What follows belongs to an exercise in optimizing a design on an open flow for small area; a production flow would make more cautious choices. Where RTL was checked, it was by simulation tests only, not by an equivalence proof against the original. Some runs may be left out. An edit can pass the tests and still lose a function that they never use. Function not checked in runs 4 and 7 to 10: the RTL went through the layout flow alone.

==> flow/design.v <==
module debounce (clk, rst, key, key_pulse);
	input clk, rst;
	input key;				 
	output key_pulse;		 
	reg key_rst, key_rst_pre;
	reg key_sec, key_sec_pre;
	reg [7:0] cnt;
	wire key_edge = key_rst_pre & ~key_rst;
	assign key_pulse = key_sec_pre & ~key_sec;
	always @(posedge clk or negedge rst)
	if (!rst)
	begin
		key_rst <= 1'b1;
		key_sec <= 1'b1;
		cnt <= 8'd0;
	end
	else
	begin
		key_rst <= key;
		if (key_edge)
			cnt <= 8'd0;
		else
			cnt <= cnt + 8'd1;
		if (&cnt)
			key_sec <= key;
	end
	always @(posedge clk)
	begin
		key_rst_pre <= key_rst;
		key_sec_pre <= key_sec;
	end
endmodule
module Game520(clk, rst, row, r_col, g_col, led,
	btn1_i, btn2_i, btn3_i, ready_i, start_i, btn6_i, btn7_i, btn8_i,
	DIG, Y, lcd_en, lcd_rw, lcd_rs, lcd_data, speaker);
	input clk, rst;						 
	input btn1_i, btn2_i, btn3_i, btn6_i, btn7_i, btn8_i;		 
	input ready_i, start_i;				 
	output [7:0] row, r_col, g_col;	 
	output [7:0] led;						 
	output [7:0] DIG, Y;					 
	output       lcd_en ;				 
	output       lcd_rw ;				 
	output       lcd_rs ;				 
	output [7:0] lcd_data;				 
	output speaker;						 
	reg [1:0] t3;
	reg [4:0] t20;
	reg [9:0] t1k;
	always @(posedge clk or negedge rst)
	if (!rst)
	begin
		t3 <= 2'd0;
		t20 <= 5'd0;
		t1k <= 10'd0;
	end
	else
	begin
		t3 <= (t3 == 2'd2) ? 2'd0 : t3 + 2'd1;
		if (t20 == 5'd19)
		begin
			t20 <= 5'd0;
			t1k <= (t1k == 10'd999) ? 10'd0 : t1k + 10'd1;
		end
		else
			t20 <= t20 + 5'd1;
	end
	wire ce_1k = (t3 == 2'd2) && (t20[1:0] == 2'd1);		 
	wire ce_5m = ~t20[0];										 
	wire ce_4hz = (t1k == 10'd499) && (t20 == 5'd19);		 
	wire btn1, btn2, btn3, btn6, btn7, btn8, ready, start;
	debounce u2(clk, rst, btn1_i, btn1);
	debounce u3(clk, rst, btn2_i, btn2);
	debounce u4(clk, rst, btn3_i, btn3);
	debounce u5(clk, rst, btn6_i, btn6);
	debounce u6(clk, rst, btn7_i, btn7);
	debounce u7(clk, rst, btn8_i, btn8);
	debounce u8(clk, rst, ready_i, ready);
	debounce u9(clk, rst, start_i, start);
	reg [1:0] sa, sb;		 
	reg pover;				 
	reg btn;					 
	reg [1:0] ca, cb;		 
	reg show;
	wire a3 = &sa;
	wire b3 = &sb;
	wire notover = ~a3 & ~b3;
	assign led = {ca == 2'd1, ca == 2'd2, ca == 2'd3, ~btn, btn,
		cb == 2'd1, cb == 2'd2, cb == 2'd3};
	reg [3:0] key;
	always @*
	begin
		case (ca)
		2'd2: key = 4'd3;
		2'd3: key = 4'd6;
		default: key = 4'd0;
		endcase
		if (cb == 2'd0)
			key = 4'd0;
		else
			key = key + {2'b00, cb};
	end
	wire a_wins = (key == 4'd2) || (key == 4'd6) || (key == 4'd7);
	wire b_wins = (key == 4'd3) || (key == 4'd4) || (key == 4'd8);
	always @(posedge clk or negedge rst)
	if (!rst)
	begin
		sa <= 2'd0;
		sb <= 2'd0;
		pover <= 1'b0;
		btn <= 1'b0;
		ca <= 2'd0;
		cb <= 2'd0;
		show <= 1'b0;
	end
	else
	begin
		pover <= a3 | b3;
		if (start && !pover)
		begin
			if (a_wins)
				sa <= sa + 2'd1;
			if (b_wins)
				sb <= sb + 2'd1;
		end
		if (notover)
		begin
			if (ready)
				btn <= 1'b1;
			if (start)
				btn <= 1'b0;
		end
		if (ready)
		begin
			ca <= 2'd0;
			cb <= 2'd0;
		end
		if (btn)
		begin
			if (btn1)
				ca <= 2'd1;
			else if (btn2)
				ca <= 2'd2;
			else if (btn3)
				ca <= 2'd3;
			if (btn6)
				cb <= 2'd1;
			else if (btn7)
				cb <= 2'd2;
			else if (btn8)
				cb <= 2'd3;
		end
		if (!pover)
		begin
			if (ready)
				show <= 1'b0;
			if (start && !show)
				show <= 1'b1;
		end
	end
	reg [2:0] rp;			 
	reg [3:0] ph;
	reg [10:0] x;
	reg [7:0] red, green;
	assign row = ~(8'h01 << rp);
	assign r_col = red;
	assign g_col = green;
	function [63:0] pict;	 
		input [3:0] n;
		case (n)
		4'd0: pict = 64'h00_00_00_e7_e7_e7_e7_00;
		4'd1: pict = 64'h00_00_00_24_c3_c3_24_00;
		4'd2: pict = 64'h00_00_00_42_e7_e7_42_00;
		4'd3: pict = 64'h3c_3c_c3_c3_30_0c_c3_c3;	 
		4'd4: pict = 64'hff_18_18_18_18_18_18_ff;	 
		4'd5: pict = 64'h18_c3_c3_7e_7e_24_24_18;	 
		4'd6: pict = 64'h3f_e3_73_3b_1f_3f_c3_c3;	 
		4'd7: pict = 64'hff_18_18_18_18_18_18_ff;	 
		4'd8: pict = 64'h3c_3c_3c_c3_c3_c3_c3_3c;	 
		4'd9: pict = 64'h3c_3c_3c_c3_c3_c3_c3_3c;	 
		4'd10: pict = 64'h81_18_18_3c_24_66_42_c3;	 
		4'd11: pict = 64'hff_ff_ff_03_3f_3f_03_ff;	 
		4'd12: pict = 64'h3f_e3_73_3b_1f_3f_c3_c3;	 
		default: pict = 64'h0;
		endcase
	endfunction
	function [15:0] res;
		input [3:0] k;
		input mid;
		case (k)
		4'd1: res = mid ? 16'h00e7 : 16'h00e7;
		4'd2: res = mid ? 16'h03e0 : 16'h04e0;
		4'd3: res = mid ? 16'he007 : 16'he002;
		4'd4: res = mid ? 16'hc007 : 16'h2007;
		4'd5: res = mid ? 16'h00c3 : 16'h0024;
		4'd6: res = mid ? 16'h07c0 : 16'h0220;
		4'd7: res = mid ? 16'h07e0 : 16'h0740;
		4'd8: res = mid ? 16'he003 : 16'h4004;
		4'd9: res = mid ? 16'h00e7 : 16'h0042;
		default: res = 16'h0000;
		endcase
	endfunction
	wire [63:0] pic_bits = pict(ph);
	wire [7:0] prow = pic_bits[{rp, 3'b000} +: 8];
	wire rows14 = (rp == 3'd1) || (rp == 3'd4);
	wire rows23 = (rp == 3'd2) || (rp == 3'd3);
	wire [15:0] rrow = (rows14 | rows23) ? res(key, rows23) : 16'h0000;
	always @(posedge clk or negedge rst)
	if (!rst)
	begin
		rp <= 3'd0;
		ph <= 4'd0;
		x <= 11'd0;
		red <= 8'h00;
		green <= 8'h00;
	end
	else if (ce_1k)
	begin
		rp <= rp + 3'd1;
		if (ph == 4'd8)
		begin
			if (!show)
			begin
				red <= 8'h00;
				green <= 8'h00;
				x <= 11'd1;
			end
			else if (|x)
			begin
				red <= rrow[15:8];
				green <= rrow[7:0];
				x <= x + 11'd1;
			end
			else if (notover)
				x <= 11'd1;
			else if (pover)
			begin
				red <= prow;
				green <= prow;
				x <= 11'd1;
				ph <= 4'd9;
			end
		end
		else if (ph == 4'd13)
		begin
			red <= a3 ? 8'h0f : 8'hf0;
			green <= a3 ? 8'hf0 : 8'h0f;
		end
		else
		begin
			red <= prow;
			green <= prow;
			if (x == 11'd500)
			begin
				x <= {10'd0, ph == 4'd7};
				ph <= ph + 4'd1;
			end
			else
				x <= x + 11'd1;
		end
	end
	reg seg_on;
	reg [1:0] sc;
	always @(posedge clk or negedge rst)
	if (!rst)
		seg_on <= 1'b0;
	else if (ce_1k)
		seg_on <= 1'b1;
	always @(posedge clk)
	if (ce_1k)
		sc <= rp[0] ? sb : sa;
	reg [7:0] yseg;
	always @*
		case (sc)
		2'd0: yseg = 8'h3f;
		2'd1: yseg = 8'h06;
		2'd2: yseg = 8'h5b;
		default: yseg = 8'h4f;
		endcase
	assign DIG = seg_on ? (rp[0] ? 8'hef : 8'hdf) : 8'hff;
	assign Y = seg_on ? yseg : 8'hff;
	reg [5:0] cs;
	reg [1:0] dig;			 
	wire lcd_idle = (cs == 6'd0);
	wire lcd_go = ~lcd_idle | (t1k == 10'd100);		 
	wire lcd_write = lcd_go & (t20 == 5'd18);
	assign lcd_en = ~(lcd_go & (t20 >= 5'd9) & (t20 <= 5'd18));
	assign lcd_rw = 1'b0;
	assign lcd_rs = cs[5];
	always @(posedge clk or negedge rst)
	if (!rst)
		cs <= 6'd0;
	else if (lcd_write)
	begin
		if (cs[5])
		begin
			if (&cs[3:0])
				cs <= {5'b00011, ~cs[4]};
			else
				cs <= cs + 6'd1;
		end
		else if (cs == 6'd6)
			cs <= 6'd32;
		else if (cs == 6'd7)
			cs <= 6'd48;
		else
			cs <= cs + 6'd1;
	end
	always @(posedge clk)
	if ((t20 == 5'd17) && cs[5] && (cs[3:0] == 4'd10))
		dig <= cs[4] ? sb : sa;
	reg [7:0] lcd_d;
	always @*
		if (cs[5])
			case (cs[3:0])
			4'd0: lcd_d = 8'h50;		 
			4'd1: lcd_d = 8'h6c;		 
			4'd2: lcd_d = 8'h61;		 
			4'd3: lcd_d = 8'h79;		 
			4'd4: lcd_d = 8'h65;		 
			4'd5: lcd_d = 8'h72;		 
			4'd7: lcd_d = cs[4] ? 8'h42 : 8'h41;	 
			4'd9: lcd_d = 8'h3a;		 
			4'd11: lcd_d = {6'b001100, dig};
			default: lcd_d = 8'h20;
			endcase
		else
			case (cs[2:0])
			3'd1: lcd_d = 8'h38;
			3'd2: lcd_d = 8'h08;
			3'd3: lcd_d = 8'h01;
			3'd4: lcd_d = 8'h06;
			3'd5: lcd_d = 8'h0c;
			3'd6: lcd_d = 8'h80;
			3'd7: lcd_d = 8'hc0;
			default: lcd_d = 8'h00;
			endcase
	assign lcd_data = lcd_d;
	reg [5:0] len;
	reg beat1;				 
	reg [13:0] tc;			 
	reg aud;
	assign speaker = aud;
	reg [3:0] note;
	always @*
		case (len)
		6'd0: note = 4'd6;
		6'd1: note = 4'd0;
		6'd2: note = 4'd10;
		6'd3: note = 4'd6;
		6'd4: note = 4'd5;
		6'd5: note = 4'd6;
		6'd6: note = 4'd6;
		6'd7: note = 4'd9;
		6'd8: note = 4'd9;
		6'd9: note = 4'd10;
		6'd10: note = 4'd9;
		6'd11: note = 4'd5;
		6'd12: note = 4'd3;
		6'd13: note = 4'd5;
		6'd14: note = 4'd5;
		6'd15: note = 4'd5;
		6'd16: note = 4'd5;
		6'd17: note = 4'd3;
		6'd18: note = 4'd5;
		6'd19: note = 4'd5;
		6'd20: note = 4'd3;
		6'd21: note = 4'd5;
		6'd22: note = 4'd5;
		6'd23: note = 4'd5;
		6'd24: note = 4'd5;
		6'd25: note = 4'd9;
		6'd26: note = 4'd8;
		6'd27: note = 4'd8;
		6'd28: note = 4'd7;
		6'd29: note = 4'd8;
		6'd30: note = 4'd8;
		6'd31: note = 4'd8;
		6'd32: note = 4'd8;
		6'd33: note = 4'd9;
		6'd34: note = 4'd10;
		6'd35: note = 4'd6;
		6'd36: note = 4'd5;
		6'd37: note = 4'd6;
		6'd38: note = 4'd6;
		6'd39: note = 4'd6;
		6'd40: note = 4'd9;
		6'd41: note = 4'd10;
		6'd42: note = 4'd9;
		6'd43: note = 4'd5;
		6'd44: note = 4'd3;
		6'd45: note = 4'd8;
		6'd46: note = 4'd5;
		6'd47: note = 4'd5;
		6'd48: note = 4'd5;
		6'd49: note = 4'd5;
		6'd50: note = 4'd3;
		6'd51: note = 4'd5;
		6'd52: note = 4'd5;
		6'd53: note = 4'd3;
		6'd54: note = 4'd5;
		6'd55: note = 4'd5;
		6'd56: note = 4'd5;
		6'd57: note = 4'd9;
		6'd58: note = 4'd8;
		6'd59: note = 4'd8;
		6'd60: note = 4'd6;
		6'd61: note = 4'd6;
		6'd62: note = 4'd6;
		6'd63: note = 4'd6;
		default: note = 4'd0;
		endcase
	reg [13:0] org;
	always @*
		case (note)
		4'd3: org = 14'd1972;
		4'd5: org = 14'd3180;
		4'd6: org = 14'd3875;
		4'd7: org = 14'd4495;
		4'd8: org = 14'd4779;
		4'd9: org = 14'd5300;
		default: org = 14'd5765;
		endcase
	wire rest = (len == 6'd1) || ((len == 6'd0) && !beat1);
	always @(posedge clk or negedge rst)
	if (!rst)
	begin
		len <= 6'd0;
		beat1 <= 1'b0;
		tc <= 14'd0;
		aud <= 1'b0;
	end
	else
	begin
		if (ce_4hz)
		begin
			len <= len + 6'd1;
			beat1 <= 1'b1;
		end
		if (ce_5m)
		begin
			if (rest)
				aud <= 1'b0;
			else if (tc == 14'd9556)
			begin
				tc <= org;
				aud <= ~aud;
			end
			else
				tc <= tc + 14'd1;
		end
	end
endmodule
==> flow/run.sh <==
#!/bin/bash
# synth_recipe.tcl (not shown) runs the flow's synth.tcl, then flattens the netlist and writes it again
# the make line also repeats each setting of config.mk as NAME=value (left out here)
make -C /OpenROAD-flow-scripts/flow DESIGN_CONFIG=/design/flow/config.mk WORK_HOME=/design/flow/orfs CLKGATE_MAP_FILE= SYNTH_SCRIPT=/design/flow/synth_recipe.tcl finish
==> flow/config.mk <==
export PLATFORM = sky130hd
export DESIGN_NAME = Game520
export DESIGN_NICKNAME = Game520
export VERILOG_FILES = /design/flow/design.v
export SDC_FILE = /design/flow/constraint.sdc
export NUM_CORES = 4
export LEC_CHECK = 0
export CAP_MARGIN = 20
export CORE_MARGIN = 2
export CORE_UTILIZATION = 40
export SLEW_MARGIN = 20
==> flow/constraint.sdc <==
create_clock -name core_clock -period 10.0 [get_ports {clk}]
set_input_delay 2.0000 -clock core_clock [delete_from_list [all_inputs] [get_ports {clk}]]
set_output_delay 2.0000 -clock core_clock [all_outputs]
set_load 0.01 [all_outputs]
==> run_1/placement.png <==
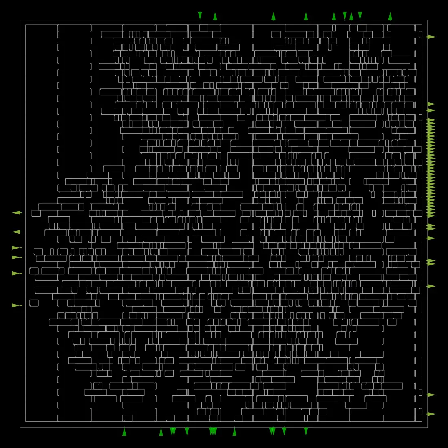
row count: 62
core area: 28500 sq um

==> run_1/wires.png <==
The bar under the picture is 50 um long. Only two layers are drawn.
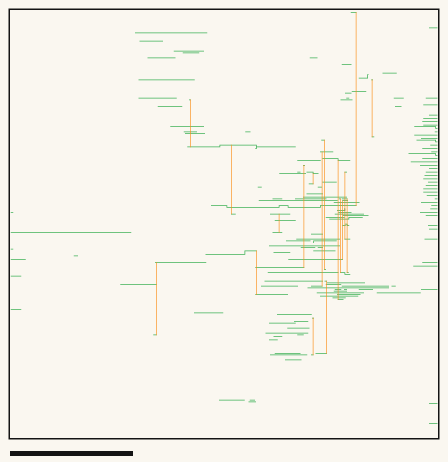
layer	colour	wire length
metal 3	green	1350 um
metal 4	orange	566 um

==> run_1/clk_routes.png <==
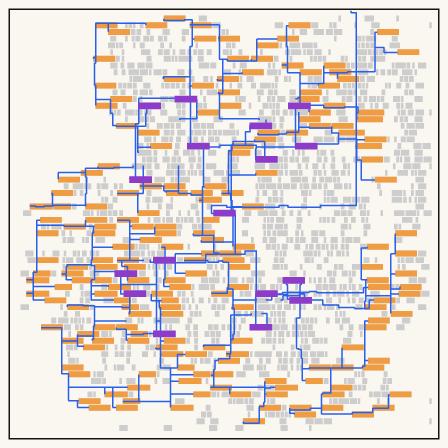
[flip-flops] orange | count: 191
[clock wires] blue | length: 2530 um
[clock drivers] purple | count: 17
routed clock nets	18

==> results by group, run 1 <==
Cells and area
  – Biggest register: tc
  – Non-clk bufs: about 70
  – Top Registers: tc x14, x x11, t1k x10
  – Flip-flop and latch area: between 4000 and 5000 sq um
  – Max FFs per register: 14
  – Layout Nets: 1394
  – Layout area overhead: 12.7%
  – CLK BUF: 17
  – Non-clk buf share: 0.0519
  – Seq/total area: 0.366
  – Design area: approximately 13000 sq um
  – Most frequent cells in the layout: 155 x dfrtp_1, 148 x nor2_1, 113 x o21ai_0
  – Core Util, Final: 0.455
  – Clock Network Area Fraction: 0.0509
  – N_diodes: 0

Clock tree
  – Post-CTS sizing: 0
  – CTS tree: yes
  – CTS Sinks: about 190
  – Largest buffer count on any clock path: 2
  – CTS HTree Levels: 4
  – Worst skew pair latency: 0.44 ns

Timing
  – Slew Limit Headroom: 0.372
  – Hold slack: 0.407 ns
  – Fmax achieved: 0.215 GHz
  – Setup violators final: 0
  – Crit path time final: approximately 4.7 ns
  – Max Slew Vio Count: 0
  – Total Neg Setup Slack: 0 ns
  – Fin. Hold Viols: 0
  – Setup Skew: 0.0146 ns

Worst setup path
  – Worst Setup End Kind: output pin
  – Flop2flop setup slack: 6.59 ns
  – Worst EP arrival: 2.65 ns
  – CP top delay family: buffers and inverters
  – Worst Path Required: ~8.0 ns
  – Worst r2r src: rp[1]
  – CP bufs+invs: 3
  – Worst r2r dst: red[2]
  – R2R cell count: 9

Drt
  – Met3 WL: roughly 1400 um
  – Via count: a little under 10000
  – Met2 wire length: between 10000 and 15000 um
  – DRT Pass-1 Iters: 5
  – Routed WL: approximately 27000 um
  – Via/cell ratio: 5.58
  – DRT met1 WL: between 10000 and 15000 um
  – Drt drc: 0
  – DRT antenna net count: 0

Min path
  – Hold Path Sink: u5.key_rst_pre
  – Hold path cells: 0
  – Hold path startpoint: u5.key_rst
  – Hold Path Class: flip-flop to flip-flop

Synthesis
  – Yosys warns: 2
  – Largest family of logic cells by synthesized area: simple AND/OR/NAND/NOR gates
  – Post-synth top cells: 155 x dfrtp_1, 148 x nor2_1, 113 x o21ai_0, 111 x nand2_1, 77 x nand3_1
  – Mux contribution to synthesized area: 0.0254
  – Area share of the largest cell type after synthesis: 0.338
  – Yosys top cell by area: dfrtp_1
  – Compound-cell area share of the yosys netlist: 0.185
  – Share of the yosys chip area belonging to registers: 0.413
  – Post-synth cell types: 86
  – Cell area after synthesis: 11500 sq um
  – Synth Area in Simple Gates: 0.228
  – Xor/xnor share of the synthesized area: 0.0442
  – Post-synthesis register bit count: between 150 and 200
  – Adder-Cell Fraction of Synth Area: 0.0562
  – Syn Inst Count: 1317
  – Most area-consuming cells after synthesis: dfrtp_1 34%, ha_1 5.4%, o21ai_0 4.9%
  – EDFF count, synth: 4

Global routing
  – Vias in the first global route: 8818
  – M2 GR Usage: 0.278
  – M1 GR Usage: 0.264
  – GR Util All Layers: 0.183
  – Largest net degree at the start of global routing: 64

Floorplan
  – Tap Cells: between 300 and 400
  – Die H: about 170 um
  – Ports: 70
  – Initial Util: 0.403
  – Die span in x: ~170 um

Run
  – Max-Cap Viols: 0

Place
  – Dpl ws: between 5 and 6 ns

Outcome
  – Outcome: finished clean
--- run 2 (changed files replaced; the others as in run 1) ---
==> flow/design.v <==
module timebase(clk, rst, ce_1k, ce_5m, ce_4hz, t20, t2000);
	input clk, rst;
	output ce_1k;		 
	output ce_5m;		 
	output ce_4hz;		 
	output [4:0] t20;	 
	output t2000;		 
	reg [1:0] t3;
	reg [4:0] t20;
	reg [9:0] t1k;		 
	always @(posedge clk or negedge rst)
	if (!rst)
	begin
		t3 <= 2'd0;
		t20 <= 5'd0;
		t1k <= 10'd0;
	end
	else
	begin
		t3 <= (t3 == 2'd2) ? 2'd0 : t3 + 2'd1;
		if (t20 == 5'd19)
		begin
			t20 <= 5'd0;
			t1k <= (t1k == 10'h2b2) ? 10'd0 : {t1k[8:0], ~(t1k[9] ^ t1k[6])};	 
		end
		else
			t20 <= t20 + 5'd1;
	end
	wire ce_1k = (t3 == 2'd2) && (t20[1:0] == 2'd1);		 
	wire ce_5m = ~t20[0];										 
	wire ce_4hz = (t1k == 10'h0ad) && (t20 == 5'd19);	 
	assign t2000 = (t1k == 10'h1f3);	 
endmodule
module debounce (clk, rst, key, key_pulse);
	input clk, rst;
	input key;				 
	output key_pulse;		 
	reg key_rst, key_rst_pre;
	reg key_sec, key_sec_pre;
	reg [7:0] cnt;
	wire key_edge = key_rst_pre & ~key_rst;
	wire low0 = ~|cnt[6:0];
	wire fb = cnt[7] ^ cnt[5] ^ cnt[4] ^ cnt[3] ^ low0;	 
	wire last = cnt[7] & low0;		 
	assign key_pulse = key_sec_pre & ~key_sec;
	always @(posedge clk or negedge rst)
	if (!rst)
	begin
		key_rst <= 1'b1;
		key_sec <= 1'b1;
		cnt <= 8'd0;
	end
	else
	begin
		key_rst <= key;
		if (key_edge)
			cnt <= 8'd0;
		else
			cnt <= {cnt[6:0], fb};
		if (last)
			key_sec <= key;
	end
	always @(posedge clk)
	begin
		key_rst_pre <= key_rst;
		key_sec_pre <= key_sec;
	end
endmodule
module score(clk, rst, key, start, A, B, pover);
	input clk, rst, start;
	input [3:0] key;		 
	output [1:0] A, B;		 
	output pover;			 
	reg [1:0] sa, sb;
	reg pover;
	assign A = sa;
	assign B = sb;
	wire a_wins = (key == 4'd2) || (key == 4'd6) || (key == 4'd7);
	wire b_wins = (key == 4'd3) || (key == 4'd4) || (key == 4'd8);
	always @(posedge clk or negedge rst)
	if (!rst)
	begin
		sa <= 2'd0;
		sb <= 2'd0;
		pover <= 1'b0;
	end
	else
	begin
		pover <= (&sa) | (&sb);
		if (start && !pover)
		begin
			if (a_wins)
				sa <= sa + 2'd1;
			if (b_wins)
				sb <= sb + 2'd1;
		end
	end
endmodule
module round(clk, ce_1k, rst, key, ready, start, A, B, pover, col_r, col_g, row_o, rp0);
	input clk, ce_1k, rst;		 
	input [3:0] key;			 
	input ready, start;
	input [1:0] A, B;			 
	input pover;				 
	output [7:0] col_r, col_g, row_o;
	output rp0;					 
	wire a3 = &A;
	wire notover = ~a3 & ~(&B);
	reg show;
	always @(posedge clk or negedge rst)
	if (!rst)
		show <= 1'b0;
	else if (!pover)
	begin
		if (ready)
			show <= 1'b0;
		if (start && !show)
			show <= 1'b1;
	end
	reg [2:0] rp;			 
	reg [3:0] ph;
	reg [10:0] x;
	reg [4:0] id;
	reg [2:0] rs;
	wire [10:0] x1 = x + 11'd1;
	assign row_o = ~(8'h01 << rp);
	assign rp0 = rp[0];
	function [3:0] pid;
		input [3:0] n;
		case (n)
		4'd0: pid = 4'd1;
		4'd1: pid = 4'd2;
		4'd2: pid = 4'd3;
		4'd3: pid = 4'd4;		 
		4'd4: pid = 4'd5;		 
		4'd5: pid = 4'd6;		 
		4'd6: pid = 4'd7;		 
		4'd7: pid = 4'd5;		 
		4'd8: pid = 4'd8;		 
		4'd9: pid = 4'd8;		 
		4'd10: pid = 4'd9;		 
		4'd11: pid = 4'd10;	 
		4'd12: pid = 4'd7;		 
		default: pid = 4'd0;
		endcase
	endfunction
	always @(posedge clk or negedge rst)
	if (!rst)
	begin
		rp <= 3'd0;
		ph <= 4'd0;
		x <= 11'd0;
		id <= 5'd0;
		rs <= 3'd0;
	end
	else if (ce_1k)
	begin
		rp <= rp + 3'd1;
		if (ph == 4'd8)
		begin
			if (!show)
			begin
				id <= 5'd0;
				x <= 11'd1;
			end
			else if (|x)
			begin
				id <= {1'b1, key};
				rs <= rp;
				x <= x1;
			end
			else if (notover)
				x <= 11'd1;
			else if (pover)
			begin
				id <= {1'b0, pid(ph)};
				rs <= rp;
				x <= 11'd1;
				ph <= 4'd9;
			end
		end
		else if (ph == 4'd13)
			id <= 5'd11;
		else
		begin
			id <= {1'b0, pid(ph)};
			rs <= rp;
			if (x == 11'd500)
			begin
				x <= {10'd0, ph == 4'd7};
				ph <= ph + 4'd1;
			end
			else
				x <= x1;
		end
	end
	function [63:0] pict;	 
		input [3:0] n;
		case (n)
		4'd1: pict = 64'h00_00_00_e7_e7_e7_e7_00;
		4'd2: pict = 64'h00_00_00_24_c3_c3_24_00;
		4'd3: pict = 64'h00_00_00_42_e7_e7_42_00;
		4'd4: pict = 64'h3c_3c_c3_c3_30_0c_c3_c3;	 
		4'd5: pict = 64'hff_18_18_18_18_18_18_ff;	 
		4'd6: pict = 64'h18_c3_c3_7e_7e_24_24_18;	 
		4'd7: pict = 64'h3f_e3_73_3b_1f_3f_c3_c3;	 
		4'd8: pict = 64'h3c_3c_3c_c3_c3_c3_c3_3c;	 
		4'd9: pict = 64'h81_18_18_3c_24_66_42_c3;	 
		4'd10: pict = 64'hff_ff_ff_03_3f_3f_03_ff;	 
		default: pict = 64'h0;
		endcase
	endfunction
	function [15:0] res;
		input [3:0] k;
		input mid;
		case (k)
		4'd1: res = mid ? 16'h00e7 : 16'h00e7;
		4'd2: res = mid ? 16'h03e0 : 16'h04e0;
		4'd3: res = mid ? 16'he007 : 16'he002;
		4'd4: res = mid ? 16'hc007 : 16'h2007;
		4'd5: res = mid ? 16'h00c3 : 16'h0024;
		4'd6: res = mid ? 16'h07c0 : 16'h0220;
		4'd7: res = mid ? 16'h07e0 : 16'h0740;
		4'd8: res = mid ? 16'he003 : 16'h4004;
		4'd9: res = mid ? 16'h00e7 : 16'h0042;
		default: res = 16'h0000;
		endcase
	endfunction
	wire [63:0] pic_bits = pict(id[3:0]);
	wire [7:0] prow = pic_bits[{rs, 3'b000} +: 8];
	wire rows14 = (rs == 3'd1) || (rs == 3'd4);
	wire rows23 = (rs == 3'd2) || (rs == 3'd3);
	wire [15:0] rrow = (rows14 | rows23) ? res(id[3:0], rows23) : 16'h0000;
	reg [15:0] cols;
	always @*
		if (id[4])
			cols = rrow;
		else if (id[3:0] == 4'd11)
			cols = a3 ? 16'h0ff0 : 16'hf00f;
		else
			cols = {prow, prow};
	assign col_r = cols[15:8];
	assign col_g = cols[7:0];
endmodule
module segment(clk, ce_1k, rst, rp0, A, B, DIG, Y);
	input clk, ce_1k, rst;
	input rp0;				 
	input [1:0] A, B;		 
	output [7:0] DIG, Y;
	reg seg_on;
	reg [1:0] sc;
	always @(posedge clk or negedge rst)
	if (!rst)
		seg_on <= 1'b0;
	else if (ce_1k)
		seg_on <= 1'b1;
	always @(posedge clk)
	if (ce_1k)
		sc <= rp0 ? B : A;
	reg [7:0] yseg;
	always @*
		case (sc)
		2'd0: yseg = 8'h3f;
		2'd1: yseg = 8'h06;
		2'd2: yseg = 8'h5b;
		default: yseg = 8'h4f;
		endcase
	assign DIG = seg_on ? (rp0 ? 8'hef : 8'hdf) : 8'hff;
	assign Y = seg_on ? yseg : 8'hff;
endmodule
module lcd_1602_driver(clk, rst, t20, t2000, A, B, lcd_en, lcd_rw, lcd_rs, lcd_data);
	input clk, rst;
	input [4:0] t20;		 
	input t2000;			 
	input [1:0] A, B;		 
	output lcd_en, lcd_rw, lcd_rs;
	output [7:0] lcd_data;
	reg [5:0] cs;
	reg [1:0] dig;			 
	wire lcd_idle = (cs == 6'd0);
	wire lcd_go = ~lcd_idle | t2000;		 
	wire lcd_write = lcd_go & (t20 == 5'd18);
	assign lcd_en = ~(lcd_go & (t20 >= 5'd9) & (t20 <= 5'd18));
	assign lcd_rw = 1'b0;
	assign lcd_rs = cs[5];
	always @(posedge clk or negedge rst)
	if (!rst)
		cs <= 6'd0;
	else if (lcd_write)
	begin
		if (cs[5])
		begin
			if (&cs[3:0])
				cs <= {5'b00011, ~cs[4]};
			else
				cs <= cs + 6'd1;
		end
		else if (cs == 6'd6)
			cs <= 6'd32;
		else if (cs == 6'd7)
			cs <= 6'd48;
		else
			cs <= cs + 6'd1;
	end
	always @(posedge clk)
	if ((t20 == 5'd17) && cs[5] && (cs[3:0] == 4'd10))
		dig <= cs[4] ? B : A;
	reg [7:0] lcd_d;
	always @*
		if (cs[5])
			case (cs[3:0])
			4'd0: lcd_d = 8'h50;		 
			4'd1: lcd_d = 8'h6c;		 
			4'd2: lcd_d = 8'h61;		 
			4'd3: lcd_d = 8'h79;		 
			4'd4: lcd_d = 8'h65;		 
			4'd5: lcd_d = 8'h72;		 
			4'd7: lcd_d = cs[4] ? 8'h42 : 8'h41;	 
			4'd9: lcd_d = 8'h3a;		 
			4'd11: lcd_d = {6'b001100, dig};
			default: lcd_d = 8'h20;
			endcase
		else
			case (cs[2:0])
			3'd1: lcd_d = 8'h38;
			3'd2: lcd_d = 8'h08;
			3'd3: lcd_d = 8'h01;
			3'd4: lcd_d = 8'h06;
			3'd5: lcd_d = 8'h0c;
			3'd6: lcd_d = 8'h80;
			3'd7: lcd_d = 8'hc0;
			default: lcd_d = 8'h00;
			endcase
	assign lcd_data = lcd_d;
endmodule
module beep(clk, rst, ce_5m, ce_4hz, speaker);
	input clk, rst;
	input ce_5m, ce_4hz;		 
	output speaker;
	reg [5:0] len;
	reg beat1;				 
	reg [13:0] tc;			 
	reg aud;
	assign speaker = aud;
	reg [3:0] note;
	always @*
		case (len)
		6'd0: note = 4'd6;
		6'd1: note = 4'd0;
		6'd2: note = 4'd10;
		6'd3: note = 4'd6;
		6'd4: note = 4'd5;
		6'd5: note = 4'd6;
		6'd6: note = 4'd6;
		6'd7: note = 4'd9;
		6'd8: note = 4'd9;
		6'd9: note = 4'd10;
		6'd10: note = 4'd9;
		6'd11: note = 4'd5;
		6'd12: note = 4'd3;
		6'd13: note = 4'd5;
		6'd14: note = 4'd5;
		6'd15: note = 4'd5;
		6'd16: note = 4'd5;
		6'd17: note = 4'd3;
		6'd18: note = 4'd5;
		6'd19: note = 4'd5;
		6'd20: note = 4'd3;
		6'd21: note = 4'd5;
		6'd22: note = 4'd5;
		6'd23: note = 4'd5;
		6'd24: note = 4'd5;
		6'd25: note = 4'd9;
		6'd26: note = 4'd8;
		6'd27: note = 4'd8;
		6'd28: note = 4'd7;
		6'd29: note = 4'd8;
		6'd30: note = 4'd8;
		6'd31: note = 4'd8;
		6'd32: note = 4'd8;
		6'd33: note = 4'd9;
		6'd34: note = 4'd10;
		6'd35: note = 4'd6;
		6'd36: note = 4'd5;
		6'd37: note = 4'd6;
		6'd38: note = 4'd6;
		6'd39: note = 4'd6;
		6'd40: note = 4'd9;
		6'd41: note = 4'd10;
		6'd42: note = 4'd9;
		6'd43: note = 4'd5;
		6'd44: note = 4'd3;
		6'd45: note = 4'd8;
		6'd46: note = 4'd5;
		6'd47: note = 4'd5;
		6'd48: note = 4'd5;
		6'd49: note = 4'd5;
		6'd50: note = 4'd3;
		6'd51: note = 4'd5;
		6'd52: note = 4'd5;
		6'd53: note = 4'd3;
		6'd54: note = 4'd5;
		6'd55: note = 4'd5;
		6'd56: note = 4'd5;
		6'd57: note = 4'd9;
		6'd58: note = 4'd8;
		6'd59: note = 4'd8;
		6'd60: note = 4'd6;
		6'd61: note = 4'd6;
		6'd62: note = 4'd6;
		6'd63: note = 4'd6;
		default: note = 4'd0;
		endcase
	reg [13:0] org;
	always @*
		case (note)
		4'd3: org = 14'h0adc;	 
		4'd5: org = 14'h1ee1;	 
		4'd6: org = 14'h076f;	 
		4'd7: org = 14'h38a1;	 
		4'd8: org = 14'h2502;	 
		4'd9: org = 14'h24e5;	 
		default: org = 14'h1ed4;	 
		endcase
	wire rest = (len == 6'd1) || ((len == 6'd0) && !beat1);
	always @(posedge clk or negedge rst)
	if (!rst)
	begin
		len <= 6'd0;
		beat1 <= 1'b0;
		tc <= 14'd0;
		aud <= 1'b0;
	end
	else
	begin
		if (ce_4hz)
		begin
			len <= len + 6'd1;
			beat1 <= 1'b1;
		end
		if (ce_5m)
		begin
			if (rest)
				aud <= 1'b0;
			else if (tc == 14'h1456)	 
			begin
				tc <= org;
				aud <= ~aud;
			end
			else
				tc <= {tc[12:0], ~(tc[13] ^ tc[12])};
		end
	end
endmodule
module Game520(clk, rst, row, r_col, g_col, led,
	btn1_i, btn2_i, btn3_i, ready_i, start_i, btn6_i, btn7_i, btn8_i,
	DIG, Y, lcd_en, lcd_rw, lcd_rs, lcd_data, speaker);
	input clk, rst;						 
	input btn1_i, btn2_i, btn3_i, btn6_i, btn7_i, btn8_i;		 
	input ready_i, start_i;				 
	output [7:0] row, r_col, g_col;	 
	output [7:0] led;						 
	output [7:0] DIG, Y;					 
	output       lcd_en ;				 
	output       lcd_rw ;				 
	output       lcd_rs ;				 
	output [7:0] lcd_data;				 
	output speaker;						 
	wire ce_1k, ce_5m, ce_4hz, t2000;
	wire [4:0] t20;
	timebase tb0(clk, rst, ce_1k, ce_5m, ce_4hz, t20, t2000);
	wire btn1, btn2, btn3, btn6, btn7, btn8, ready, start;
	debounce u2(clk, rst, btn1_i, btn1);
	debounce u3(clk, rst, btn2_i, btn2);
	debounce u4(clk, rst, btn3_i, btn3);
	debounce u5(clk, rst, btn6_i, btn6);
	debounce u6(clk, rst, btn7_i, btn7);
	debounce u7(clk, rst, btn8_i, btn8);
	debounce u8(clk, rst, ready_i, ready);
	debounce u9(clk, rst, start_i, start);
	reg btn;					 
	reg [1:0] ca, cb;		 
	wire [1:0] A, B;		 
	wire pover;
	wire notover = ~(&A) & ~(&B);
	assign led = {ca == 2'd1, ca == 2'd2, ca == 2'd3, ~btn, btn,
		cb == 2'd1, cb == 2'd2, cb == 2'd3};
	reg [3:0] key;
	always @*
	begin
		case (ca)
		2'd2: key = 4'd3;
		2'd3: key = 4'd6;
		default: key = 4'd0;
		endcase
		if (cb == 2'd0)
			key = 4'd0;
		else
			key = key + {2'b00, cb};
	end
	always @(posedge clk or negedge rst)
	if (!rst)
	begin
		btn <= 1'b0;
		ca <= 2'd0;
		cb <= 2'd0;
	end
	else
	begin
		if (notover)
		begin
			if (ready)
				btn <= 1'b1;
			if (start)
				btn <= 1'b0;
		end
		if (ready)
		begin
			ca <= 2'd0;
			cb <= 2'd0;
		end
		if (btn)
		begin
			if (btn1)
				ca <= 2'd1;
			else if (btn2)
				ca <= 2'd2;
			else if (btn3)
				ca <= 2'd3;
			if (btn6)
				cb <= 2'd1;
			else if (btn7)
				cb <= 2'd2;
			else if (btn8)
				cb <= 2'd3;
		end
	end
	wire rp0;
	score s1(clk, rst, key, start, A, B, pover);
	round r1(clk, ce_1k, rst, key, ready, start, A, B, pover, r_col, g_col, row, rp0);
	segment sg(clk, ce_1k, rst, rp0, A, B, DIG, Y);
	lcd_1602_driver l1(clk, rst, t20, t2000, A, B, lcd_en, lcd_rw, lcd_rs, lcd_data);
	beep b1(clk, rst, ce_5m, ce_4hz, speaker);
endmodule
==> run_2/placement.png <==
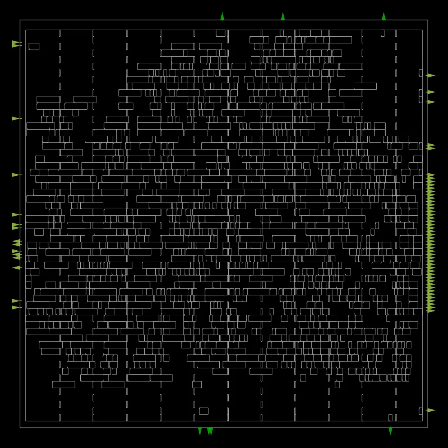
Core Util, Final: 0.458
core area: 26100 sq um

==> run 2 against run 1 <==
  * Area after synthesis shrank 7.2%
  * Routed wire length fell by 16%
  * Critical path type unchanged
  * Sequential cell count fell by 8
==> results by group, run 2 <==
Outcome
  – Outcome: finished clean

Worst setup path
  – Worst Setup End Kind: output pin
  – Worst r2r dst: s1.sb[1]
  – R2R cell count: 11
  – Flop2flop setup slack: around 7 ns
  – CP bufs+invs: 2
  – Worst Path Required: 8.00 ns
  – Worst r2r src: ca[1]
  – Worst EP arrival: around 3.8 ns
  – CP top delay family: compound AO/OA/AOI/OAI gates

Min path
  – Hold Path Class: flip-flop to flip-flop
  – Hold path startpoint: u3.key_rst

Global routing
  – Largest net degree at the start of global routing: 100
  – M2 GR Usage: 0.254
  – GR Util All Layers: 0.170
  – M1 GR Usage: 0.250
  – Vias in the first global route: ~7800

Cells and area
  – Max FFs per register: 14
  – Most frequent cells in the layout: 147 x dfrtp_1, 94 x nor2_1, 89 x nand2_1
  – Layout Nets: ~1200
  – Non-CTS inverters: between 50 and 60
  – Clock Network Area Fraction: 0.0506
  – CLK BUF: 17
  – Top Registers: b1.tc x14, r1.x x11, tb0.t1k x10
  – N_diodes: 0
  – Seq/total area: 0.379
  – Non-clk bufs: 64

Synthesis
  – Xor/xnor share of the synthesized area: 0.0303
  – Cell area after synthesis: approximately 11000 sq um
  – Compound-cell area share of the yosys netlist: 0.175
  – Yosys top cell by area: dfrtp_1
  – Post-synth cell types: 96
  – Area share of the largest cell type after synthesis: 0.345
  – Post-synthesis register bit count: 183
  – Adder-Cell Fraction of Synth Area: 0.0559
  – Post-synth top cells: 147 x dfrtp_1, 94 x nor2_1, 89 x nand2_1, 71 x and2_1
  – Share of the yosys chip area belonging to registers: 0.426
  – EDFF count, synth: 4
  – Top-count cell post-synth: dfrtp_1
  – Syn Inst Count: between 1000 and 1500
  – Yosys warns: 8

Floorplan
  – Tap Cells: 335
  – Die H: between 150 and 200 um
  – Die span in x: between 150 and 200 um
  – Row count: 59
  – Ports: 70
  – Initial Util: 0.408

Drt
  – Met2 wire length: 10000 um
  – Via/cell ratio: 5.46
  – DRT met1 WL: between 10000 and 15000 um
  – DRT antenna net count: 0
  – Via count: around 8000
  – Met3 WL: a little under 1000 um
  – DRT Pass-1 Iters: 23
  – Drt drc: 0
  – Routed WL: 22900 um

Timing
  – Setup violators final: 0
  – Max Slew Vio Count: 0
  – Crit path time final: just under 6 ns
  – Fmax achieved: between 0.15 and 0.2 GHz
  – Slew Limit Headroom: 0.400
  – Total Neg Setup Slack: 0 ns
  – Setup Skew: 0.00820 ns
  – Fin. Hold Viols: 0

Run
  – Max-Cap Viols: 0

Clock tree
  – Worst skew pair latency: ~0.43 ns
  – CTS HTree Levels: 4
==> run_2/clk_routes.png <==
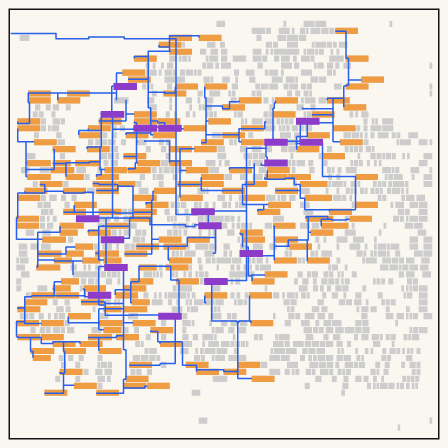
[clock drivers] purple | count: 17
[flip-flops] orange | count: 183
[clock wires] blue | length: 2280 um
routed clock nets	18

==> run 3, diff against run 2 <==
==> flow/flow/run.sh (new file) <==
#!/bin/bash
# Layout flow: the standard synthesis, then the combinational logic
# between the registers is mapped again with a stronger ABC script (the
# registers, their names and cell types are kept as the standard synthesis
# made them), then the standard layout from floorplan to finish.
# Each tool's output goes to a log file of its own in this folder.
set -euo pipefail
work=$(pwd)
res=$work/orfs/results/$FLOW_PLATFORM/Game520/base
yosys_bin=$FLOW_HOME/../tools/install/yosys/bin/yosys
lib=$FLOW_HOME/platforms/$FLOW_PLATFORM/lib/sky130_fd_sc_hd__tt_025C_1v80.lib

# 1. standard synthesis
bash standard.sh "$res/1_2_yosys.v" > "$work/flow_1_synth.log" 2>&1
cp "$res/1_2_yosys.v" "$work/standard_1_2_yosys.v"

# 2. map the combinational logic again
dontuse=$(grep -o -- "-dont_use [A-Za-z0-9_]*" "$work/orfs/logs/$FLOW_PLATFORM/Game520/base/1_2_yosys.log" | sort -u | tr '\n' ' ')
abc_script=$(tr -d '\n' < "$work/flow/abc.script" | sed 's/[&#]/\\&/g')
sed -e "s#@LIB@#$lib#g" -e "s#@NET@#$work/standard_1_2_yosys.v#g" \
    -e "s#@OUT@#$res/1_2_yosys.v#g" -e "s#@MID@#$work/resynth_mid.v#g" -e "s#@TOP@#$FLOW_TOP#g" \
    -e "s#@DONTUSE@#$dontuse#g" -e "s#@ABC@#$abc_script#g" \
    "$work/flow/resynth.ys" > "$work/resynth.ys"
"$yosys_bin" -s "$work/resynth.ys" > "$work/flow_2_resynth.log" 2>&1

# 3. standard layout on the new netlist
bash standard.sh > "$work/flow_3_layout.log" 2>&1
test -f "$work/out/final.def"
==> flow/flow/abc.script (new file) <==
strash;&get,-n;&deepsyn,-T,60;&dch;&nf,-R,1000;&put
==> flow/flow/resynth.ys (new file) <==
# Combinational cells are read as their logic functions and flattened away;
# the flip-flop cells stay as they are (black boxes keep their instances,
# names and types). ABC maps the logic between them again.
read_liberty -ignore_miss_func @LIB@
blackbox sky130_fd_sc_hd__df* sky130_fd_sc_hd__edf* sky130_fd_sc_hd__sdf*
read_verilog @NET@
hierarchy -top @TOP@
flatten
opt_clean -purge
opt
abc -liberty @LIB@ @DONTUSE@ -script +@ABC@
opt_clean -purge
write_verilog -noattr @MID@
# read the mapped netlist back against the library's cells, then finish it
# as the standard synthesis does (tie cells, buffers for pass-through wires)
design -reset
read_liberty -lib -ignore_miss_dir -setattr blackbox @LIB@
read_verilog @MID@
hierarchy -top @TOP@
splitnets
opt_clean -purge
hilomap -singleton -hicell sky130_fd_sc_hd__conb_1 HI -locell sky130_fd_sc_hd__conb_1 LO
insbuf -buf sky130_fd_sc_hd__buf_4 A X
check -assert
stat -liberty @LIB@
write_verilog -noattr -nohex -nodec @OUT@
==> flow/standard.sh (new file) <==
#!/bin/bash
# synth_recipe.tcl (not shown) runs the flow's synth.tcl, then flattens the netlist and writes it again
# the make line also repeats each setting of config.mk as NAME=value (left out here)
make -C /OpenROAD-flow-scripts/flow DESIGN_CONFIG=/design/flow/config.mk WORK_HOME=/design/flow/orfs CLKGATE_MAP_FILE= SYNTH_SCRIPT=/design/flow/synth_recipe.tcl "${@:-finish}"
removed: flow/run.sh
==> run_3/placement.png <==
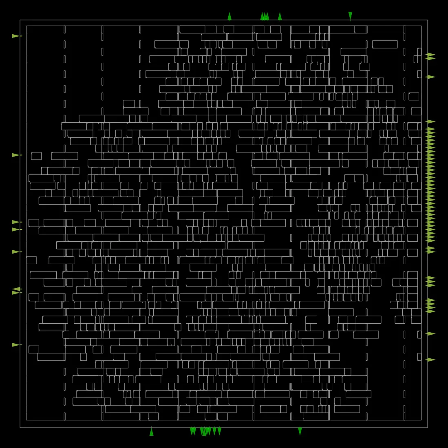
Tap Cells: 275
row count: 53
Seq/total area: 0.458

==> run 3 against run 2 <==
  * Still clean on timing, DRC and antenna
  * Critical path depth increased by 3
  * Sequential share of layout area rose by 7.9 points
  * Routed wire length decreased by 25%
  * Die area is 21% lower
  * Setup slack improved by 0.063 ns
==> results by group, run 3 <==
Clock tree
  – Worst-path clk slew: approximately 0.07 ns
  – Post-CTS sizing: 0
  – Clock root cell: clkbuf_16
  – CTS HTree Levels: 4
  – Worst skew pair latency: between 0.4 and 0.5 ns
  – Postcts setup bufs: 0
  – Hold Buf Count CTS: 0
  – CTS tree: yes
  – Largest buffer count on any clock path: 2
  – Num CTS Buffers: 17
  – CTS Sinks: around 180

Timing
  – Setup violators final: 0
  – RSZ-0062 raised after global routing: false
  – Slew Limit Headroom: 0.377
  – Worst setup margin: roughly 4.3 ns
  – Crit share post-route: 0.571
  – Fin. Hold Viols: 0
  – Fmax achieved: 0.175 GHz
  – Max Slew Vio Count: 0
  – Setup Skew: 0.0142 ns
  – Total Neg Setup Slack: 0 ns
  – Hold slack: about 0.4 ns
  – Crit path time final: 5.71 ns
  – Slew of the pin with the lowest slew margin: 0.934 ns

Worst setup path
  – Worst r2r dst: r1.x[8]
  – Worst Setup End Kind: output pin
  – Crit. path cell count: 12
  – CP max stage cell: dfrtp_1
  – Worst path cell trace: or2_0 -> o31ai_1 -> o21ai_0 -> a32oi_1 -> nor3_1 -> a22oi_1 -> nor2_1 -> o211a_1 -> a22oi_1 -> nand2_1 -> or2_0 -> clkdlybuf4s50_1
  – Worst Path Required: roughly 8.0 ns
  – Worst EP arrival: ~3.7 ns
  – Worst Setup EP: g_col[6]
  – Crit Path Category: flip-flop to output pin
  – CP bufs+invs: 1
  – CP top delay family: compound AO/OA/AOI/OAI gates
  – R2R cell count: 11
  – Worst Setup SP: r1.rs[1]
  – Slowest stage delay, CP: 0.56 ns
  – Flop2flop setup slack: 6.48 ns
  – Worst setup SP type: flip-flop
  – CP Max Fanout: 17
  – Worst r2r src: r1.x[4]

Place
  – GP Congestion: 0.889
  – Dpl ws: 4.77 ns
  – Dpl cells: roughly 1200
  – Hpwl dp: between 10000 and 15000 um
  – DP Area: 9340 sq um
  – Number of port buffers: 61

Cells and area
  – Non-clk bufs: 63
  – Layout cells sized above 1: 0.0522
  – CLK BUF: 21
  – Most common cell after layout, fill and taps aside: dfrtp_1
  – Biggest register: b1.tc
  – Layout area overhead: 17.8%
  – Max FFs per register: 14
  – Biggest Area Class: sequential cells
  – Flip-flop and latch area: about 4500 sq um
  – Non-CTS inverters: 24
  – Final std cells w/o fill: ~1200
  – Layout Nets: roughly 940
  – Core Util, Final: 0.476
  – Multi-input logic portion of the cell area: 0.377
  – Non-clk buf share: 0.0633
  – Top Registers: b1.tc x14, r1.x x11, tb0.t1k x10
  – Clock Network Area Fraction: 0.0575
  – # fillers: about 2000
  – Area of the multi-input gates: about 3700 sq um
  – Seq_cells: approximately 180
  – Design area: 9900 sq um
  – N_diodes: 0
  – Multi-input gate count: approximately 640
  – Most frequent cells in the layout: 147 x dfrtp_1, 88 x nor2_1, 75 x nand2_1

Min path
  – Hold Path Class: flip-flop to flip-flop
  – Hold Path Sink: u9.key_rst_pre
  – Hold path cells: 0
  – Hold path startpoint: u9.key_rst

Floorplan
  – Core area: between 20000 and 25000 sq um
  – Die H: ~150 um
  – Die span in x: 149 um
  – Initial Util: 0.404
  – Die footprint: roughly 22000 sq um
  – Ports: 70

Global routing
  – Antenna violations before repair: 0
  – Largest net degree at the start of global routing: 106
  – Vias in the first global route: a little under 6000
  – GR Util All Layers: 0.165
  – GR met3 Demand/Resource: 0.0309
  – First-pass GRT wire length: ~30000 um
  – M1 GR Usage: 0.232
  – M2 GR Usage: 0.254
  – GRT overflow: 0
  – GR peak layer: met2

Drt
  – Routed len/inst: around 14 um
  – Via/cell ratio: approximately 5.2
  – Drt drc: 0
  – Routed WL: 17200 um
  – Iter 0 DRT Violations: between 200 and 300
  – DRT Pass-1 Iters: 5
  – Top layer in use: met4
  – DRT antenna net count: 0
  – Met3 WL: between 700 and 800 um
  – Met2 wire length: roughly 7800 um
  – DRT met1 WL: about 8400 um
  – Via count: ~6300

Outcome
  – Outcome: finished clean

Synthesis
  – Yosys warns: 8
  – Syn Inst Count: between 800 and 900
  – Syn_area_per_cell: 9.93 sq um
  – Cell area after synthesis: roughly 8400 sq um

Run
  – Max-Cap Viols: 0
==> run_3/io_fan.png <==
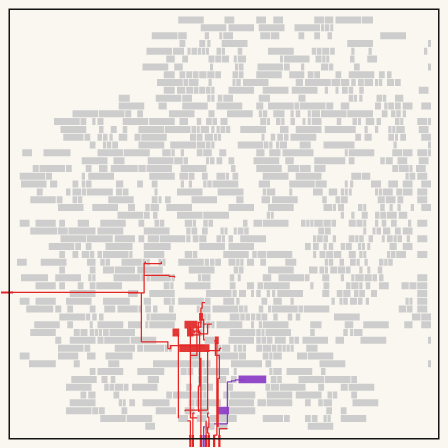
port	colour	bits	direction	edge	end cells	buffers	wire
led	red	8	output	7 south, 1 west	8	8	432 um
start_i	purple	1	input	south	2	1	31.3 um

==> run 4, diff against run 3 <==
--- a/flow/design.v
+++ b/flow/design.v
@@ -33,4 +33,5 @@
 endmodule
-module debounce (clk, rst, key, key_pulse);
+module debounce (clk, rst, run, key, key_pulse);
 	input clk, rst;
+	input run;				 
 	input key;				 
@@ -38,3 +39,3 @@
 	reg key_rst, key_rst_pre;
-	reg key_sec, key_sec_pre;
+	reg nkey_sec, nkey_sec_pre;		 
 	reg [7:0] cnt;
@@ -43,4 +44,4 @@
 	wire fb = cnt[7] ^ cnt[5] ^ cnt[4] ^ cnt[3] ^ low0;	 
-	wire last = cnt[7] & low0;		 
-	assign key_pulse = key_sec_pre & ~key_sec;
+	wire last = run & cnt[7] & low0;		 
+	assign key_pulse = ~nkey_sec_pre & nkey_sec;
 	always @(posedge clk or negedge rst)
@@ -49,4 +50,3 @@
 		key_rst <= 1'b1;
-		key_sec <= 1'b1;
-		cnt <= 8'd0;
+		nkey_sec <= 1'b0;
 	end
@@ -55,8 +55,4 @@
 		key_rst <= key;
-		if (key_edge)
-			cnt <= 8'd0;
-		else
-			cnt <= {cnt[6:0], fb};
 		if (last)
-			key_sec <= key;
+			nkey_sec <= ~key;
 	end
@@ -64,4 +60,8 @@
 	begin
+		if (key_edge | ~run)
+			cnt <= {7'd0, ~run};
+		else
+			cnt <= {cnt[6:0], fb};
 		key_rst_pre <= key_rst;
-		key_sec_pre <= key_sec;
+		nkey_sec_pre <= nkey_sec;
 	end
@@ -121,6 +121,6 @@
 	reg [3:0] ph;
-	reg [10:0] x;
+	reg [10:0] x;			 
 	reg [4:0] id;
-	reg [2:0] rs;
-	wire [10:0] x1 = x + 11'd1;
+	reg h;
+	wire [10:0] x1 = {x[9:0], x[10] ^ x[8] ^ ~|x[9:0]};	 
 	assign row_o = ~(8'h01 << rp);
@@ -153,3 +153,3 @@
 		id <= 5'd0;
-		rs <= 3'd0;
+		h <= 1'b0;
 	end
@@ -158,2 +158,3 @@
 		rp <= rp + 3'd1;
+		h <= 1'b0;
 		if (ph == 4'd8)
@@ -168,3 +169,2 @@
 				id <= {1'b1, key};
-				rs <= rp;
 				x <= x1;
@@ -172,3 +172,6 @@
 			else if (notover)
+			begin
 				x <= 11'd1;
+				h <= 1'b1;
+			end
 			else if (pover)
@@ -176,3 +179,2 @@
 				id <= {1'b0, pid(ph)};
-				rs <= rp;
 				x <= 11'd1;
@@ -180,2 +182,4 @@
 			end
+			else
+				h <= 1'b1;
 		end
@@ -186,4 +190,3 @@
 			id <= {1'b0, pid(ph)};
-			rs <= rp;
-			if (x == 11'd500)
+			if (x == 11'h44c)	 
 			begin
@@ -229,5 +232,7 @@
 	wire [63:0] pic_bits = pict(id[3:0]);
+	wire [2:0] rs = rp - 3'd1;				 
+	wire [2:0] rr = rp - {2'b01, h} + 3'd1;	 
 	wire [7:0] prow = pic_bits[{rs, 3'b000} +: 8];
-	wire rows14 = (rs == 3'd1) || (rs == 3'd4);
-	wire rows23 = (rs == 3'd2) || (rs == 3'd3);
+	wire rows14 = (rr == 3'd1) || (rr == 3'd4);
+	wire rows23 = (rr == 3'd2) || (rr == 3'd3);
 	wire [15:0] rrow = (rows14 | rows23) ? res(id[3:0], rows23) : 16'h0000;
@@ -277,62 +282,57 @@
 	output [7:0] lcd_data;
-	reg [5:0] cs;
+	reg row;
+	reg [4:0] k;
 	reg [1:0] dig;			 
-	wire lcd_idle = (cs == 6'd0);
+	wire lcd_idle = (k == 5'd0);
 	wire lcd_go = ~lcd_idle | t2000;		 
 	wire lcd_write = lcd_go & (t20 == 5'd18);
+	wire chars = (k >= 5'd7);
 	assign lcd_en = ~(lcd_go & (t20 >= 5'd9) & (t20 <= 5'd18));
 	assign lcd_rw = 1'b0;
-	assign lcd_rs = cs[5];
+	assign lcd_rs = chars;
 	always @(posedge clk or negedge rst)
 	if (!rst)
-		cs <= 6'd0;
+	begin
+		row <= 1'b0;
+		k <= 5'd0;
+	end
 	else if (lcd_write)
 	begin
-		if (cs[5])
+		if (k == 5'd22)
 		begin
-			if (&cs[3:0])
-				cs <= {5'b00011, ~cs[4]};
-			else
-				cs <= cs + 6'd1;
+			k <= 5'd6;
+			row <= ~row;
 		end
-		else if (cs == 6'd6)
-			cs <= 6'd32;
-		else if (cs == 6'd7)
-			cs <= 6'd48;
 		else
-			cs <= cs + 6'd1;
+			k <= k + 5'd1;
 	end
 	always @(posedge clk)
-	if ((t20 == 5'd17) && cs[5] && (cs[3:0] == 4'd10))
-		dig <= cs[4] ? B : A;
+	if ((t20 == 5'd17) && (k == 5'd17))
+		dig <= row ? B : A;
 	reg [7:0] lcd_d;
 	always @*
-		if (cs[5])
-			case (cs[3:0])
-			4'd0: lcd_d = 8'h50;		 
-			4'd1: lcd_d = 8'h6c;		 
-			4'd2: lcd_d = 8'h61;		 
-			4'd3: lcd_d = 8'h79;		 
-			4'd4: lcd_d = 8'h65;		 
-			4'd5: lcd_d = 8'h72;		 
-			4'd7: lcd_d = cs[4] ? 8'h42 : 8'h41;	 
-			4'd9: lcd_d = 8'h3a;		 
-			4'd11: lcd_d = {6'b001100, dig};
-			default: lcd_d = 8'h20;
-			endcase
-		else
-			case (cs[2:0])
-			3'd1: lcd_d = 8'h38;
-			3'd2: lcd_d = 8'h08;
-			3'd3: lcd_d = 8'h01;
-			3'd4: lcd_d = 8'h06;
-			3'd5: lcd_d = 8'h0c;
-			3'd6: lcd_d = 8'h80;
-			3'd7: lcd_d = 8'hc0;
-			default: lcd_d = 8'h00;
-			endcase
+		case (k)
+		5'd1: lcd_d = 8'h38;
+		5'd2: lcd_d = 8'h08;
+		5'd3: lcd_d = 8'h01;
+		5'd4: lcd_d = 8'h06;
+		5'd5: lcd_d = 8'h0c;
+		5'd6: lcd_d = row ? 8'hc0 : 8'h80;	 
+		5'd7: lcd_d = 8'h50;		 
+		5'd8: lcd_d = 8'h6c;		 
+		5'd9: lcd_d = 8'h61;		 
+		5'd10: lcd_d = 8'h79;		 
+		5'd11: lcd_d = 8'h65;		 
+		5'd12: lcd_d = 8'h72;		 
+		5'd14: lcd_d = row ? 8'h42 : 8'h41;	 
+		5'd16: lcd_d = 8'h3a;		 
+		5'd18: lcd_d = {6'b001100, dig};
+		5'd13, 5'd15, 5'd17, 5'd19, 5'd20, 5'd21, 5'd22: lcd_d = 8'h20;
+		default: lcd_d = 8'h00;
+		endcase
 	assign lcd_data = lcd_d;
 endmodule
-module beep(clk, rst, ce_5m, ce_4hz, speaker);
+module beep(clk, rst, run, ce_5m, ce_4hz, speaker);
 	input clk, rst;
+	input run;					 
 	input ce_5m, ce_4hz;		 
@@ -430,3 +430,2 @@
 		beat1 <= 1'b0;
-		tc <= 14'd0;
 		aud <= 1'b0;
@@ -444,11 +443,17 @@
 				aud <= 1'b0;
-			else if (tc == 14'h1456)	 
-			begin
-				tc <= org;
+			else if (tc_end)
 				aud <= ~aud;
-			end
-			else
-				tc <= {tc[12:0], ~(tc[13] ^ tc[12])};
 		end
 	end
+	wire tc_end = (tc == 14'h1456);	 
+	always @(posedge clk)
+	if (!run)
+		tc <= 14'd0;
+	else if (ce_5m && !rest)
+	begin
+		if (tc_end)
+			tc <= org;
+		else
+			tc <= {tc[12:0], ~(tc[13] ^ tc[12])};
+	end
 endmodule
@@ -472,10 +477,16 @@
 	wire btn1, btn2, btn3, btn6, btn7, btn8, ready, start;
-	debounce u2(clk, rst, btn1_i, btn1);
-	debounce u3(clk, rst, btn2_i, btn2);
-	debounce u4(clk, rst, btn3_i, btn3);
-	debounce u5(clk, rst, btn6_i, btn6);
-	debounce u6(clk, rst, btn7_i, btn7);
-	debounce u7(clk, rst, btn8_i, btn8);
-	debounce u8(clk, rst, ready_i, ready);
-	debounce u9(clk, rst, start_i, start);
+	reg run;
+	always @(posedge clk or negedge rst)
+	if (!rst)
+		run <= 1'b0;
+	else
+		run <= 1'b1;
+	debounce u2(clk, rst, run, btn1_i, btn1);
+	debounce u3(clk, rst, run, btn2_i, btn2);
+	debounce u4(clk, rst, run, btn3_i, btn3);
+	debounce u5(clk, rst, run, btn6_i, btn6);
+	debounce u6(clk, rst, run, btn7_i, btn7);
+	debounce u7(clk, rst, run, btn8_i, btn8);
+	debounce u8(clk, rst, run, ready_i, ready);
+	debounce u9(clk, rst, run, start_i, start);
 	reg btn;					 
@@ -542,3 +553,3 @@
 	lcd_1602_driver l1(clk, rst, t20, t2000, A, B, lcd_en, lcd_rw, lcd_rs, lcd_data);
-	beep b1(clk, rst, ce_5m, ce_4hz, speaker);
+	beep b1(clk, rst, run, ce_5m, ce_4hz, speaker);
 endmodule
--- a/flow/flow/run.sh
+++ b/flow/flow/run.sh
@@ -25,4 +25,6 @@
 
-# 3. standard layout on the new netlist
-bash standard.sh > "$work/flow_3_layout.log" 2>&1
+# 3. standard layout on the new netlist, with the ports buffered by the
+# smallest buffer and a clock tree of smaller buffers (flow/layout.args)
+mapfile -t layout_args < <(grep -v '^#' "$work/flow/layout.args" | grep .)
+bash standard.sh "${layout_args[@]}" finish > "$work/flow_3_layout.log" 2>&1
 test -f "$work/out/final.def"
==> flow/flow/layout.args (new file) <==
# one make variable per line, passed to standard.sh for the layout steps
BUFFER_PORTS_ARGS=-buffer_cell sky130_fd_sc_hd__buf_1
CTS_ARGS=-sink_clustering_enable -repair_clock_nets -dont_use_dummy_load -buf_list sky130_fd_sc_hd__clkbuf_8 -root_buf sky130_fd_sc_hd__clkbuf_16
==> run_4/wires.png <==
The bar under the picture is 50 um long. Only two layers are drawn.
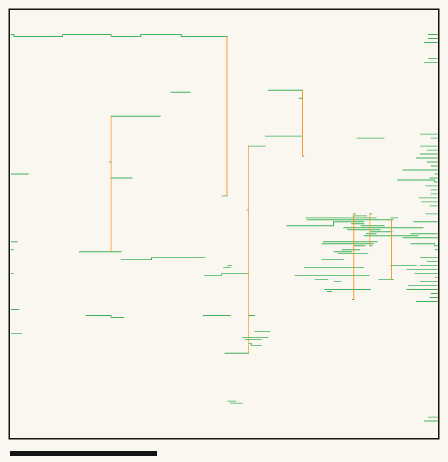
layer	colour	wire length
metal 4	orange	254 um
metal 3	green	838 um
Routed WL: 16800 um
GR Util All Layers: 0.163

==> run 4 against run 3 <==
  * Critical path type unchanged
  * Routed wire length fell by 2.4%
  * Die area down 3.9%
  * Critical endpoint is now r_col[5]
  * Synthesized cell count rose by 4.1%
==> results by group, run 4 <==
Floorplan
  – Core area: 19700 sq um
  – Die footprint: approximately 21000 sq um
  – Die span in x: around 150 um
  – Tap Cells: around 270
  – Row count: 51
  – Initial Util: 0.411
  – Ports: 70
  – Die H: approximately 150 um

Timing
  – Setup violators final: 0
  – Total Neg Setup Slack: 0 ns
  – Crit path time final: ~6.8 ns
  – Crit share post-route: 0.679
  – RSZ-0062 raised after global routing: false
  – Fmax achieved: approximately 0.15 GHz
  – Setup Skew: roughly 0.037 ns
  – Fin. Hold Viols: 0
  – Hold slack: 0.404 ns
  – Max Slew Vio Count: 0
  – Slew of the pin with the lowest slew margin: between 0.8 and 0.9 ns
  – Slew Limit Headroom: 0.421
  – Worst setup margin: ~3.2 ns

Synthesis
  – Cell area after synthesis: about 8000 sq um
  – Syn Inst Count: 882
  – Yosys warns: 8
  – Syn_area_per_cell: 9.15 sq um

Cells and area
  – Biggest register: b1.tc
  – Non-clk buf share: 0.0288
  – Biggest Area Class: sequential cells
  – Multi-input logic portion of the cell area: 0.429
  – N_diodes: 0
  – # fillers: around 2000
  – Seq/total area: 0.464
  – Clock Network Area Fraction: 0.0277
  – Area of the multi-input gates: between 3000 and 4000 sq um
  – Non-CTS inverters: 30
  – Design area: 8860 sq um
  – Top Registers: b1.tc x14, r1.x x11, tb0.t1k x10
  – CLK BUF: 17
  – Seq_cells: roughly 180
  – Most common cell after layout, fill and taps aside: nand2_1
  – Final std cells w/o fill: ~1200
  – Layout area overhead: 9.78%
  – Max FFs per register: 14
  – Layout Nets: 972
  – Most frequent cells in the layout: 99 x nand2_1, 94 x dfxtp_1, 79 x o21ai_0
  – Layout cells sized above 1: 0.0313
  – Core Util, Final: 0.451
  – Multi-input gate count: 667
  – Flip-flop and latch area: a little over 4000 sq um
  – Non-clk bufs: 64

Worst setup path
  – Most used cell, CP: o21ai_0
  – Worst EP arrival: 4.79 ns
  – Worst Path Required: 8.00 ns
  – CP Max Fanout: 15
  – Worst Setup SP: r1.id[0]
  – Worst Setup End Kind: output pin
  – CP bufs+invs: 2
  – CP max stage cell: dfrtp_1
  – Worst r2r src: r1.x[8]
  – Flop2flop setup slack: slightly above 7 ns
  – R2R cell count: 9
  – CP top delay family: compound AO/OA/AOI/OAI gates
  – Worst Setup EP: r_col[5]
  – Slowest stage delay, CP: around 0.65 ns
  – Crit. path cell count: 20
  – Worst path cell trace: clkinv_1 -> nand2_1 -> nor3b_1 -> a21oi_1 -> a21oi_1 -> o21ai_0 -> nor3_1 -> a221o_1 -> nor4_1 -> nor2_1 -> o21ai_0 -> o211ai_1 -> a21o_1 -> o21ai_0 -> o21ai_0 -> or2_0 -> a21oi_1 -> or3_1 -> nand3_1 -> buf_1
  – Crit Path Category: flip-flop to output pin
  – Worst r2r dst: r1.x[0]
  – Worst setup SP type: flip-flop

Clock tree
  – Clock root cell: clkbuf_16
  – CTS tree: yes
  – Worst-path clk slew: 0.10 ns
  – Largest buffer count on any clock path: 2
  – CTS HTree Levels: 4
  – Hold Buf Count CTS: 0
  – Postcts setup bufs: 0
  – Num CTS Buffers: 17
  – CTS Sinks: between 150 and 200
  – Worst skew pair latency: 0.39 ns
  – Post-CTS sizing: 0

Drt
  – Routed len/inst: approximately 14 um
  – Via/cell ratio: between 5 and 6
  – Met3 WL: 838 um
  – Top layer in use: met4
  – Drt drc: 0
  – DRT antenna net count: 0
  – DRT met1 WL: roughly 8400 um
  – Iter 0 DRT Violations: 262
  – DRT Pass-1 Iters: 4
  – Via count: 6309
  – Met2 wire length: just over 7000 um

Min path
  – Hold path startpoint: u4.nkey_sec
  – Hold Path Class: flip-flop to flip-flop
  – Hold Path Sink: u4.nkey_sec_pre
  – Hold path cells: 0

Place
  – Dpl cells: about 1200
  – Dpl ws: 3.69 ns
  – Hpwl dp: approximately 12000 um
  – DP Area: around 8600 sq um
  – GP Congestion: 0.900
  – Number of port buffers: 61

Global routing
  – M1 GR Usage: 0.235
  – Antenna violations before repair: 0
  – Vias in the first global route: roughly 5900
  – First-pass GRT wire length: about 29000 um
  – M2 GR Usage: 0.244
  – GR peak layer: met2
  – GR met3 Demand/Resource: 0.0366
  – GRT overflow: 0
  – Largest net degree at the start of global routing: between 60 and 70

Outcome
  – Outcome: finished clean

Run
  – Max-Cap Viols: 0
==> run_4/clk_routes.png <==
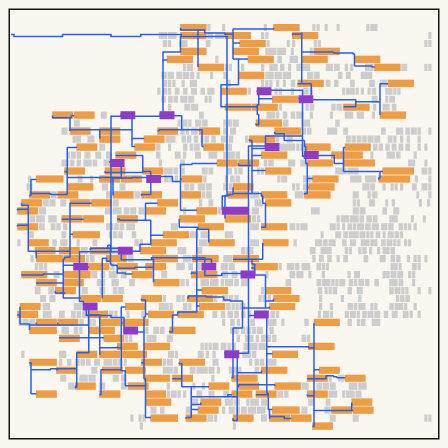
[clock drivers] purple | count: 17
[flip-flops] orange | count: 182
[clock wires] blue | length: 2050 um
routed clock nets	18

==> run 5, diff against run 4 <==
--- a/flow/design.v
+++ b/flow/design.v
@@ -68,5 +68,5 @@
 endmodule
-module score(clk, rst, key, start, A, B, pover);
+module score(clk, rst, ca, cb, start, A, B, pover);
 	input clk, rst, start;
-	input [3:0] key;		 
+	input [1:0] ca, cb;		 
 	output [1:0] A, B;		 
@@ -77,4 +77,5 @@
 	assign B = sb;
-	wire a_wins = (key == 4'd2) || (key == 4'd6) || (key == 4'd7);
-	wire b_wins = (key == 4'd3) || (key == 4'd4) || (key == 4'd8);
+	wire [1:0] a = (ca == 2'd0) ? 2'd1 : ca;
+	wire a_wins = ((a == 2'd1) && (cb == 2'd2)) || ((a == 2'd2) && (cb == 2'd3)) || ((a == 2'd3) && (cb == 2'd1));
+	wire b_wins = ((a == 2'd1) && (cb == 2'd3)) || ((a == 2'd2) && (cb == 2'd1)) || ((a == 2'd3) && (cb == 2'd2));
 	always @(posedge clk or negedge rst)
@@ -219,11 +220,14 @@
 		case (k)
-		4'd1: res = mid ? 16'h00e7 : 16'h00e7;
-		4'd2: res = mid ? 16'h03e0 : 16'h04e0;
-		4'd3: res = mid ? 16'he007 : 16'he002;
-		4'd4: res = mid ? 16'hc007 : 16'h2007;
-		4'd5: res = mid ? 16'h00c3 : 16'h0024;
-		4'd6: res = mid ? 16'h07c0 : 16'h0220;
-		4'd7: res = mid ? 16'h07e0 : 16'h0740;
-		4'd8: res = mid ? 16'he003 : 16'h4004;
-		4'd9: res = mid ? 16'h00e7 : 16'h0042;
+		4'd1: res = mid ? 16'h00e7 : 16'h00e7;	 
+		4'd2: res = mid ? 16'h03e0 : 16'h04e0;	 
+		4'd3: res = mid ? 16'he007 : 16'he002;	 
+		4'd5: res = mid ? 16'h00e7 : 16'h00e7;	 
+		4'd6: res = mid ? 16'h03e0 : 16'h04e0;	 
+		4'd7: res = mid ? 16'he007 : 16'he002;	 
+		4'd9: res = mid ? 16'hc007 : 16'h2007;	 
+		4'd10: res = mid ? 16'h00c3 : 16'h0024;	 
+		4'd11: res = mid ? 16'h07c0 : 16'h0220;	 
+		4'd13: res = mid ? 16'h07e0 : 16'h0740;	 
+		4'd14: res = mid ? 16'he003 : 16'h4004;	 
+		4'd15: res = mid ? 16'h00e7 : 16'h0042;	 
 		default: res = 16'h0000;
@@ -498,15 +502,2 @@
 		cb == 2'd1, cb == 2'd2, cb == 2'd3};
-	reg [3:0] key;
-	always @*
-	begin
-		case (ca)
-		2'd2: key = 4'd3;
-		2'd3: key = 4'd6;
-		default: key = 4'd0;
-		endcase
-		if (cb == 2'd0)
-			key = 4'd0;
-		else
-			key = key + {2'b00, cb};
-	end
 	always @(posedge clk or negedge rst)
@@ -549,4 +540,4 @@
 	wire rp0;
-	score s1(clk, rst, key, start, A, B, pover);
-	round r1(clk, ce_1k, rst, key, ready, start, A, B, pover, r_col, g_col, row, rp0);
+	score s1(clk, rst, ca, cb, start, A, B, pover);
+	round r1(clk, ce_1k, rst, {ca, cb}, ready, start, A, B, pover, r_col, g_col, row, rp0);
 	segment sg(clk, ce_1k, rst, rp0, A, B, DIG, Y);
==> flow/flow/abc.script (replaced) <==
strash;&get,-n;&deepsyn,-T,60;&put;strash;dch;map,-a;&get,-n;&dch;&nf,-R,1000;&put
==> flow/flow/layout.args (replaced) <==
# one make variable per line, passed to standard.sh for the layout steps
BUFFER_PORTS_ARGS=-buffer_cell sky130_fd_sc_hd__buf_1
CTS_ARGS=-sink_clustering_enable -repair_clock_nets -dont_use_dummy_load -buf_list "sky130_fd_sc_hd__clkbuf_4 sky130_fd_sc_hd__clkbuf_8" -root_buf sky130_fd_sc_hd__clkbuf_8
--- a/flow/config.mk
+++ b/flow/config.mk
@@ -9,3 +9,4 @@
 export CORE_MARGIN = 2
-export CORE_UTILIZATION = 40
+export CORE_UTILIZATION = 65
+export PLACE_DENSITY = 0.75
 export SLEW_MARGIN = 20
==> run 5 against run 4 <==
  * The flow now stops in clock tree synthesis (4_1_cts)
  * Synthesized cell count decreased by 2.0%
  * Area after synthesis decreased by 1.2%
==> results by group, run 5 <==
Floorplan
  – Ports: 70
  – Die H: around 110 um
  – Initial Util: 0.664
  – Die span in x: roughly 110 um
  – Row count: 40

Place
  – Dpl ws: approximately 3.0 ns
  – Dpl cells: around 1100
  – Number of port buffers: between 60 and 70
  – Hpwl dp: ~12000 um
  – GP Congestion: just under 0.9
  – DP Area: 8360 sq um

Outcome
  – Outcome: did not finish
  – Stage reached: clock tree synthesis (4_1_cts)
  – Stop err: [ERROR STA-0564] clock_tree_synthesis positional arguments not supported.

Synthesis
  – Syn Inst Count: around 860
  – Syn_area_per_cell: a little over 9 sq um
  – Yosys warns: 8
  – Cell area after synthesis: between 7000 and 8000 sq um
==> run 6, diff against run 5 <==
==> flow/flow/layout.args (replaced) <==
# one make variable per line, passed to standard.sh for the layout steps
BUFFER_PORTS_ARGS=-buffer_cell sky130_fd_sc_hd__buf_1
CTS_ARGS=-sink_clustering_enable -repair_clock_nets -dont_use_dummy_load -buf_list sky130_fd_sc_hd__clkbuf_8 -root_buf sky130_fd_sc_hd__clkbuf_8
==> run_6/by_instance.png <==
The bar under the picture is 20 um long. Other sequential cells in the stronger grey, the rest of the logic in the fainter grey.
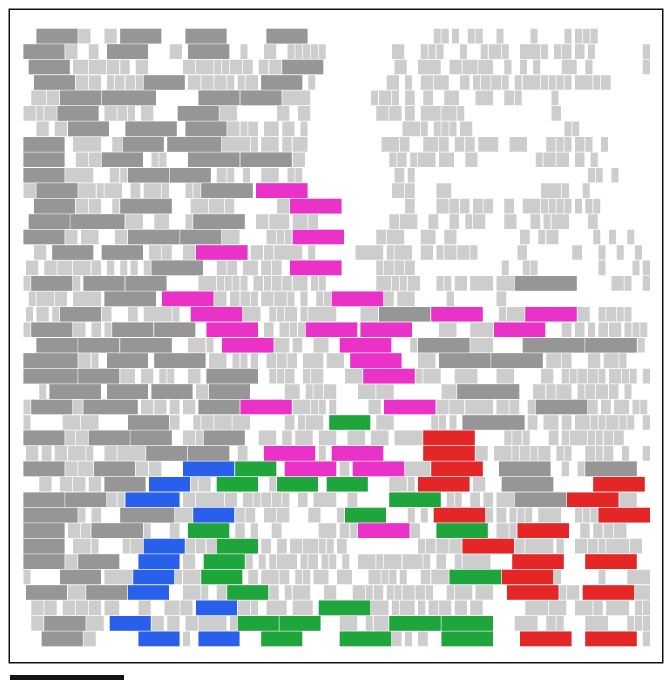
scope	colour	sequential cells	where
tb0	red	17	south-east
r1	magenta	25	centre
u9	blue	12	south-west
b1	green	22	south
not coloured	106
final std cells w/o fill: 1088
Core Util, Final: 0.716
die footprint: 13200 sq um

==> run 6 against run 5 <==
  * Now clean on timing, DRC and antenna
  * Area after synthesis did not move
  * Synthesized cell count did not move
==> results by group, run 6 <==
Clock tree
  – Worst skew pair latency: approximately 0.46 ns
  – Hold Buf Count CTS: 0
  – CTS tree: yes
  – Clock root cell: clkbuf_8
  – CTS Sinks: between 150 and 200
  – Post-CTS sizing: 0
  – Postcts setup bufs: 0
  – Largest buffer count on any clock path: 2
  – Num CTS Buffers: 17
  – Worst-path clk slew: roughly 0.09 ns
  – CTS HTree Levels: 4

Global routing
  – GRT overflow: 0
  – GR met3 Demand/Resource: 0.0527
  – Vias in the first global route: a little over 6000
  – M2 GR Usage: 0.441
  – Antenna violations before repair: 0
  – Largest net degree at the start of global routing: between 80 and 90
  – GR Util All Layers: 0.270
  – M1 GR Usage: 0.355
  – First-pass GRT wire length: between 20000 and 30000 um
  – GR peak layer: met2

Floorplan
  – Die H: 115 um
  – Die span in x: approximately 110 um
  – Initial Util: 0.664
  – Core area: 12000 sq um
  – Ports: 70

Drt
  – Met2 wire length: approximately 8300 um
  – Via count: around 6600
  – DRT Pass-1 Iters: 6
  – DRT antenna net count: 0
  – Drt drc: 0
  – Via/cell ratio: ~6.1
  – Top layer in use: met4
  – DRT met1 WL: between 7000 and 8000 um
  – Met3 WL: 910 um
  – Routed len/inst: 15.8 um
  – Routed WL: approximately 17000 um
  – Iter 0 DRT Violations: 593

Synthesis
  – Syn Inst Count: ~860
  – Yosys warns: 8
  – Syn_area_per_cell: roughly 9.2 sq um
  – Cell area after synthesis: around 8000 sq um

Timing
  – Hold slack: between 0.3 and 0.4 ns
  – Fin. Hold Viols: 0
  – Crit share post-route: 0.765
  – Slew of the pin with the lowest slew margin: between 0.8 and 0.9 ns
  – Slew Limit Headroom: 0.406
  – RSZ-0062 raised after global routing: false
  – Max Slew Vio Count: 0
  – Worst setup margin: 2.35 ns
  – Total Neg Setup Slack: 0 ns
  – Setup violators final: 0
  – Fmax achieved: between 0.1 and 0.15 GHz
  – Setup Skew: between 0.02 and 0.03 ns
  – Crit path time final: 7.65 ns

Worst setup path
  – Worst r2r src: tb0.t20[0]
  – Worst Path Required: 8.00 ns
  – Worst Setup SP: r1.id[0]
  – Worst setup SP type: flip-flop
  – Most used cell, CP: a21oi_1
  – Worst path cell trace: nand2_1 -> a32oi_1 -> nand3_1 -> o21ai_0 -> a21oi_1 -> a21oi_1 -> a21oi_1 -> a22oi_1 -> xnor2_1 -> a21oi_1 -> a31oi_1 -> a21oi_1 -> nor4bb_1 -> a211oi_1 -> a21oi_1 -> or3_1 -> o21ai_0 -> clkinv_1 -> o21ai_0 -> nor3_1 -> a221oi_1 -> nor2_1 -> buf_1
  – Crit Path Category: flip-flop to output pin
  – Crit. path cell count: 23
  – Worst Setup End Kind: output pin
  – CP Max Fanout: 21
  – CP bufs+invs: 2
  – Worst EP arrival: between 5 and 6 ns
  – R2R cell count: 6
  – CP top delay family: compound AO/OA/AOI/OAI gates
  – CP max stage cell: dfrtp_1
  – Worst Setup EP: g_col[2]
  – Slowest stage delay, CP: roughly 0.82 ns
  – Worst r2r dst: b1.len[5]
  – Flop2flop setup slack: a little over 7 ns

Cells and area
  – Multi-input gate count: around 650
  – Most common cell after layout, fill and taps aside: nand2_1
  – CLK BUF: 17
  – Area of the multi-input gates: 3720 sq um
  – Non-clk bufs: between 60 and 70
  – Layout cells sized above 1: 0.0319
  – Non-CTS inverters: 26
  – Flip-flop and latch area: approximately 4100 sq um
  – N_diodes: 0
  – Biggest register: b1.tc
  – Layout area overhead: 7.88%
  – Max FFs per register: 14
  – Most frequent cells in the layout: 119 x nand2_1, 94 x dfxtp_1, 80 x nor2_1
  – Clock Network Area Fraction: 0.0272
  – Layout Nets: 953
  – Non-clk buf share: 0.0292
  – Multi-input logic portion of the cell area: 0.432
  – Top Registers: b1.tc x14, r1.x x11, tb0.t1k x10
  – Design area: ~8600 sq um
  – Biggest Area Class: sequential cells

Min path
  – Hold path startpoint: u2.key_rst
  – Hold Path Class: flip-flop to flip-flop
  – Hold Path Sink: u2.key_rst_pre
  – Hold path cells: 0

Place
  – DP Area: ~8400 sq um
  – GP Congestion: between 0.8 and 0.9
  – Dpl cells: roughly 1100
  – Number of port buffers: 61
  – Hpwl dp: around 12000 um
  – Dpl ws: between 2 and 3 ns

Run
  – Max-Cap Viols: 0

Outcome
  – Outcome: finished clean
==> run_6/placement.png <==
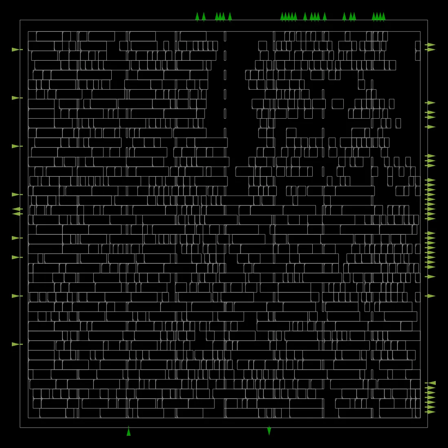
seq_cells: 182
# fillers: 883
row count: 40
Tap Cells: 147
Seq/total area: 0.478

==> run 7, diff against run 6 <==
--- a/flow/design.v
+++ b/flow/design.v
@@ -348,70 +348,69 @@
 	assign speaker = aud;
-	reg [3:0] note;
+	reg [2:0] note;
 	always @*
 		case (len)
-		6'd0: note = 4'd6;
-		6'd1: note = 4'd0;
-		6'd2: note = 4'd10;
-		6'd3: note = 4'd6;
-		6'd4: note = 4'd5;
-		6'd5: note = 4'd6;
-		6'd6: note = 4'd6;
-		6'd7: note = 4'd9;
-		6'd8: note = 4'd9;
-		6'd9: note = 4'd10;
-		6'd10: note = 4'd9;
-		6'd11: note = 4'd5;
-		6'd12: note = 4'd3;
-		6'd13: note = 4'd5;
-		6'd14: note = 4'd5;
-		6'd15: note = 4'd5;
-		6'd16: note = 4'd5;
-		6'd17: note = 4'd3;
-		6'd18: note = 4'd5;
-		6'd19: note = 4'd5;
-		6'd20: note = 4'd3;
-		6'd21: note = 4'd5;
-		6'd22: note = 4'd5;
-		6'd23: note = 4'd5;
-		6'd24: note = 4'd5;
-		6'd25: note = 4'd9;
-		6'd26: note = 4'd8;
-		6'd27: note = 4'd8;
-		6'd28: note = 4'd7;
-		6'd29: note = 4'd8;
-		6'd30: note = 4'd8;
-		6'd31: note = 4'd8;
-		6'd32: note = 4'd8;
-		6'd33: note = 4'd9;
-		6'd34: note = 4'd10;
-		6'd35: note = 4'd6;
-		6'd36: note = 4'd5;
-		6'd37: note = 4'd6;
-		6'd38: note = 4'd6;
-		6'd39: note = 4'd6;
-		6'd40: note = 4'd9;
-		6'd41: note = 4'd10;
-		6'd42: note = 4'd9;
-		6'd43: note = 4'd5;
-		6'd44: note = 4'd3;
-		6'd45: note = 4'd8;
-		6'd46: note = 4'd5;
-		6'd47: note = 4'd5;
-		6'd48: note = 4'd5;
-		6'd49: note = 4'd5;
-		6'd50: note = 4'd3;
-		6'd51: note = 4'd5;
-		6'd52: note = 4'd5;
-		6'd53: note = 4'd3;
-		6'd54: note = 4'd5;
-		6'd55: note = 4'd5;
-		6'd56: note = 4'd5;
-		6'd57: note = 4'd9;
-		6'd58: note = 4'd8;
-		6'd59: note = 4'd8;
-		6'd60: note = 4'd6;
-		6'd61: note = 4'd6;
-		6'd62: note = 4'd6;
-		6'd63: note = 4'd6;
-		default: note = 4'd0;
+		6'd0: note = 3'd0;
+		6'd1: note = 3'd2;
+		6'd2: note = 3'd2;
+		6'd3: note = 3'd0;
+		6'd4: note = 3'd1;
+		6'd5: note = 3'd0;
+		6'd6: note = 3'd0;
+		6'd7: note = 3'd5;
+		6'd8: note = 3'd5;
+		6'd9: note = 3'd2;
+		6'd10: note = 3'd5;
+		6'd11: note = 3'd1;
+		6'd12: note = 3'd3;
+		6'd13: note = 3'd1;
+		6'd14: note = 3'd1;
+		6'd15: note = 3'd1;
+		6'd16: note = 3'd1;
+		6'd17: note = 3'd3;
+		6'd18: note = 3'd1;
+		6'd19: note = 3'd1;
+		6'd20: note = 3'd3;
+		6'd21: note = 3'd1;
+		6'd22: note = 3'd1;
+		6'd23: note = 3'd1;
+		6'd24: note = 3'd1;
+		6'd25: note = 3'd5;
+		6'd26: note = 3'd4;
+		6'd27: note = 3'd4;
+		6'd28: note = 3'd6;
+		6'd29: note = 3'd4;
+		6'd30: note = 3'd4;
+		6'd31: note = 3'd4;
+		6'd32: note = 3'd4;
+		6'd33: note = 3'd5;
+		6'd34: note = 3'd2;
+		6'd35: note = 3'd0;
+		6'd36: note = 3'd1;
+		6'd37: note = 3'd0;
+		6'd38: note = 3'd0;
+		6'd39: note = 3'd0;
+		6'd40: note = 3'd5;
+		6'd41: note = 3'd2;
+		6'd42: note = 3'd5;
+		6'd43: note = 3'd1;
+		6'd44: note = 3'd3;
+		6'd45: note = 3'd4;
+		6'd46: note = 3'd1;
+		6'd47: note = 3'd1;
+		6'd48: note = 3'd1;
+		6'd49: note = 3'd1;
+		6'd50: note = 3'd3;
+		6'd51: note = 3'd1;
+		6'd52: note = 3'd1;
+		6'd53: note = 3'd3;
+		6'd54: note = 3'd1;
+		6'd55: note = 3'd1;
+		6'd56: note = 3'd1;
+		6'd57: note = 3'd5;
+		6'd58: note = 3'd4;
+		6'd59: note = 3'd4;
+		6'd60: note = 3'd0;
+		6'd61: note = 3'd0;
+		6'd62: note = 3'd0;
+		6'd63: note = 3'd0;
 		endcase
@@ -420,9 +419,10 @@
 		case (note)
-		4'd3: org = 14'h0adc;	 
-		4'd5: org = 14'h1ee1;	 
-		4'd6: org = 14'h076f;	 
-		4'd7: org = 14'h38a1;	 
-		4'd8: org = 14'h2502;	 
-		4'd9: org = 14'h24e5;	 
-		default: org = 14'h1ed4;	 
+		3'd3: org = 14'h0adc;
+		3'd1: org = 14'h1ee1;
+		3'd0: org = 14'h076f;
+		3'd6: org = 14'h38a1;
+		3'd4: org = 14'h2502;
+		3'd5: org = 14'h24e5;
+		3'd2: org = 14'h1ed4;
+		default: org = 14'h0;
 		endcase
@@ -454,3 +454,3 @@
 	if (!run)
-		tc <= 14'd0;
+		tc <= 14'h0000;
 	else if (ce_5m && !rest)
==> run_7/clk_routes.png <==
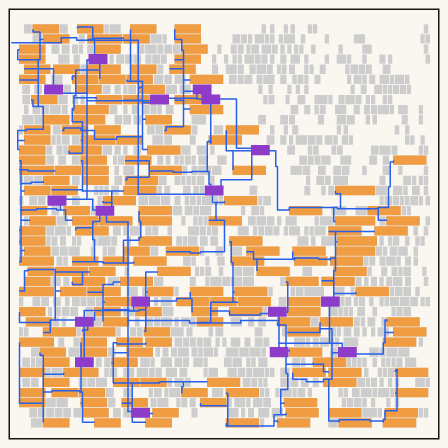
[flip-flops] orange | count: 182
[clock wires] blue | length: 1760 um
[clock drivers] purple | count: 17
routed clock nets	18

==> run 7 against run 6 <==
  * Synthesized cell count is 1.9% higher
  * Clock skew shrank 0.0038 ns
  * Critical path depth is the same
  * Routed wire length grew 4.6%
  * Critical endpoint is now g_col[5]
  * Core utilization increased by 0.57 points
  * Highest routed layer unchanged
  * Non-clock buffer count up 2
  * Global-route usage grew 1.2 points
  * Maximum frequency increased by 6.4%
  * Final cell count is 3.6% higher
  * Sequential cell count stayed put
  * Critical path type unchanged
==> results by group, run 7 <==
Outcome
  – Outcome: finished clean

Timing
  – Fmax achieved: about 0.14 GHz
  – Hold slack: 0.402 ns
  – Worst setup margin: about 2.8 ns
  – Total Neg Setup Slack: 0 ns
  – RSZ-0062 raised after global routing: false
  – Crit share post-route: 0.719
  – Max Slew Vio Count: 0

Cells and area
  – Core Util, Final: 0.722
  – Biggest register: b1.tc
  – Multi-input logic portion of the cell area: 0.436
  – Non-CTS inverters: 23
  – Non-clk buf share: 0.0302
  – Layout Nets: 971
  – Layout cells sized above 1: 0.0323
  – Design area: just under 9000 sq um
  – Most common cell after layout, fill and taps aside: nand2_1
  – Top Registers: b1.tc x14, r1.x x11, tb0.t1k x10
  – Flip-flop and latch area: around 4100 sq um
  – Multi-input gate count: 672
  – Final std cells w/o fill: ~1100

Clock tree
  – Post-CTS sizing: 0
  – Worst skew pair latency: around 0.46 ns
  – Worst-path clk slew: ~0.09 ns
  – Clock root cell: clkbuf_8
  – Hold Buf Count CTS: 0

Floorplan
  – Core area: approximately 12000 sq um
  – Tap Cells: approximately 170
  – Die H: about 120 um
  – Initial Util: 0.667
  – Row count: 40

Run
  – Max-Cap Viols: 0

Synthesis
  – Syn_area_per_cell: 9.14 sq um
  – Cell area after synthesis: 8040 sq um
  – Syn Inst Count: approximately 900
  – Yosys warns: 8

Drt
  – Routed WL: approximately 18000 um
  – DRT antenna net count: 0
  – Met2 wire length: between 8000 and 9000 um
  – Via count: between 6000 and 7000
  – DRT met1 WL: between 8000 and 9000 um
  – Drt drc: 0
  – Top layer in use: met4
  – Met3 WL: ~1000 um

Worst setup path
  – Slowest stage delay, CP: ~0.80 ns
  – Worst setup SP type: flip-flop
  – Crit. path cell count: 23
  – Worst r2r dst: b1.tc[0]
  – Most used cell, CP: a21oi_1
  – CP Max Fanout: 25
  – Worst EP arrival: 5.19 ns
  – R2R cell count: 11
  – CP bufs+invs: 1
  – Flop2flop setup slack: 7.08 ns
  – CP max stage cell: dfrtp_1
  – Worst Setup EP: g_col[5]
  – Worst r2r src: b1.len[1]

Global routing
  – First-pass GRT wire length: ~30000 um
  – GR Util All Layers: 0.281
  – GRT overflow: 0
  – Vias in the first global route: about 6400
  – GR met3 Demand/Resource: 0.0617

Place
  – Dpl ws: 3.42 ns
  – GP Congestion: around 0.94

Min path
  – Hold Path Class: flip-flop to flip-flop
==> run_7/io_fan.png <==
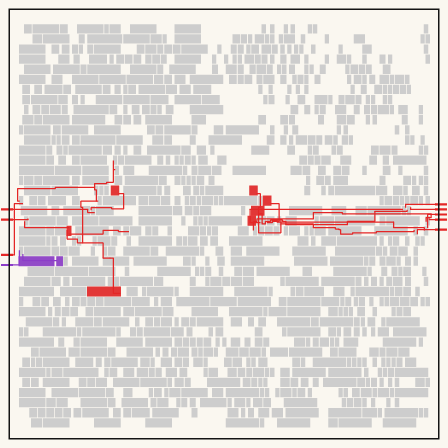
port	colour	bits	direction	edge	end cells	buffers	wire
start_i	purple	1	input	west	2	1	16.9 um
led	red	8	output	5 east, 3 west	8	8	476 um
number of port buffers: 61
Ports: 70

==> run 8, diff against run 7 <==
--- a/flow/flow/run.sh
+++ b/flow/flow/run.sh
@@ -16,10 +16,28 @@
 
-# 2. map the combinational logic again
+# 2. map the combinational logic again: ABC's deepsyn is randomised, so it
+# runs with several seeds at once (flow/abc.script, @SEED@) and the
+# smallest netlist is kept
 dontuse=$(grep -o -- "-dont_use [A-Za-z0-9_]*" "$work/orfs/logs/$FLOW_PLATFORM/Game520/base/1_2_yosys.log" | sort -u | tr '\n' ' ')
-abc_script=$(tr -d '\n' < "$work/flow/abc.script" | sed 's/[&#]/\\&/g')
-sed -e "s#@LIB@#$lib#g" -e "s#@NET@#$work/standard_1_2_yosys.v#g" \
-    -e "s#@OUT@#$res/1_2_yosys.v#g" -e "s#@MID@#$work/resynth_mid.v#g" -e "s#@TOP@#$FLOW_TOP#g" \
-    -e "s#@DONTUSE@#$dontuse#g" -e "s#@ABC@#$abc_script#g" \
-    "$work/flow/resynth.ys" > "$work/resynth.ys"
-"$yosys_bin" -s "$work/resynth.ys" > "$work/flow_2_resynth.log" 2>&1
+best=""
+best_area=""
+for seed in 1 2 3 4; do
+  abc_script=$(tr -d '\n' < "$work/flow/abc.script" | sed -e "s/@SEED@/$seed/g" -e 's/[&#]/\\&/g')
+  sed -e "s#@LIB@#$lib#g" -e "s#@NET@#$work/standard_1_2_yosys.v#g" \
+      -e "s#@OUT@#$work/resynth_$seed.v#g" -e "s#@MID@#$work/resynth_mid_$seed.v#g" -e "s#@TOP@#$FLOW_TOP#g" \
+      -e "s#@DONTUSE@#$dontuse#g" -e "s#@ABC@#$abc_script#g" \
+      "$work/flow/resynth.ys" > "$work/resynth_$seed.ys"
+  "$yosys_bin" -s "$work/resynth_$seed.ys" > "$work/flow_2_resynth_$seed.log" 2>&1 &
+done
+wait
+for seed in 1 2 3 4; do
+  area=$(grep "Chip area" "$work/flow_2_resynth_$seed.log" | tail -1 | awk '{print $NF}')
+  echo "seed $seed: $area" >> "$work/flow_2_resynth_pick.log"
+  if [[ -n "$area" ]] && { [[ -z "$best_area" ]] || awk -v a="$area" -v b="$best_area" 'BEGIN { exit !(a < b) }'; }; then
+    best=$seed
+    best_area=$area
+  fi
+done
+echo "kept seed $best" >> "$work/flow_2_resynth_pick.log"
+test -n "$best"
+cp "$work/resynth_$best.v" "$res/1_2_yosys.v"
 
==> flow/flow/abc.script (replaced) <==
strash;&get,-n;&deepsyn,-T,60,-S,@SEED@;&put;strash;dch;map,-a;&get,-n;&dch;&nf,-R,1000;&put
==> run_8/wires.png <==
The bar under the picture is 20 um long. Only two layers are drawn.
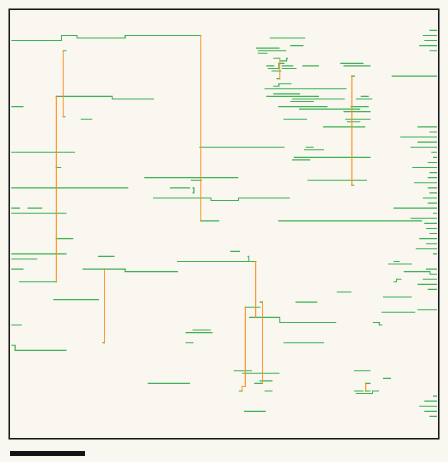
layer	colour	wire length
metal 3	green	984 um
metal 4	orange	234 um
GR Util All Layers: 0.271
via count: 6501
Routed WL: 16900 um
routed len/inst: 15.7 um

==> run 8 against run 7 <==
  * Still clean
  * Sequential share of layout area up 0.70 points
  * Maximum frequency up 16%
  * Count of clock-buffer cells in the layout unchanged
  * Synthesized cell count down 2.8%
  * Critical path depth down 7
  * Core utilization down 0.45 points
  * Critical path type unchanged
  * Critical endpoint is now r_col[5]
  * Largest cell class unchanged
==> results by group, run 8 <==
Drt
  – DRT met1 WL: 7710 um
  – DRT antenna net count: 0
  – Met3 WL: approximately 1000 um
  – Iter 0 DRT Violations: about 660
  – Drt drc: 0
  – Via/cell ratio: 6.02
  – Top layer in use: met4
  – DRT Pass-1 Iters: 5
  – Met2 wire length: 7980 um

Worst setup path
  – CP top delay family: compound AO/OA/AOI/OAI gates
  – CP Max Fanout: 19
  – Worst Setup SP: r1.id[1]
  – Worst r2r dst: r1.x[0]
  – CP max stage cell: dfrtp_1
  – Worst EP arrival: between 4 and 5 ns
  – Most used cell, CP: o21ai_0
  – Worst path cell trace: and2_0 -> nand3_1 -> a31oi_1 -> nand2_1 -> o21ai_0 -> o41ai_1 -> nand2b_1 -> a211o_1 -> mux2_1 -> o21ai_0 -> o21ai_0 -> nor2_1 -> nor2_1 -> a21oi_1 -> o311ai_0 -> buf_1
  – Slowest stage delay, CP: 0.70 ns
  – R2R cell count: 10
  – CP bufs+invs: 1
  – Worst setup SP type: flip-flop
  – Worst Path Required: ~8.0 ns
  – Flop2flop setup slack: approximately 7.3 ns
  – Crit. path cell count: 16
  – Worst Setup End Kind: output pin
  – Worst r2r src: r1.x[1]
  – Crit Path Category: flip-flop to output pin
  – Worst Setup EP: r_col[5]

Cells and area
  – Seq_cells: around 180
  – Layout area overhead: 7.93%
  – Biggest Area Class: sequential cells
  – Layout cells sized above 1: 0.0322
  – Most common cell after layout, fill and taps aside: nand2_1
  – Multi-input gate count: 642
  – CLK BUF: 17
  – Seq/total area: 0.479
  – Clock Network Area Fraction: 0.0273
  – Biggest register: b1.tc
  – Max FFs per register: 14
  – Layout Nets: roughly 950
  – Design area: roughly 8600 sq um
  – Non-CTS inverters: 28
  – Area of the multi-input gates: approximately 3700 sq um
  – Top Registers: b1.tc x14, r1.x x11, tb0.t1k x10
  – Most frequent cells in the layout: 106 x nand2_1, 94 x dfxtp_1, 81 x nor2_1
  – Non-clk bufs: 64
  – # fillers: roughly 900
  – Non-clk buf share: 0.0297
  – Flip-flop and latch area: roughly 4100 sq um
  – N_diodes: 0
  – Multi-input logic portion of the cell area: 0.430

Timing
  – Fmax achieved: 0.162 GHz
  – Worst setup margin: ~3.8 ns
  – RSZ-0062 raised after global routing: false
  – Crit path time final: ~6.2 ns
  – Hold slack: approximately 0.4 ns
  – Max Slew Vio Count: 0
  – Setup violators final: 0
  – Slew of the pin with the lowest slew margin: around 0.99 ns
  – Slew Limit Headroom: 0.334
  – Total Neg Setup Slack: 0 ns
  – Setup Skew: 0.0371 ns
  – Fin. Hold Viols: 0
  – Crit share post-route: 0.618

Clock tree
  – Worst skew pair latency: approximately 0.45 ns
  – Num CTS Buffers: 17
  – CTS Sinks: around 180
  – Worst-path clk slew: 0.10 ns
  – Clock root cell: clkbuf_8
  – CTS tree: yes
  – Post-CTS sizing: 0
  – CTS HTree Levels: 4
  – Hold Buf Count CTS: 0
  – Postcts setup bufs: 0
  – Largest buffer count on any clock path: 2

Min path
  – Hold Path Class: flip-flop to flip-flop
  – Hold path startpoint: u8.nkey_sec
  – Hold path cells: 0
  – Hold Path Sink: u8.nkey_sec_pre

Floorplan
  – Die span in x: 115 um
  – Initial Util: 0.665
  – Row count: 40
  – Ports: 70
  – Core area: about 12000 sq um
  – Tap Cells: ~150
  – Die H: between 100 and 150 um

Global routing
  – Largest net degree at the start of global routing: 55
  – M1 GR Usage: 0.374
  – First-pass GRT wire length: between 20000 and 30000 um
  – GRT overflow: 0
  – M2 GR Usage: 0.434
  – Antenna violations before repair: 0
  – GR peak layer: met2
  – Vias in the first global route: approximately 6000
  – GR met3 Demand/Resource: 0.0625

Place
  – Hpwl dp: between 10000 and 15000 um
  – GP Congestion: roughly 0.90
  – DP Area: 8350 sq um
  – Dpl cells: 1063
  – Number of port buffers: between 60 and 70
  – Dpl ws: 4.35 ns

Synthesis
  – Syn_area_per_cell: around 9.3 sq um
  – Cell area after synthesis: roughly 8000 sq um
  – Syn Inst Count: ~860
  – Yosys warns: 8

Outcome
  – Outcome: finished clean

Run
  – Max-Cap Viols: 0
==> run_8/by_instance.png <==
The bar under the picture is 20 um long. Other sequential cells in the stronger grey, the rest of the logic in the fainter grey.
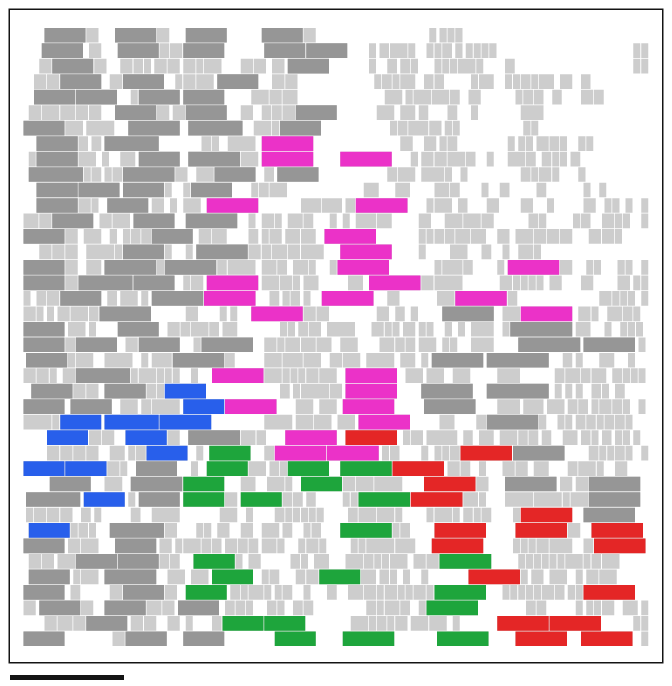
scope	colour	sequential cells
u9	blue	12
r1	magenta	25
tb0	red	17
b1	green	22
not coloured	106
Core Util, Final: 0.717
die footprint: 13100 sq um
final std cells w/o fill: 1080

==> run 9, diff against run 8 <==
==> flow/flow/abc.script (replaced) <==
strash;&get,-n;&deepsyn,-T,60,-S,@SEED@;&put;strash;dch;amap,-m,-F,20,-A,20,-C,1000
==> run_9/clk_routes.png <==
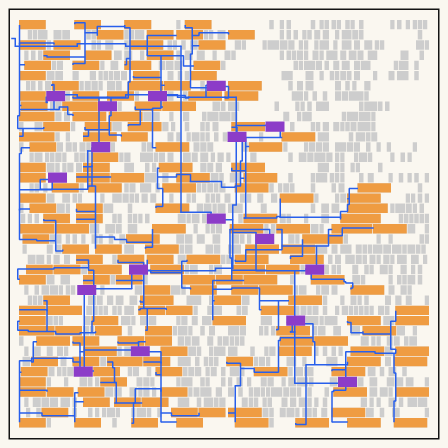
[flip-flops] orange | count: 182
[clock wires] blue | length: 1770 um
[clock drivers] purple | count: 17
routed clock nets	18
flops lie	widely spread

==> run 9 against run 8 <==
  * Register-to-register slack got worse by 0.68 ns
  * Still clean
  * Maximum frequency fell by 3.0%
  * Die area is 0.96% lower
  * Final area shrank 1.0%
  * Area after synthesis decreased by 0.99%
  * Routed wire length shrank 5.8%
==> results by group, run 9 <==
Outcome
  – Outcome: finished clean

Clock tree
  – CTS Sinks: 182
  – CTS tree: yes
  – Clock root cell: clkbuf_8
  – Worst-path clk slew: 0.09 ns
  – Num CTS Buffers: 17
  – Worst skew pair latency: between 0.4 and 0.5 ns
  – Post-CTS sizing: 0
  – CTS HTree Levels: 4
  – Postcts setup bufs: 0
  – Largest buffer count on any clock path: 2
  – Hold Buf Count CTS: 0

Cells and area
  – N_diodes: 0
  – Layout Nets: about 1000
  – Non-clk buf share: 0.0292
  – Area of the multi-input gates: between 3000 and 4000 sq um
  – Clock Network Area Fraction: 0.0275
  – Layout cells sized above 1: 0.0285
  – Flip-flop and latch area: roughly 4100 sq um
  – Most common cell after layout, fill and taps aside: clkinv_1
  – Biggest register: b1.tc
  – # fillers: 984
  – Core Util, Final: 0.713
  – Multi-input gate count: just under 600
  – Layout area overhead: 7.90%
  – Top Registers: b1.tc x14, r1.x x11, tb0.t1k x10
  – Most frequent cells in the layout: 160 x clkinv_1, 148 x nor2_1, 94 x dfxtp_1
  – Seq/total area: 0.484
  – CLK BUF: 17
  – Max FFs per register: 14
  – Multi-input logic portion of the cell area: 0.367
  – Seq_cells: about 180
  – Design area: ~8500 sq um
  – Final std cells w/o fill: 1166
  – Non-CTS inverters: 160
  – Non-clk bufs: between 60 and 70

Drt
  – DRT met1 WL: around 7400 um
  – DRT antenna net count: 0
  – DRT Pass-1 Iters: 5
  – Via/cell ratio: between 5 and 6
  – Met3 WL: approximately 950 um
  – Top layer in use: met4
  – Iter 0 DRT Violations: approximately 580
  – Drt drc: 0
  – Met2 wire length: about 7200 um

Min path
  – Hold path cells: 0
  – Hold Path Sink: u5.nkey_sec_pre
  – Hold path startpoint: u5.nkey_sec

Worst setup path
  – Slowest stage delay, CP: 0.54 ns
  – Crit. path cell count: 17
  – R2R cell count: 14
  – CP top delay family: compound AO/OA/AOI/OAI gates
  – Worst Path Required: ~8 ns
  – CP max stage cell: dfrtp_1
  – Worst EP arrival: around 4.4 ns
  – CP Max Fanout: 12
  – Worst Setup EP: r_col[5]
  – Worst r2r dst: b1.len[5]
  – Worst Setup End Kind: output pin
  – Crit Path Category: flip-flop to output pin
  – Worst setup SP type: flip-flop
  – CP bufs+invs: 4
  – Most used cell, CP: clkinv_1
  – Worst Setup SP: r1.id[0]
  – Flop2flop setup slack: 6.57 ns
  – Worst path cell trace: clkinv_1 -> nor2_1 -> clkinv_1 -> nor3_1 -> o2111a_1 -> o32ai_1 -> clkinv_1 -> nand2_1 -> a211oi_1 -> o311ai_0 -> nor4_1 -> a31oi_1 -> nor2_1 -> nand2_1 -> o21ai_0 -> o211ai_1 -> buf_1
  – Worst r2r src: tb0.t20[2]

Global routing
  – GRT overflow: 0
  – M2 GR Usage: 0.405
  – First-pass GRT wire length: about 27000 um
  – GR met3 Demand/Resource: 0.0627
  – Vias in the first global route: a little over 6000
  – Largest net degree at the start of global routing: 75
  – Antenna violations before repair: 0
  – GR peak layer: met2
  – M1 GR Usage: 0.353

Timing
  – Fmax achieved: between 0.15 and 0.2 GHz
  – Max Slew Vio Count: 0
  – RSZ-0062 raised after global routing: false
  – Worst setup margin: approximately 3.6 ns
  – Crit share post-route: 0.637
  – Slew of the pin with the lowest slew margin: roughly 1.1 ns
  – Total Neg Setup Slack: 0 ns
  – Setup Skew: between 0.03 and 0.04 ns
  – Setup violators final: 0
  – Fin. Hold Viols: 0
  – Crit path time final: approximately 6.4 ns
  – Hold slack: 0.387 ns
  – Slew Limit Headroom: 0.281

Place
  – Hpwl dp: 11700 um
  – Number of port buffers: 61
  – Dpl ws: about 4.2 ns
  – GP Congestion: 0.970
  – Dpl cells: 1149

Synthesis
  – Yosys warns: 8
  – Cell area after synthesis: between 7000 and 8000 sq um
  – Syn_area_per_cell: about 8.4 sq um

Floorplan
  – Die footprint: roughly 13000 sq um
  – Initial Util: 0.661
  – Row count: 40
  – Tap Cells: ~150
  – Ports: 70
  – Die H: 114 um
  – Die span in x: approximately 110 um
  – Core area: 11900 sq um

Run
  – Max-Cap Viols: 0
==> run_9/wires.png <==
The bar under the picture is 20 um long. Only two layers are drawn.
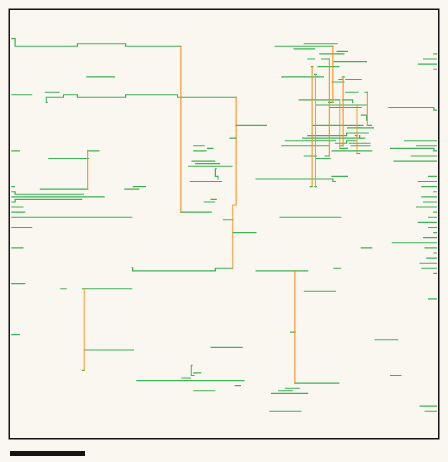
layer	colour	wire length
metal 4	orange	308 um
metal 3	green	951 um
routed len/inst: 13.7 um
via count: 6670
GR Util All Layers: 0.259
Routed WL: 15900 um

==> run 10, diff against run 9 <==
--- a/flow/design.v
+++ b/flow/design.v
@@ -40,3 +40,5 @@
 	reg nkey_sec, nkey_sec_pre;		 
-	reg [7:0] cnt;
+	localparam [7:0] POL = 8'b10101010;
+	reg [7:0] cnt_s;
+	wire [7:0] cnt = cnt_s ^ POL;
 	wire key_edge = key_rst_pre & ~key_rst;
@@ -61,5 +63,5 @@
 		if (key_edge | ~run)
-			cnt <= {7'd0, ~run};
+			cnt_s <= {7'd0, ~run} ^ POL;
 		else
-			cnt <= {cnt[6:0], fb};
+			cnt_s <= {cnt[6:0], fb} ^ POL;
 		key_rst_pre <= key_rst;
--- a/flow/flow/run.sh
+++ b/flow/flow/run.sh
@@ -17,3 +17,3 @@
 # 2. map the combinational logic again: ABC's deepsyn is randomised, so it
-# runs with several seeds at once (flow/abc.script, @SEED@) and the
+# runs with several seeds, four at a time (flow/abc.script, @SEED@), and the
 # smallest netlist is kept
@@ -22,3 +22,3 @@
 best_area=""
-for seed in 1 2 3 4; do
+for seed in 1 2 3 4 5 6 7 8; do
   abc_script=$(tr -d '\n' < "$work/flow/abc.script" | sed -e "s/@SEED@/$seed/g" -e 's/[&#]/\\&/g')
@@ -29,5 +29,6 @@
   "$yosys_bin" -s "$work/resynth_$seed.ys" > "$work/flow_2_resynth_$seed.log" 2>&1 &
+  if (( seed % 4 == 0 )); then wait; fi
 done
 wait
-for seed in 1 2 3 4; do
+for seed in 1 2 3 4 5 6 7 8; do
   area=$(grep "Chip area" "$work/flow_2_resynth_$seed.log" | tail -1 | awk '{print $NF}')
==> run_10/wires.png <==
The bar under the picture is 20 um long. Only two layers are drawn.
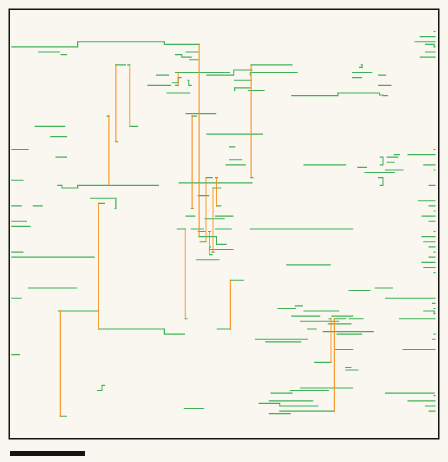
layer	colour	wire length
metal 4	orange	345 um
metal 3	green	875 um

==> run 10 against run 9 <==
  * Synthesized cell count down 3.0%
  * Final cell count down 2.7%
  * Setup slack better by 0.024 ns
  * Via count up 3.4%
  * Core utilization up 1.5 points
  * Count of clock-buffer cells in the layout unchanged
  * Die area down 0.99%
  * Non-clock buffer count up 1
  * Global-route usage up 2.2 points
  * Critical endpoint is now r_col[2]
==> results by group, run 10 <==
Clock tree
  – CTS tree: yes
  – Worst-path clk slew: about 0.09 ns
  – CTS Sinks: 182
  – Largest buffer count on any clock path: 2
  – Postcts setup bufs: 0
  – Num CTS Buffers: 17
  – Hold Buf Count CTS: 0

Cells and area
  – CLK BUF: 17
  – Non-clk buf share: 0.0308
  – Clock Network Area Fraction: 0.0278
  – Max FFs per register: 14
  – Multi-input gate count: 606
  – Non-clk bufs: 64
  – Biggest register: b1.tc
  – Design area: 8410 sq um
  – Biggest Area Class: sequential cells
  – # fillers: about 860
  – Seq_cells: between 150 and 200
  – Core Util, Final: 0.728
  – Layout cells sized above 1: 0.0292
  – Seq/total area: 0.489
  – Most common cell after layout, fill and taps aside: nor2_1
  – N_diodes: 0
  – Layout Nets: 1004

Global routing
  – GR Util All Layers: 0.281
  – GRT overflow: 0
  – GR met3 Demand/Resource: 0.0600
  – Largest net degree at the start of global routing: between 80 and 90
  – First-pass GRT wire length: around 30000 um
  – M1 GR Usage: 0.347
  – M2 GR Usage: 0.490
  – Vias in the first global route: 6606

Worst setup path
  – Slowest stage delay, CP: 0.50 ns
  – Worst path cell trace: clkinv_1 -> nor2_1 -> clkinv_1 -> o22ai_1 -> o21a_1 -> a31oi_1 -> o2111ai_1 -> clkinv_1 -> nand2_1 -> a31oi_1 -> nor2b_1 -> a31oi_1 -> clkinv_1 -> a221oi_1 -> or3_1 -> o311ai_0 -> buf_1
  – Worst r2r dst: b1.len[5]
  – Most used cell, CP: clkinv_1
  – CP bufs+invs: 5
  – Flop2flop setup slack: ~6.2 ns
  – Worst Setup End Kind: output pin
  – CP Max Fanout: 8
  – Worst Path Required: roughly 8.0 ns
  – Worst setup SP type: flip-flop

Place
  – Hpwl dp: 12700 um
  – Number of port buffers: 61
  – DP Area: slightly above 8000 sq um

Timing
  – RSZ-0062 raised after global routing: false
  – Hold slack: 0.397 ns
  – Slew Limit Headroom: 0.462
  – Fin. Hold Viols: 0
  – Crit path time final: about 6.3 ns
  – Worst setup margin: roughly 3.7 ns

Drt
  – DRT Pass-1 Iters: 6
  – Met2 wire length: ~8700 um
  – Met3 WL: 875 um
  – Routed len/inst: about 15 um
  – Iter 0 DRT Violations: approximately 630
  – Drt drc: 0

Min path
  – Hold path cells: 0
  – Hold path startpoint: u6.nkey_sec

Floorplan
  – Row count: 39
  – Die span in x: roughly 110 um
  – Die footprint: 12900 sq um
  – Die H: 113 um
  – Tap Cells: around 140
  – Initial Util: 0.674
  – Core area: between 10000 and 15000 sq um

Outcome
  – Outcome: finished clean

Synthesis
  – Cell area after synthesis: between 7000 and 8000 sq um
==> run_10/clk_routes.png <==
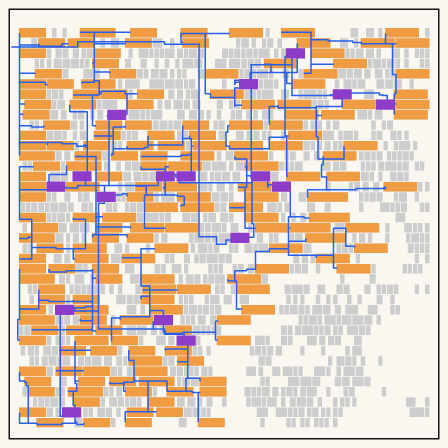
[clock wires] blue | length: 1720 um
[flip-flops] orange | count: 182
[clock drivers] purple | count: 17
routed clock nets	18
flops lie	widely spread

==> run 11, diff against run 10 <==
--- a/flow/design.v
+++ b/flow/design.v
@@ -44,5 +44,6 @@
 	wire key_edge = key_rst_pre & ~key_rst;
-	wire low0 = ~|cnt[6:0];
-	wire fb = cnt[7] ^ cnt[5] ^ cnt[4] ^ cnt[3] ^ low0;	 
-	wire last = run & cnt[7] & low0;		 
+	wire any04 = cnt[0] | cnt[4];
+	wire any_other = cnt[1] | cnt[2] | cnt[3] | cnt[5] | cnt[6];
+	wire fb = cnt[7] ^ (any04 | ~any_other);
+	wire last = run & cnt[7] & ~(any04 | any_other);		 
 	assign key_pulse = ~nkey_sec_pre & nkey_sec;
==> run_11/placement.png <==
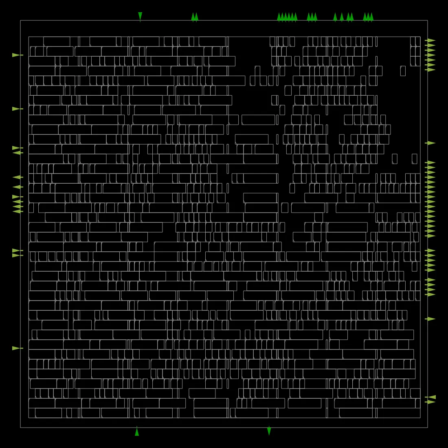
core area: 11600 sq um
final std cells w/o fill: 1137
# fillers: 853
row count: 39

==> run 11 against run 10 <==
  * Still clean on timing, DRC and antenna
  * Global-route usage shrank 0.74 points
  * Die area shrank 0.21%
  * Count of clock-buffer cells in the layout did not move
  * Synthesized cell count up 0.22%
  * Maximum frequency rose by 4.7%
  * Hold slack got worse by 0.0075 ns
  * Final cell count rose by 0.18%
  * Critical endpoint is now r_col[0]
==> results by group, run 11 <==
Cells and area
  – Layout area overhead: 7.97%
  – Biggest register: b1.tc
  – Layout cells sized above 1: 0.0292
  – Non-CTS inverters: 147
  – Area of the multi-input gates: between 3000 and 4000 sq um
  – Top Registers: b1.tc x14, r1.x x11, tb0.t1k x10
  – Non-clk buf share: 0.0304
  – Multi-input logic portion of the cell area: 0.364
  – Core Util, Final: 0.726
  – Clock Network Area Fraction: 0.0279
  – CLK BUF: 17
  – Multi-input gate count: approximately 580
  – Seq/total area: 0.490
  – Most common cell after layout, fill and taps aside: clkinv_1
  – Non-clk bufs: 64
  – Seq_cells: approximately 180
  – Design area: ~8400 sq um
  – Most frequent cells in the layout: 147 x clkinv_1, 146 x nor2_1, 94 x dfxtp_1
  – Biggest Area Class: sequential cells
  – Max FFs per register: 14
  – Flip-flop and latch area: ~4100 sq um
  – Layout Nets: a little over 1000
  – N_diodes: 0

Worst setup path
  – Crit. path cell count: 14
  – Crit Path Category: flip-flop to output pin
  – Worst Path Required: ~8.0 ns
  – CP bufs+invs: 3
  – CP Max Fanout: 14
  – Worst Setup EP: r_col[0]
  – CP max stage cell: o22ai_1
  – Worst EP arrival: 4.06 ns
  – Flop2flop setup slack: 7.25 ns
  – R2R cell count: 7
  – Worst Setup End Kind: output pin
  – Worst r2r src: b1.tc[7]
  – CP top delay family: compound AO/OA/AOI/OAI gates
  – Most used cell, CP: o21ai_0
  – Worst setup SP type: flip-flop
  – Worst Setup SP: r1.id[1]
  – Worst r2r dst: b1.tc[8]
  – Worst path cell trace: clkinv_1 -> o22ai_1 -> a31oi_1 -> nand3_1 -> nor2_1 -> o21ai_0 -> o21ai_0 -> o32ai_1 -> o21ai_0 -> nor2b_1 -> o21ai_0 -> clkinv_1 -> or3_1 -> buf_1
  – Slowest stage delay, CP: 0.55 ns

Clock tree
  – Worst-path clk slew: approximately 0.080 ns
  – CTS tree: yes
  – Postcts setup bufs: 0
  – Worst skew pair latency: roughly 0.46 ns
  – Hold Buf Count CTS: 0
  – Clock root cell: clkbuf_8
  – CTS HTree Levels: 4
  – Post-CTS sizing: 0
  – Num CTS Buffers: 17
  – Largest buffer count on any clock path: 2
  – CTS Sinks: about 180

Global routing
  – GRT overflow: 0
  – GR Util All Layers: 0.274
  – GR met3 Demand/Resource: 0.0605
  – M2 GR Usage: 0.439
  – Vias in the first global route: between 6000 and 7000
  – Largest net degree at the start of global routing: 78
  – Antenna violations before repair: 0
  – GR peak layer: met2
  – M1 GR Usage: 0.369
  – First-pass GRT wire length: between 20000 and 30000 um

Place
  – Number of port buffers: 61
  – DP Area: ~8000 sq um
  – Hpwl dp: 12300 um
  – Dpl cells: 1120
  – Dpl ws: approximately 4.6 ns
  – GP Congestion: 1.02

Drt
  – Iter 0 DRT Violations: between 600 and 700
  – Via count: about 6800
  – DRT antenna net count: 0
  – Met3 WL: between 1000 and 1500 um
  – Top layer in use: met4
  – DRT met1 WL: 7500 um
  – Routed WL: 16800 um
  – Met2 wire length: approximately 7900 um
  – DRT Pass-1 Iters: 6
  – Drt drc: 0
  – Routed len/inst: approximately 15 um
  – Via/cell ratio: between 5 and 6

Timing
  – Crit path time final: a little over 6 ns
  – Setup violators final: 0
  – Setup Skew: ~0.026 ns
  – RSZ-0062 raised after global routing: false
  – Max Slew Vio Count: 0
  – Slew of the pin with the lowest slew margin: between 1 and 1.5 ns
  – Fmax achieved: roughly 0.17 GHz
  – Worst setup margin: 3.94 ns
  – Fin. Hold Viols: 0
  – Slew Limit Headroom: 0.277
  – Hold slack: 0.389 ns
  – Crit share post-route: 0.606
  – Total Neg Setup Slack: 0 ns

Min path
  – Hold Path Sink: u7.nkey_sec_pre
  – Hold path cells: 0
  – Hold path startpoint: u7.nkey_sec
  – Hold Path Class: flip-flop to flip-flop

Floorplan
  – Ports: 70
  – Initial Util: 0.672
  – Tap Cells: roughly 140
  – Die footprint: about 13000 sq um
  – Die H: roughly 110 um
  – Die span in x: 113 um

Synthesis
  – Yosys warns: 8
  – Cell area after synthesis: 7770 sq um
  – Syn Inst Count: between 900 and 1000
  – Syn_area_per_cell: about 8.5 sq um

Run
  – Max-Cap Viols: 0

Outcome
  – Outcome: finished clean
==> run_11/io_fan.png <==
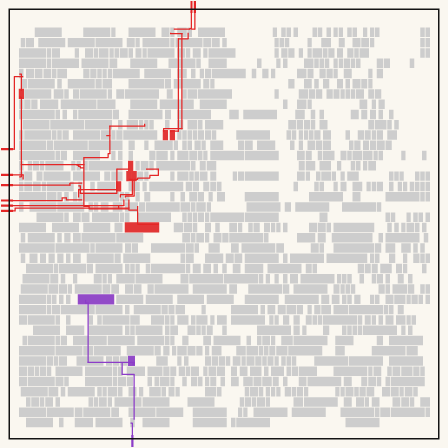
port	colour	bits	direction	edge	end cells	buffers	wire
led	red	8	output	6 west, 2 north	8	8	384 um
start_i	purple	1	input	south	2	1	52.7 um


==> gallery <==
I/O nets highlighted.
panel A
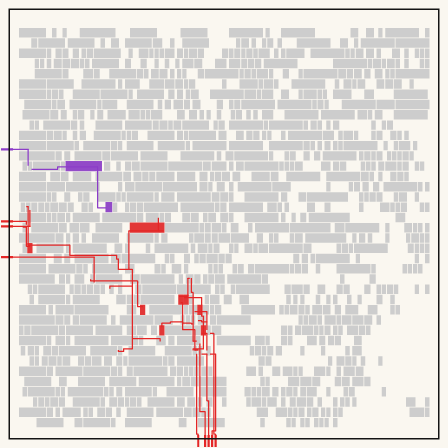
panel B
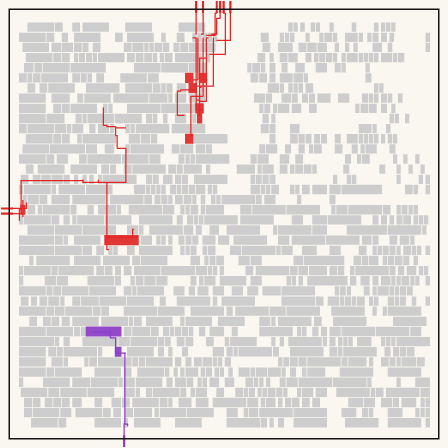
panel C
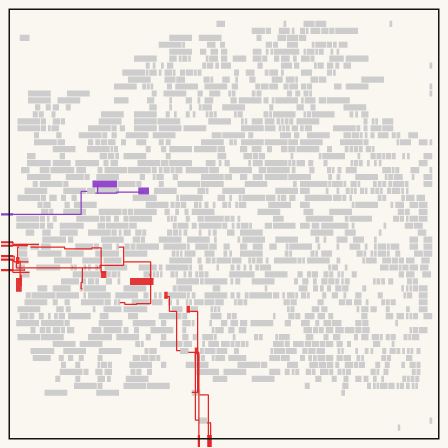
panel D
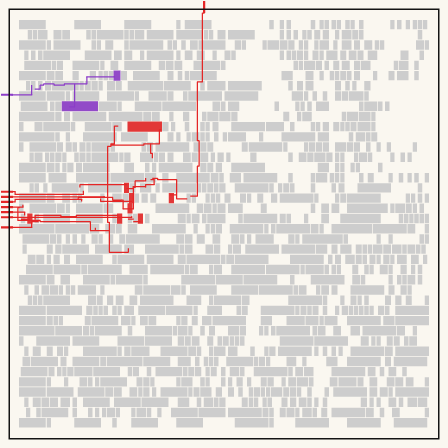
panel E
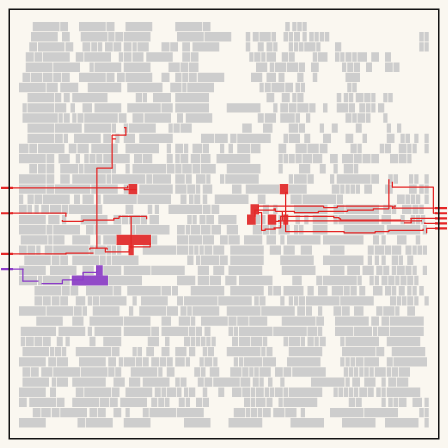
panel F
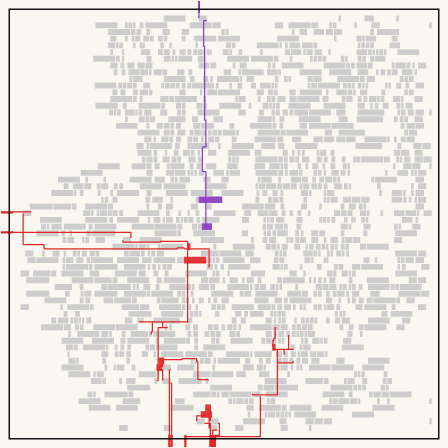
Panel B is run 6.
Panel C is run 2.
Panel F is run 1.
Panel A is run 10.
Panel E is run 8.
Panel D is run 9.


==> gallery <==
Clock wires, drivers and flops.
(a)
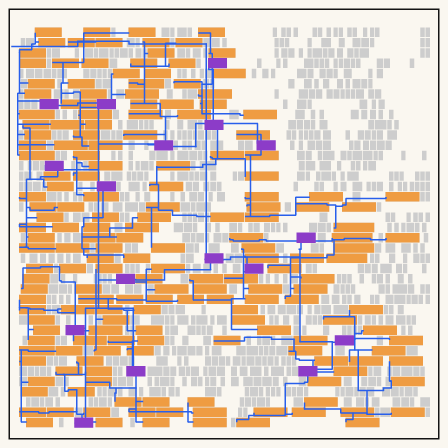
(b)
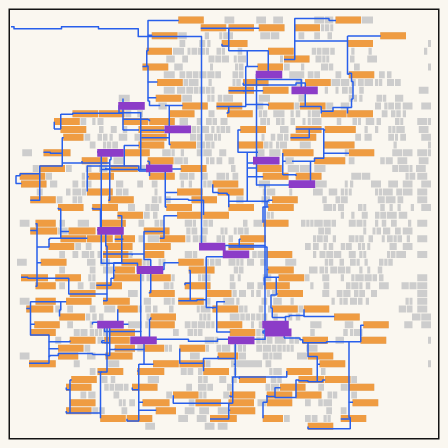
- (b) = run 3
- (a) = run 11

[separate check: timing with driven ports]
How much do the figures lean on ideal ports? The routed layouts below were timed once more, with nothing changed but the port constraints.
Step 1 (the two cells are an assumption about what drives the block):
set clk [get_ports {clk}]
set_driving_cell -lib_cell sky130_fd_sc_hd__clkbuf_16 $clk
set_driving_cell -lib_cell sky130_fd_sc_hd__buf_2 [delete_from_list [all_inputs] $clk]
Step 2 times the ports against the registers' clock, not the clock port: input delays grow and output delays shrink by t, the midpoint of the rising clock arrivals with the driver on.
a / b / c = ideal / step 1 / step 2; a / b = the first two.
run	t, ns	slack for setup (ns)	worst setup path after step 2
run 1	0.485	5.346 / 5.295 / 5.780	register to output
run 2	0.468	4.229 / 4.184 / 4.652	register to output
run 3	0.471	4.293 / 4.247 / 4.717	register to output
run 4	0.416	3.210 / 3.166 / 3.582	register to output
run 6	0.481	2.351 / 2.314 / 2.794	register to output
run 7	0.482	2.813 / 2.776 / 3.258	register to output
run 8	0.472	3.823 / 3.786 / 4.258	register to output
run 9	0.475	3.632 / 3.596 / 4.070	register to output
run 10	0.478	3.656 / 3.616 / 4.094	register to output
run 11	0.481	3.940 / 3.902 / 4.383	register to output
After both steps setup and hold are still met in every run listed.
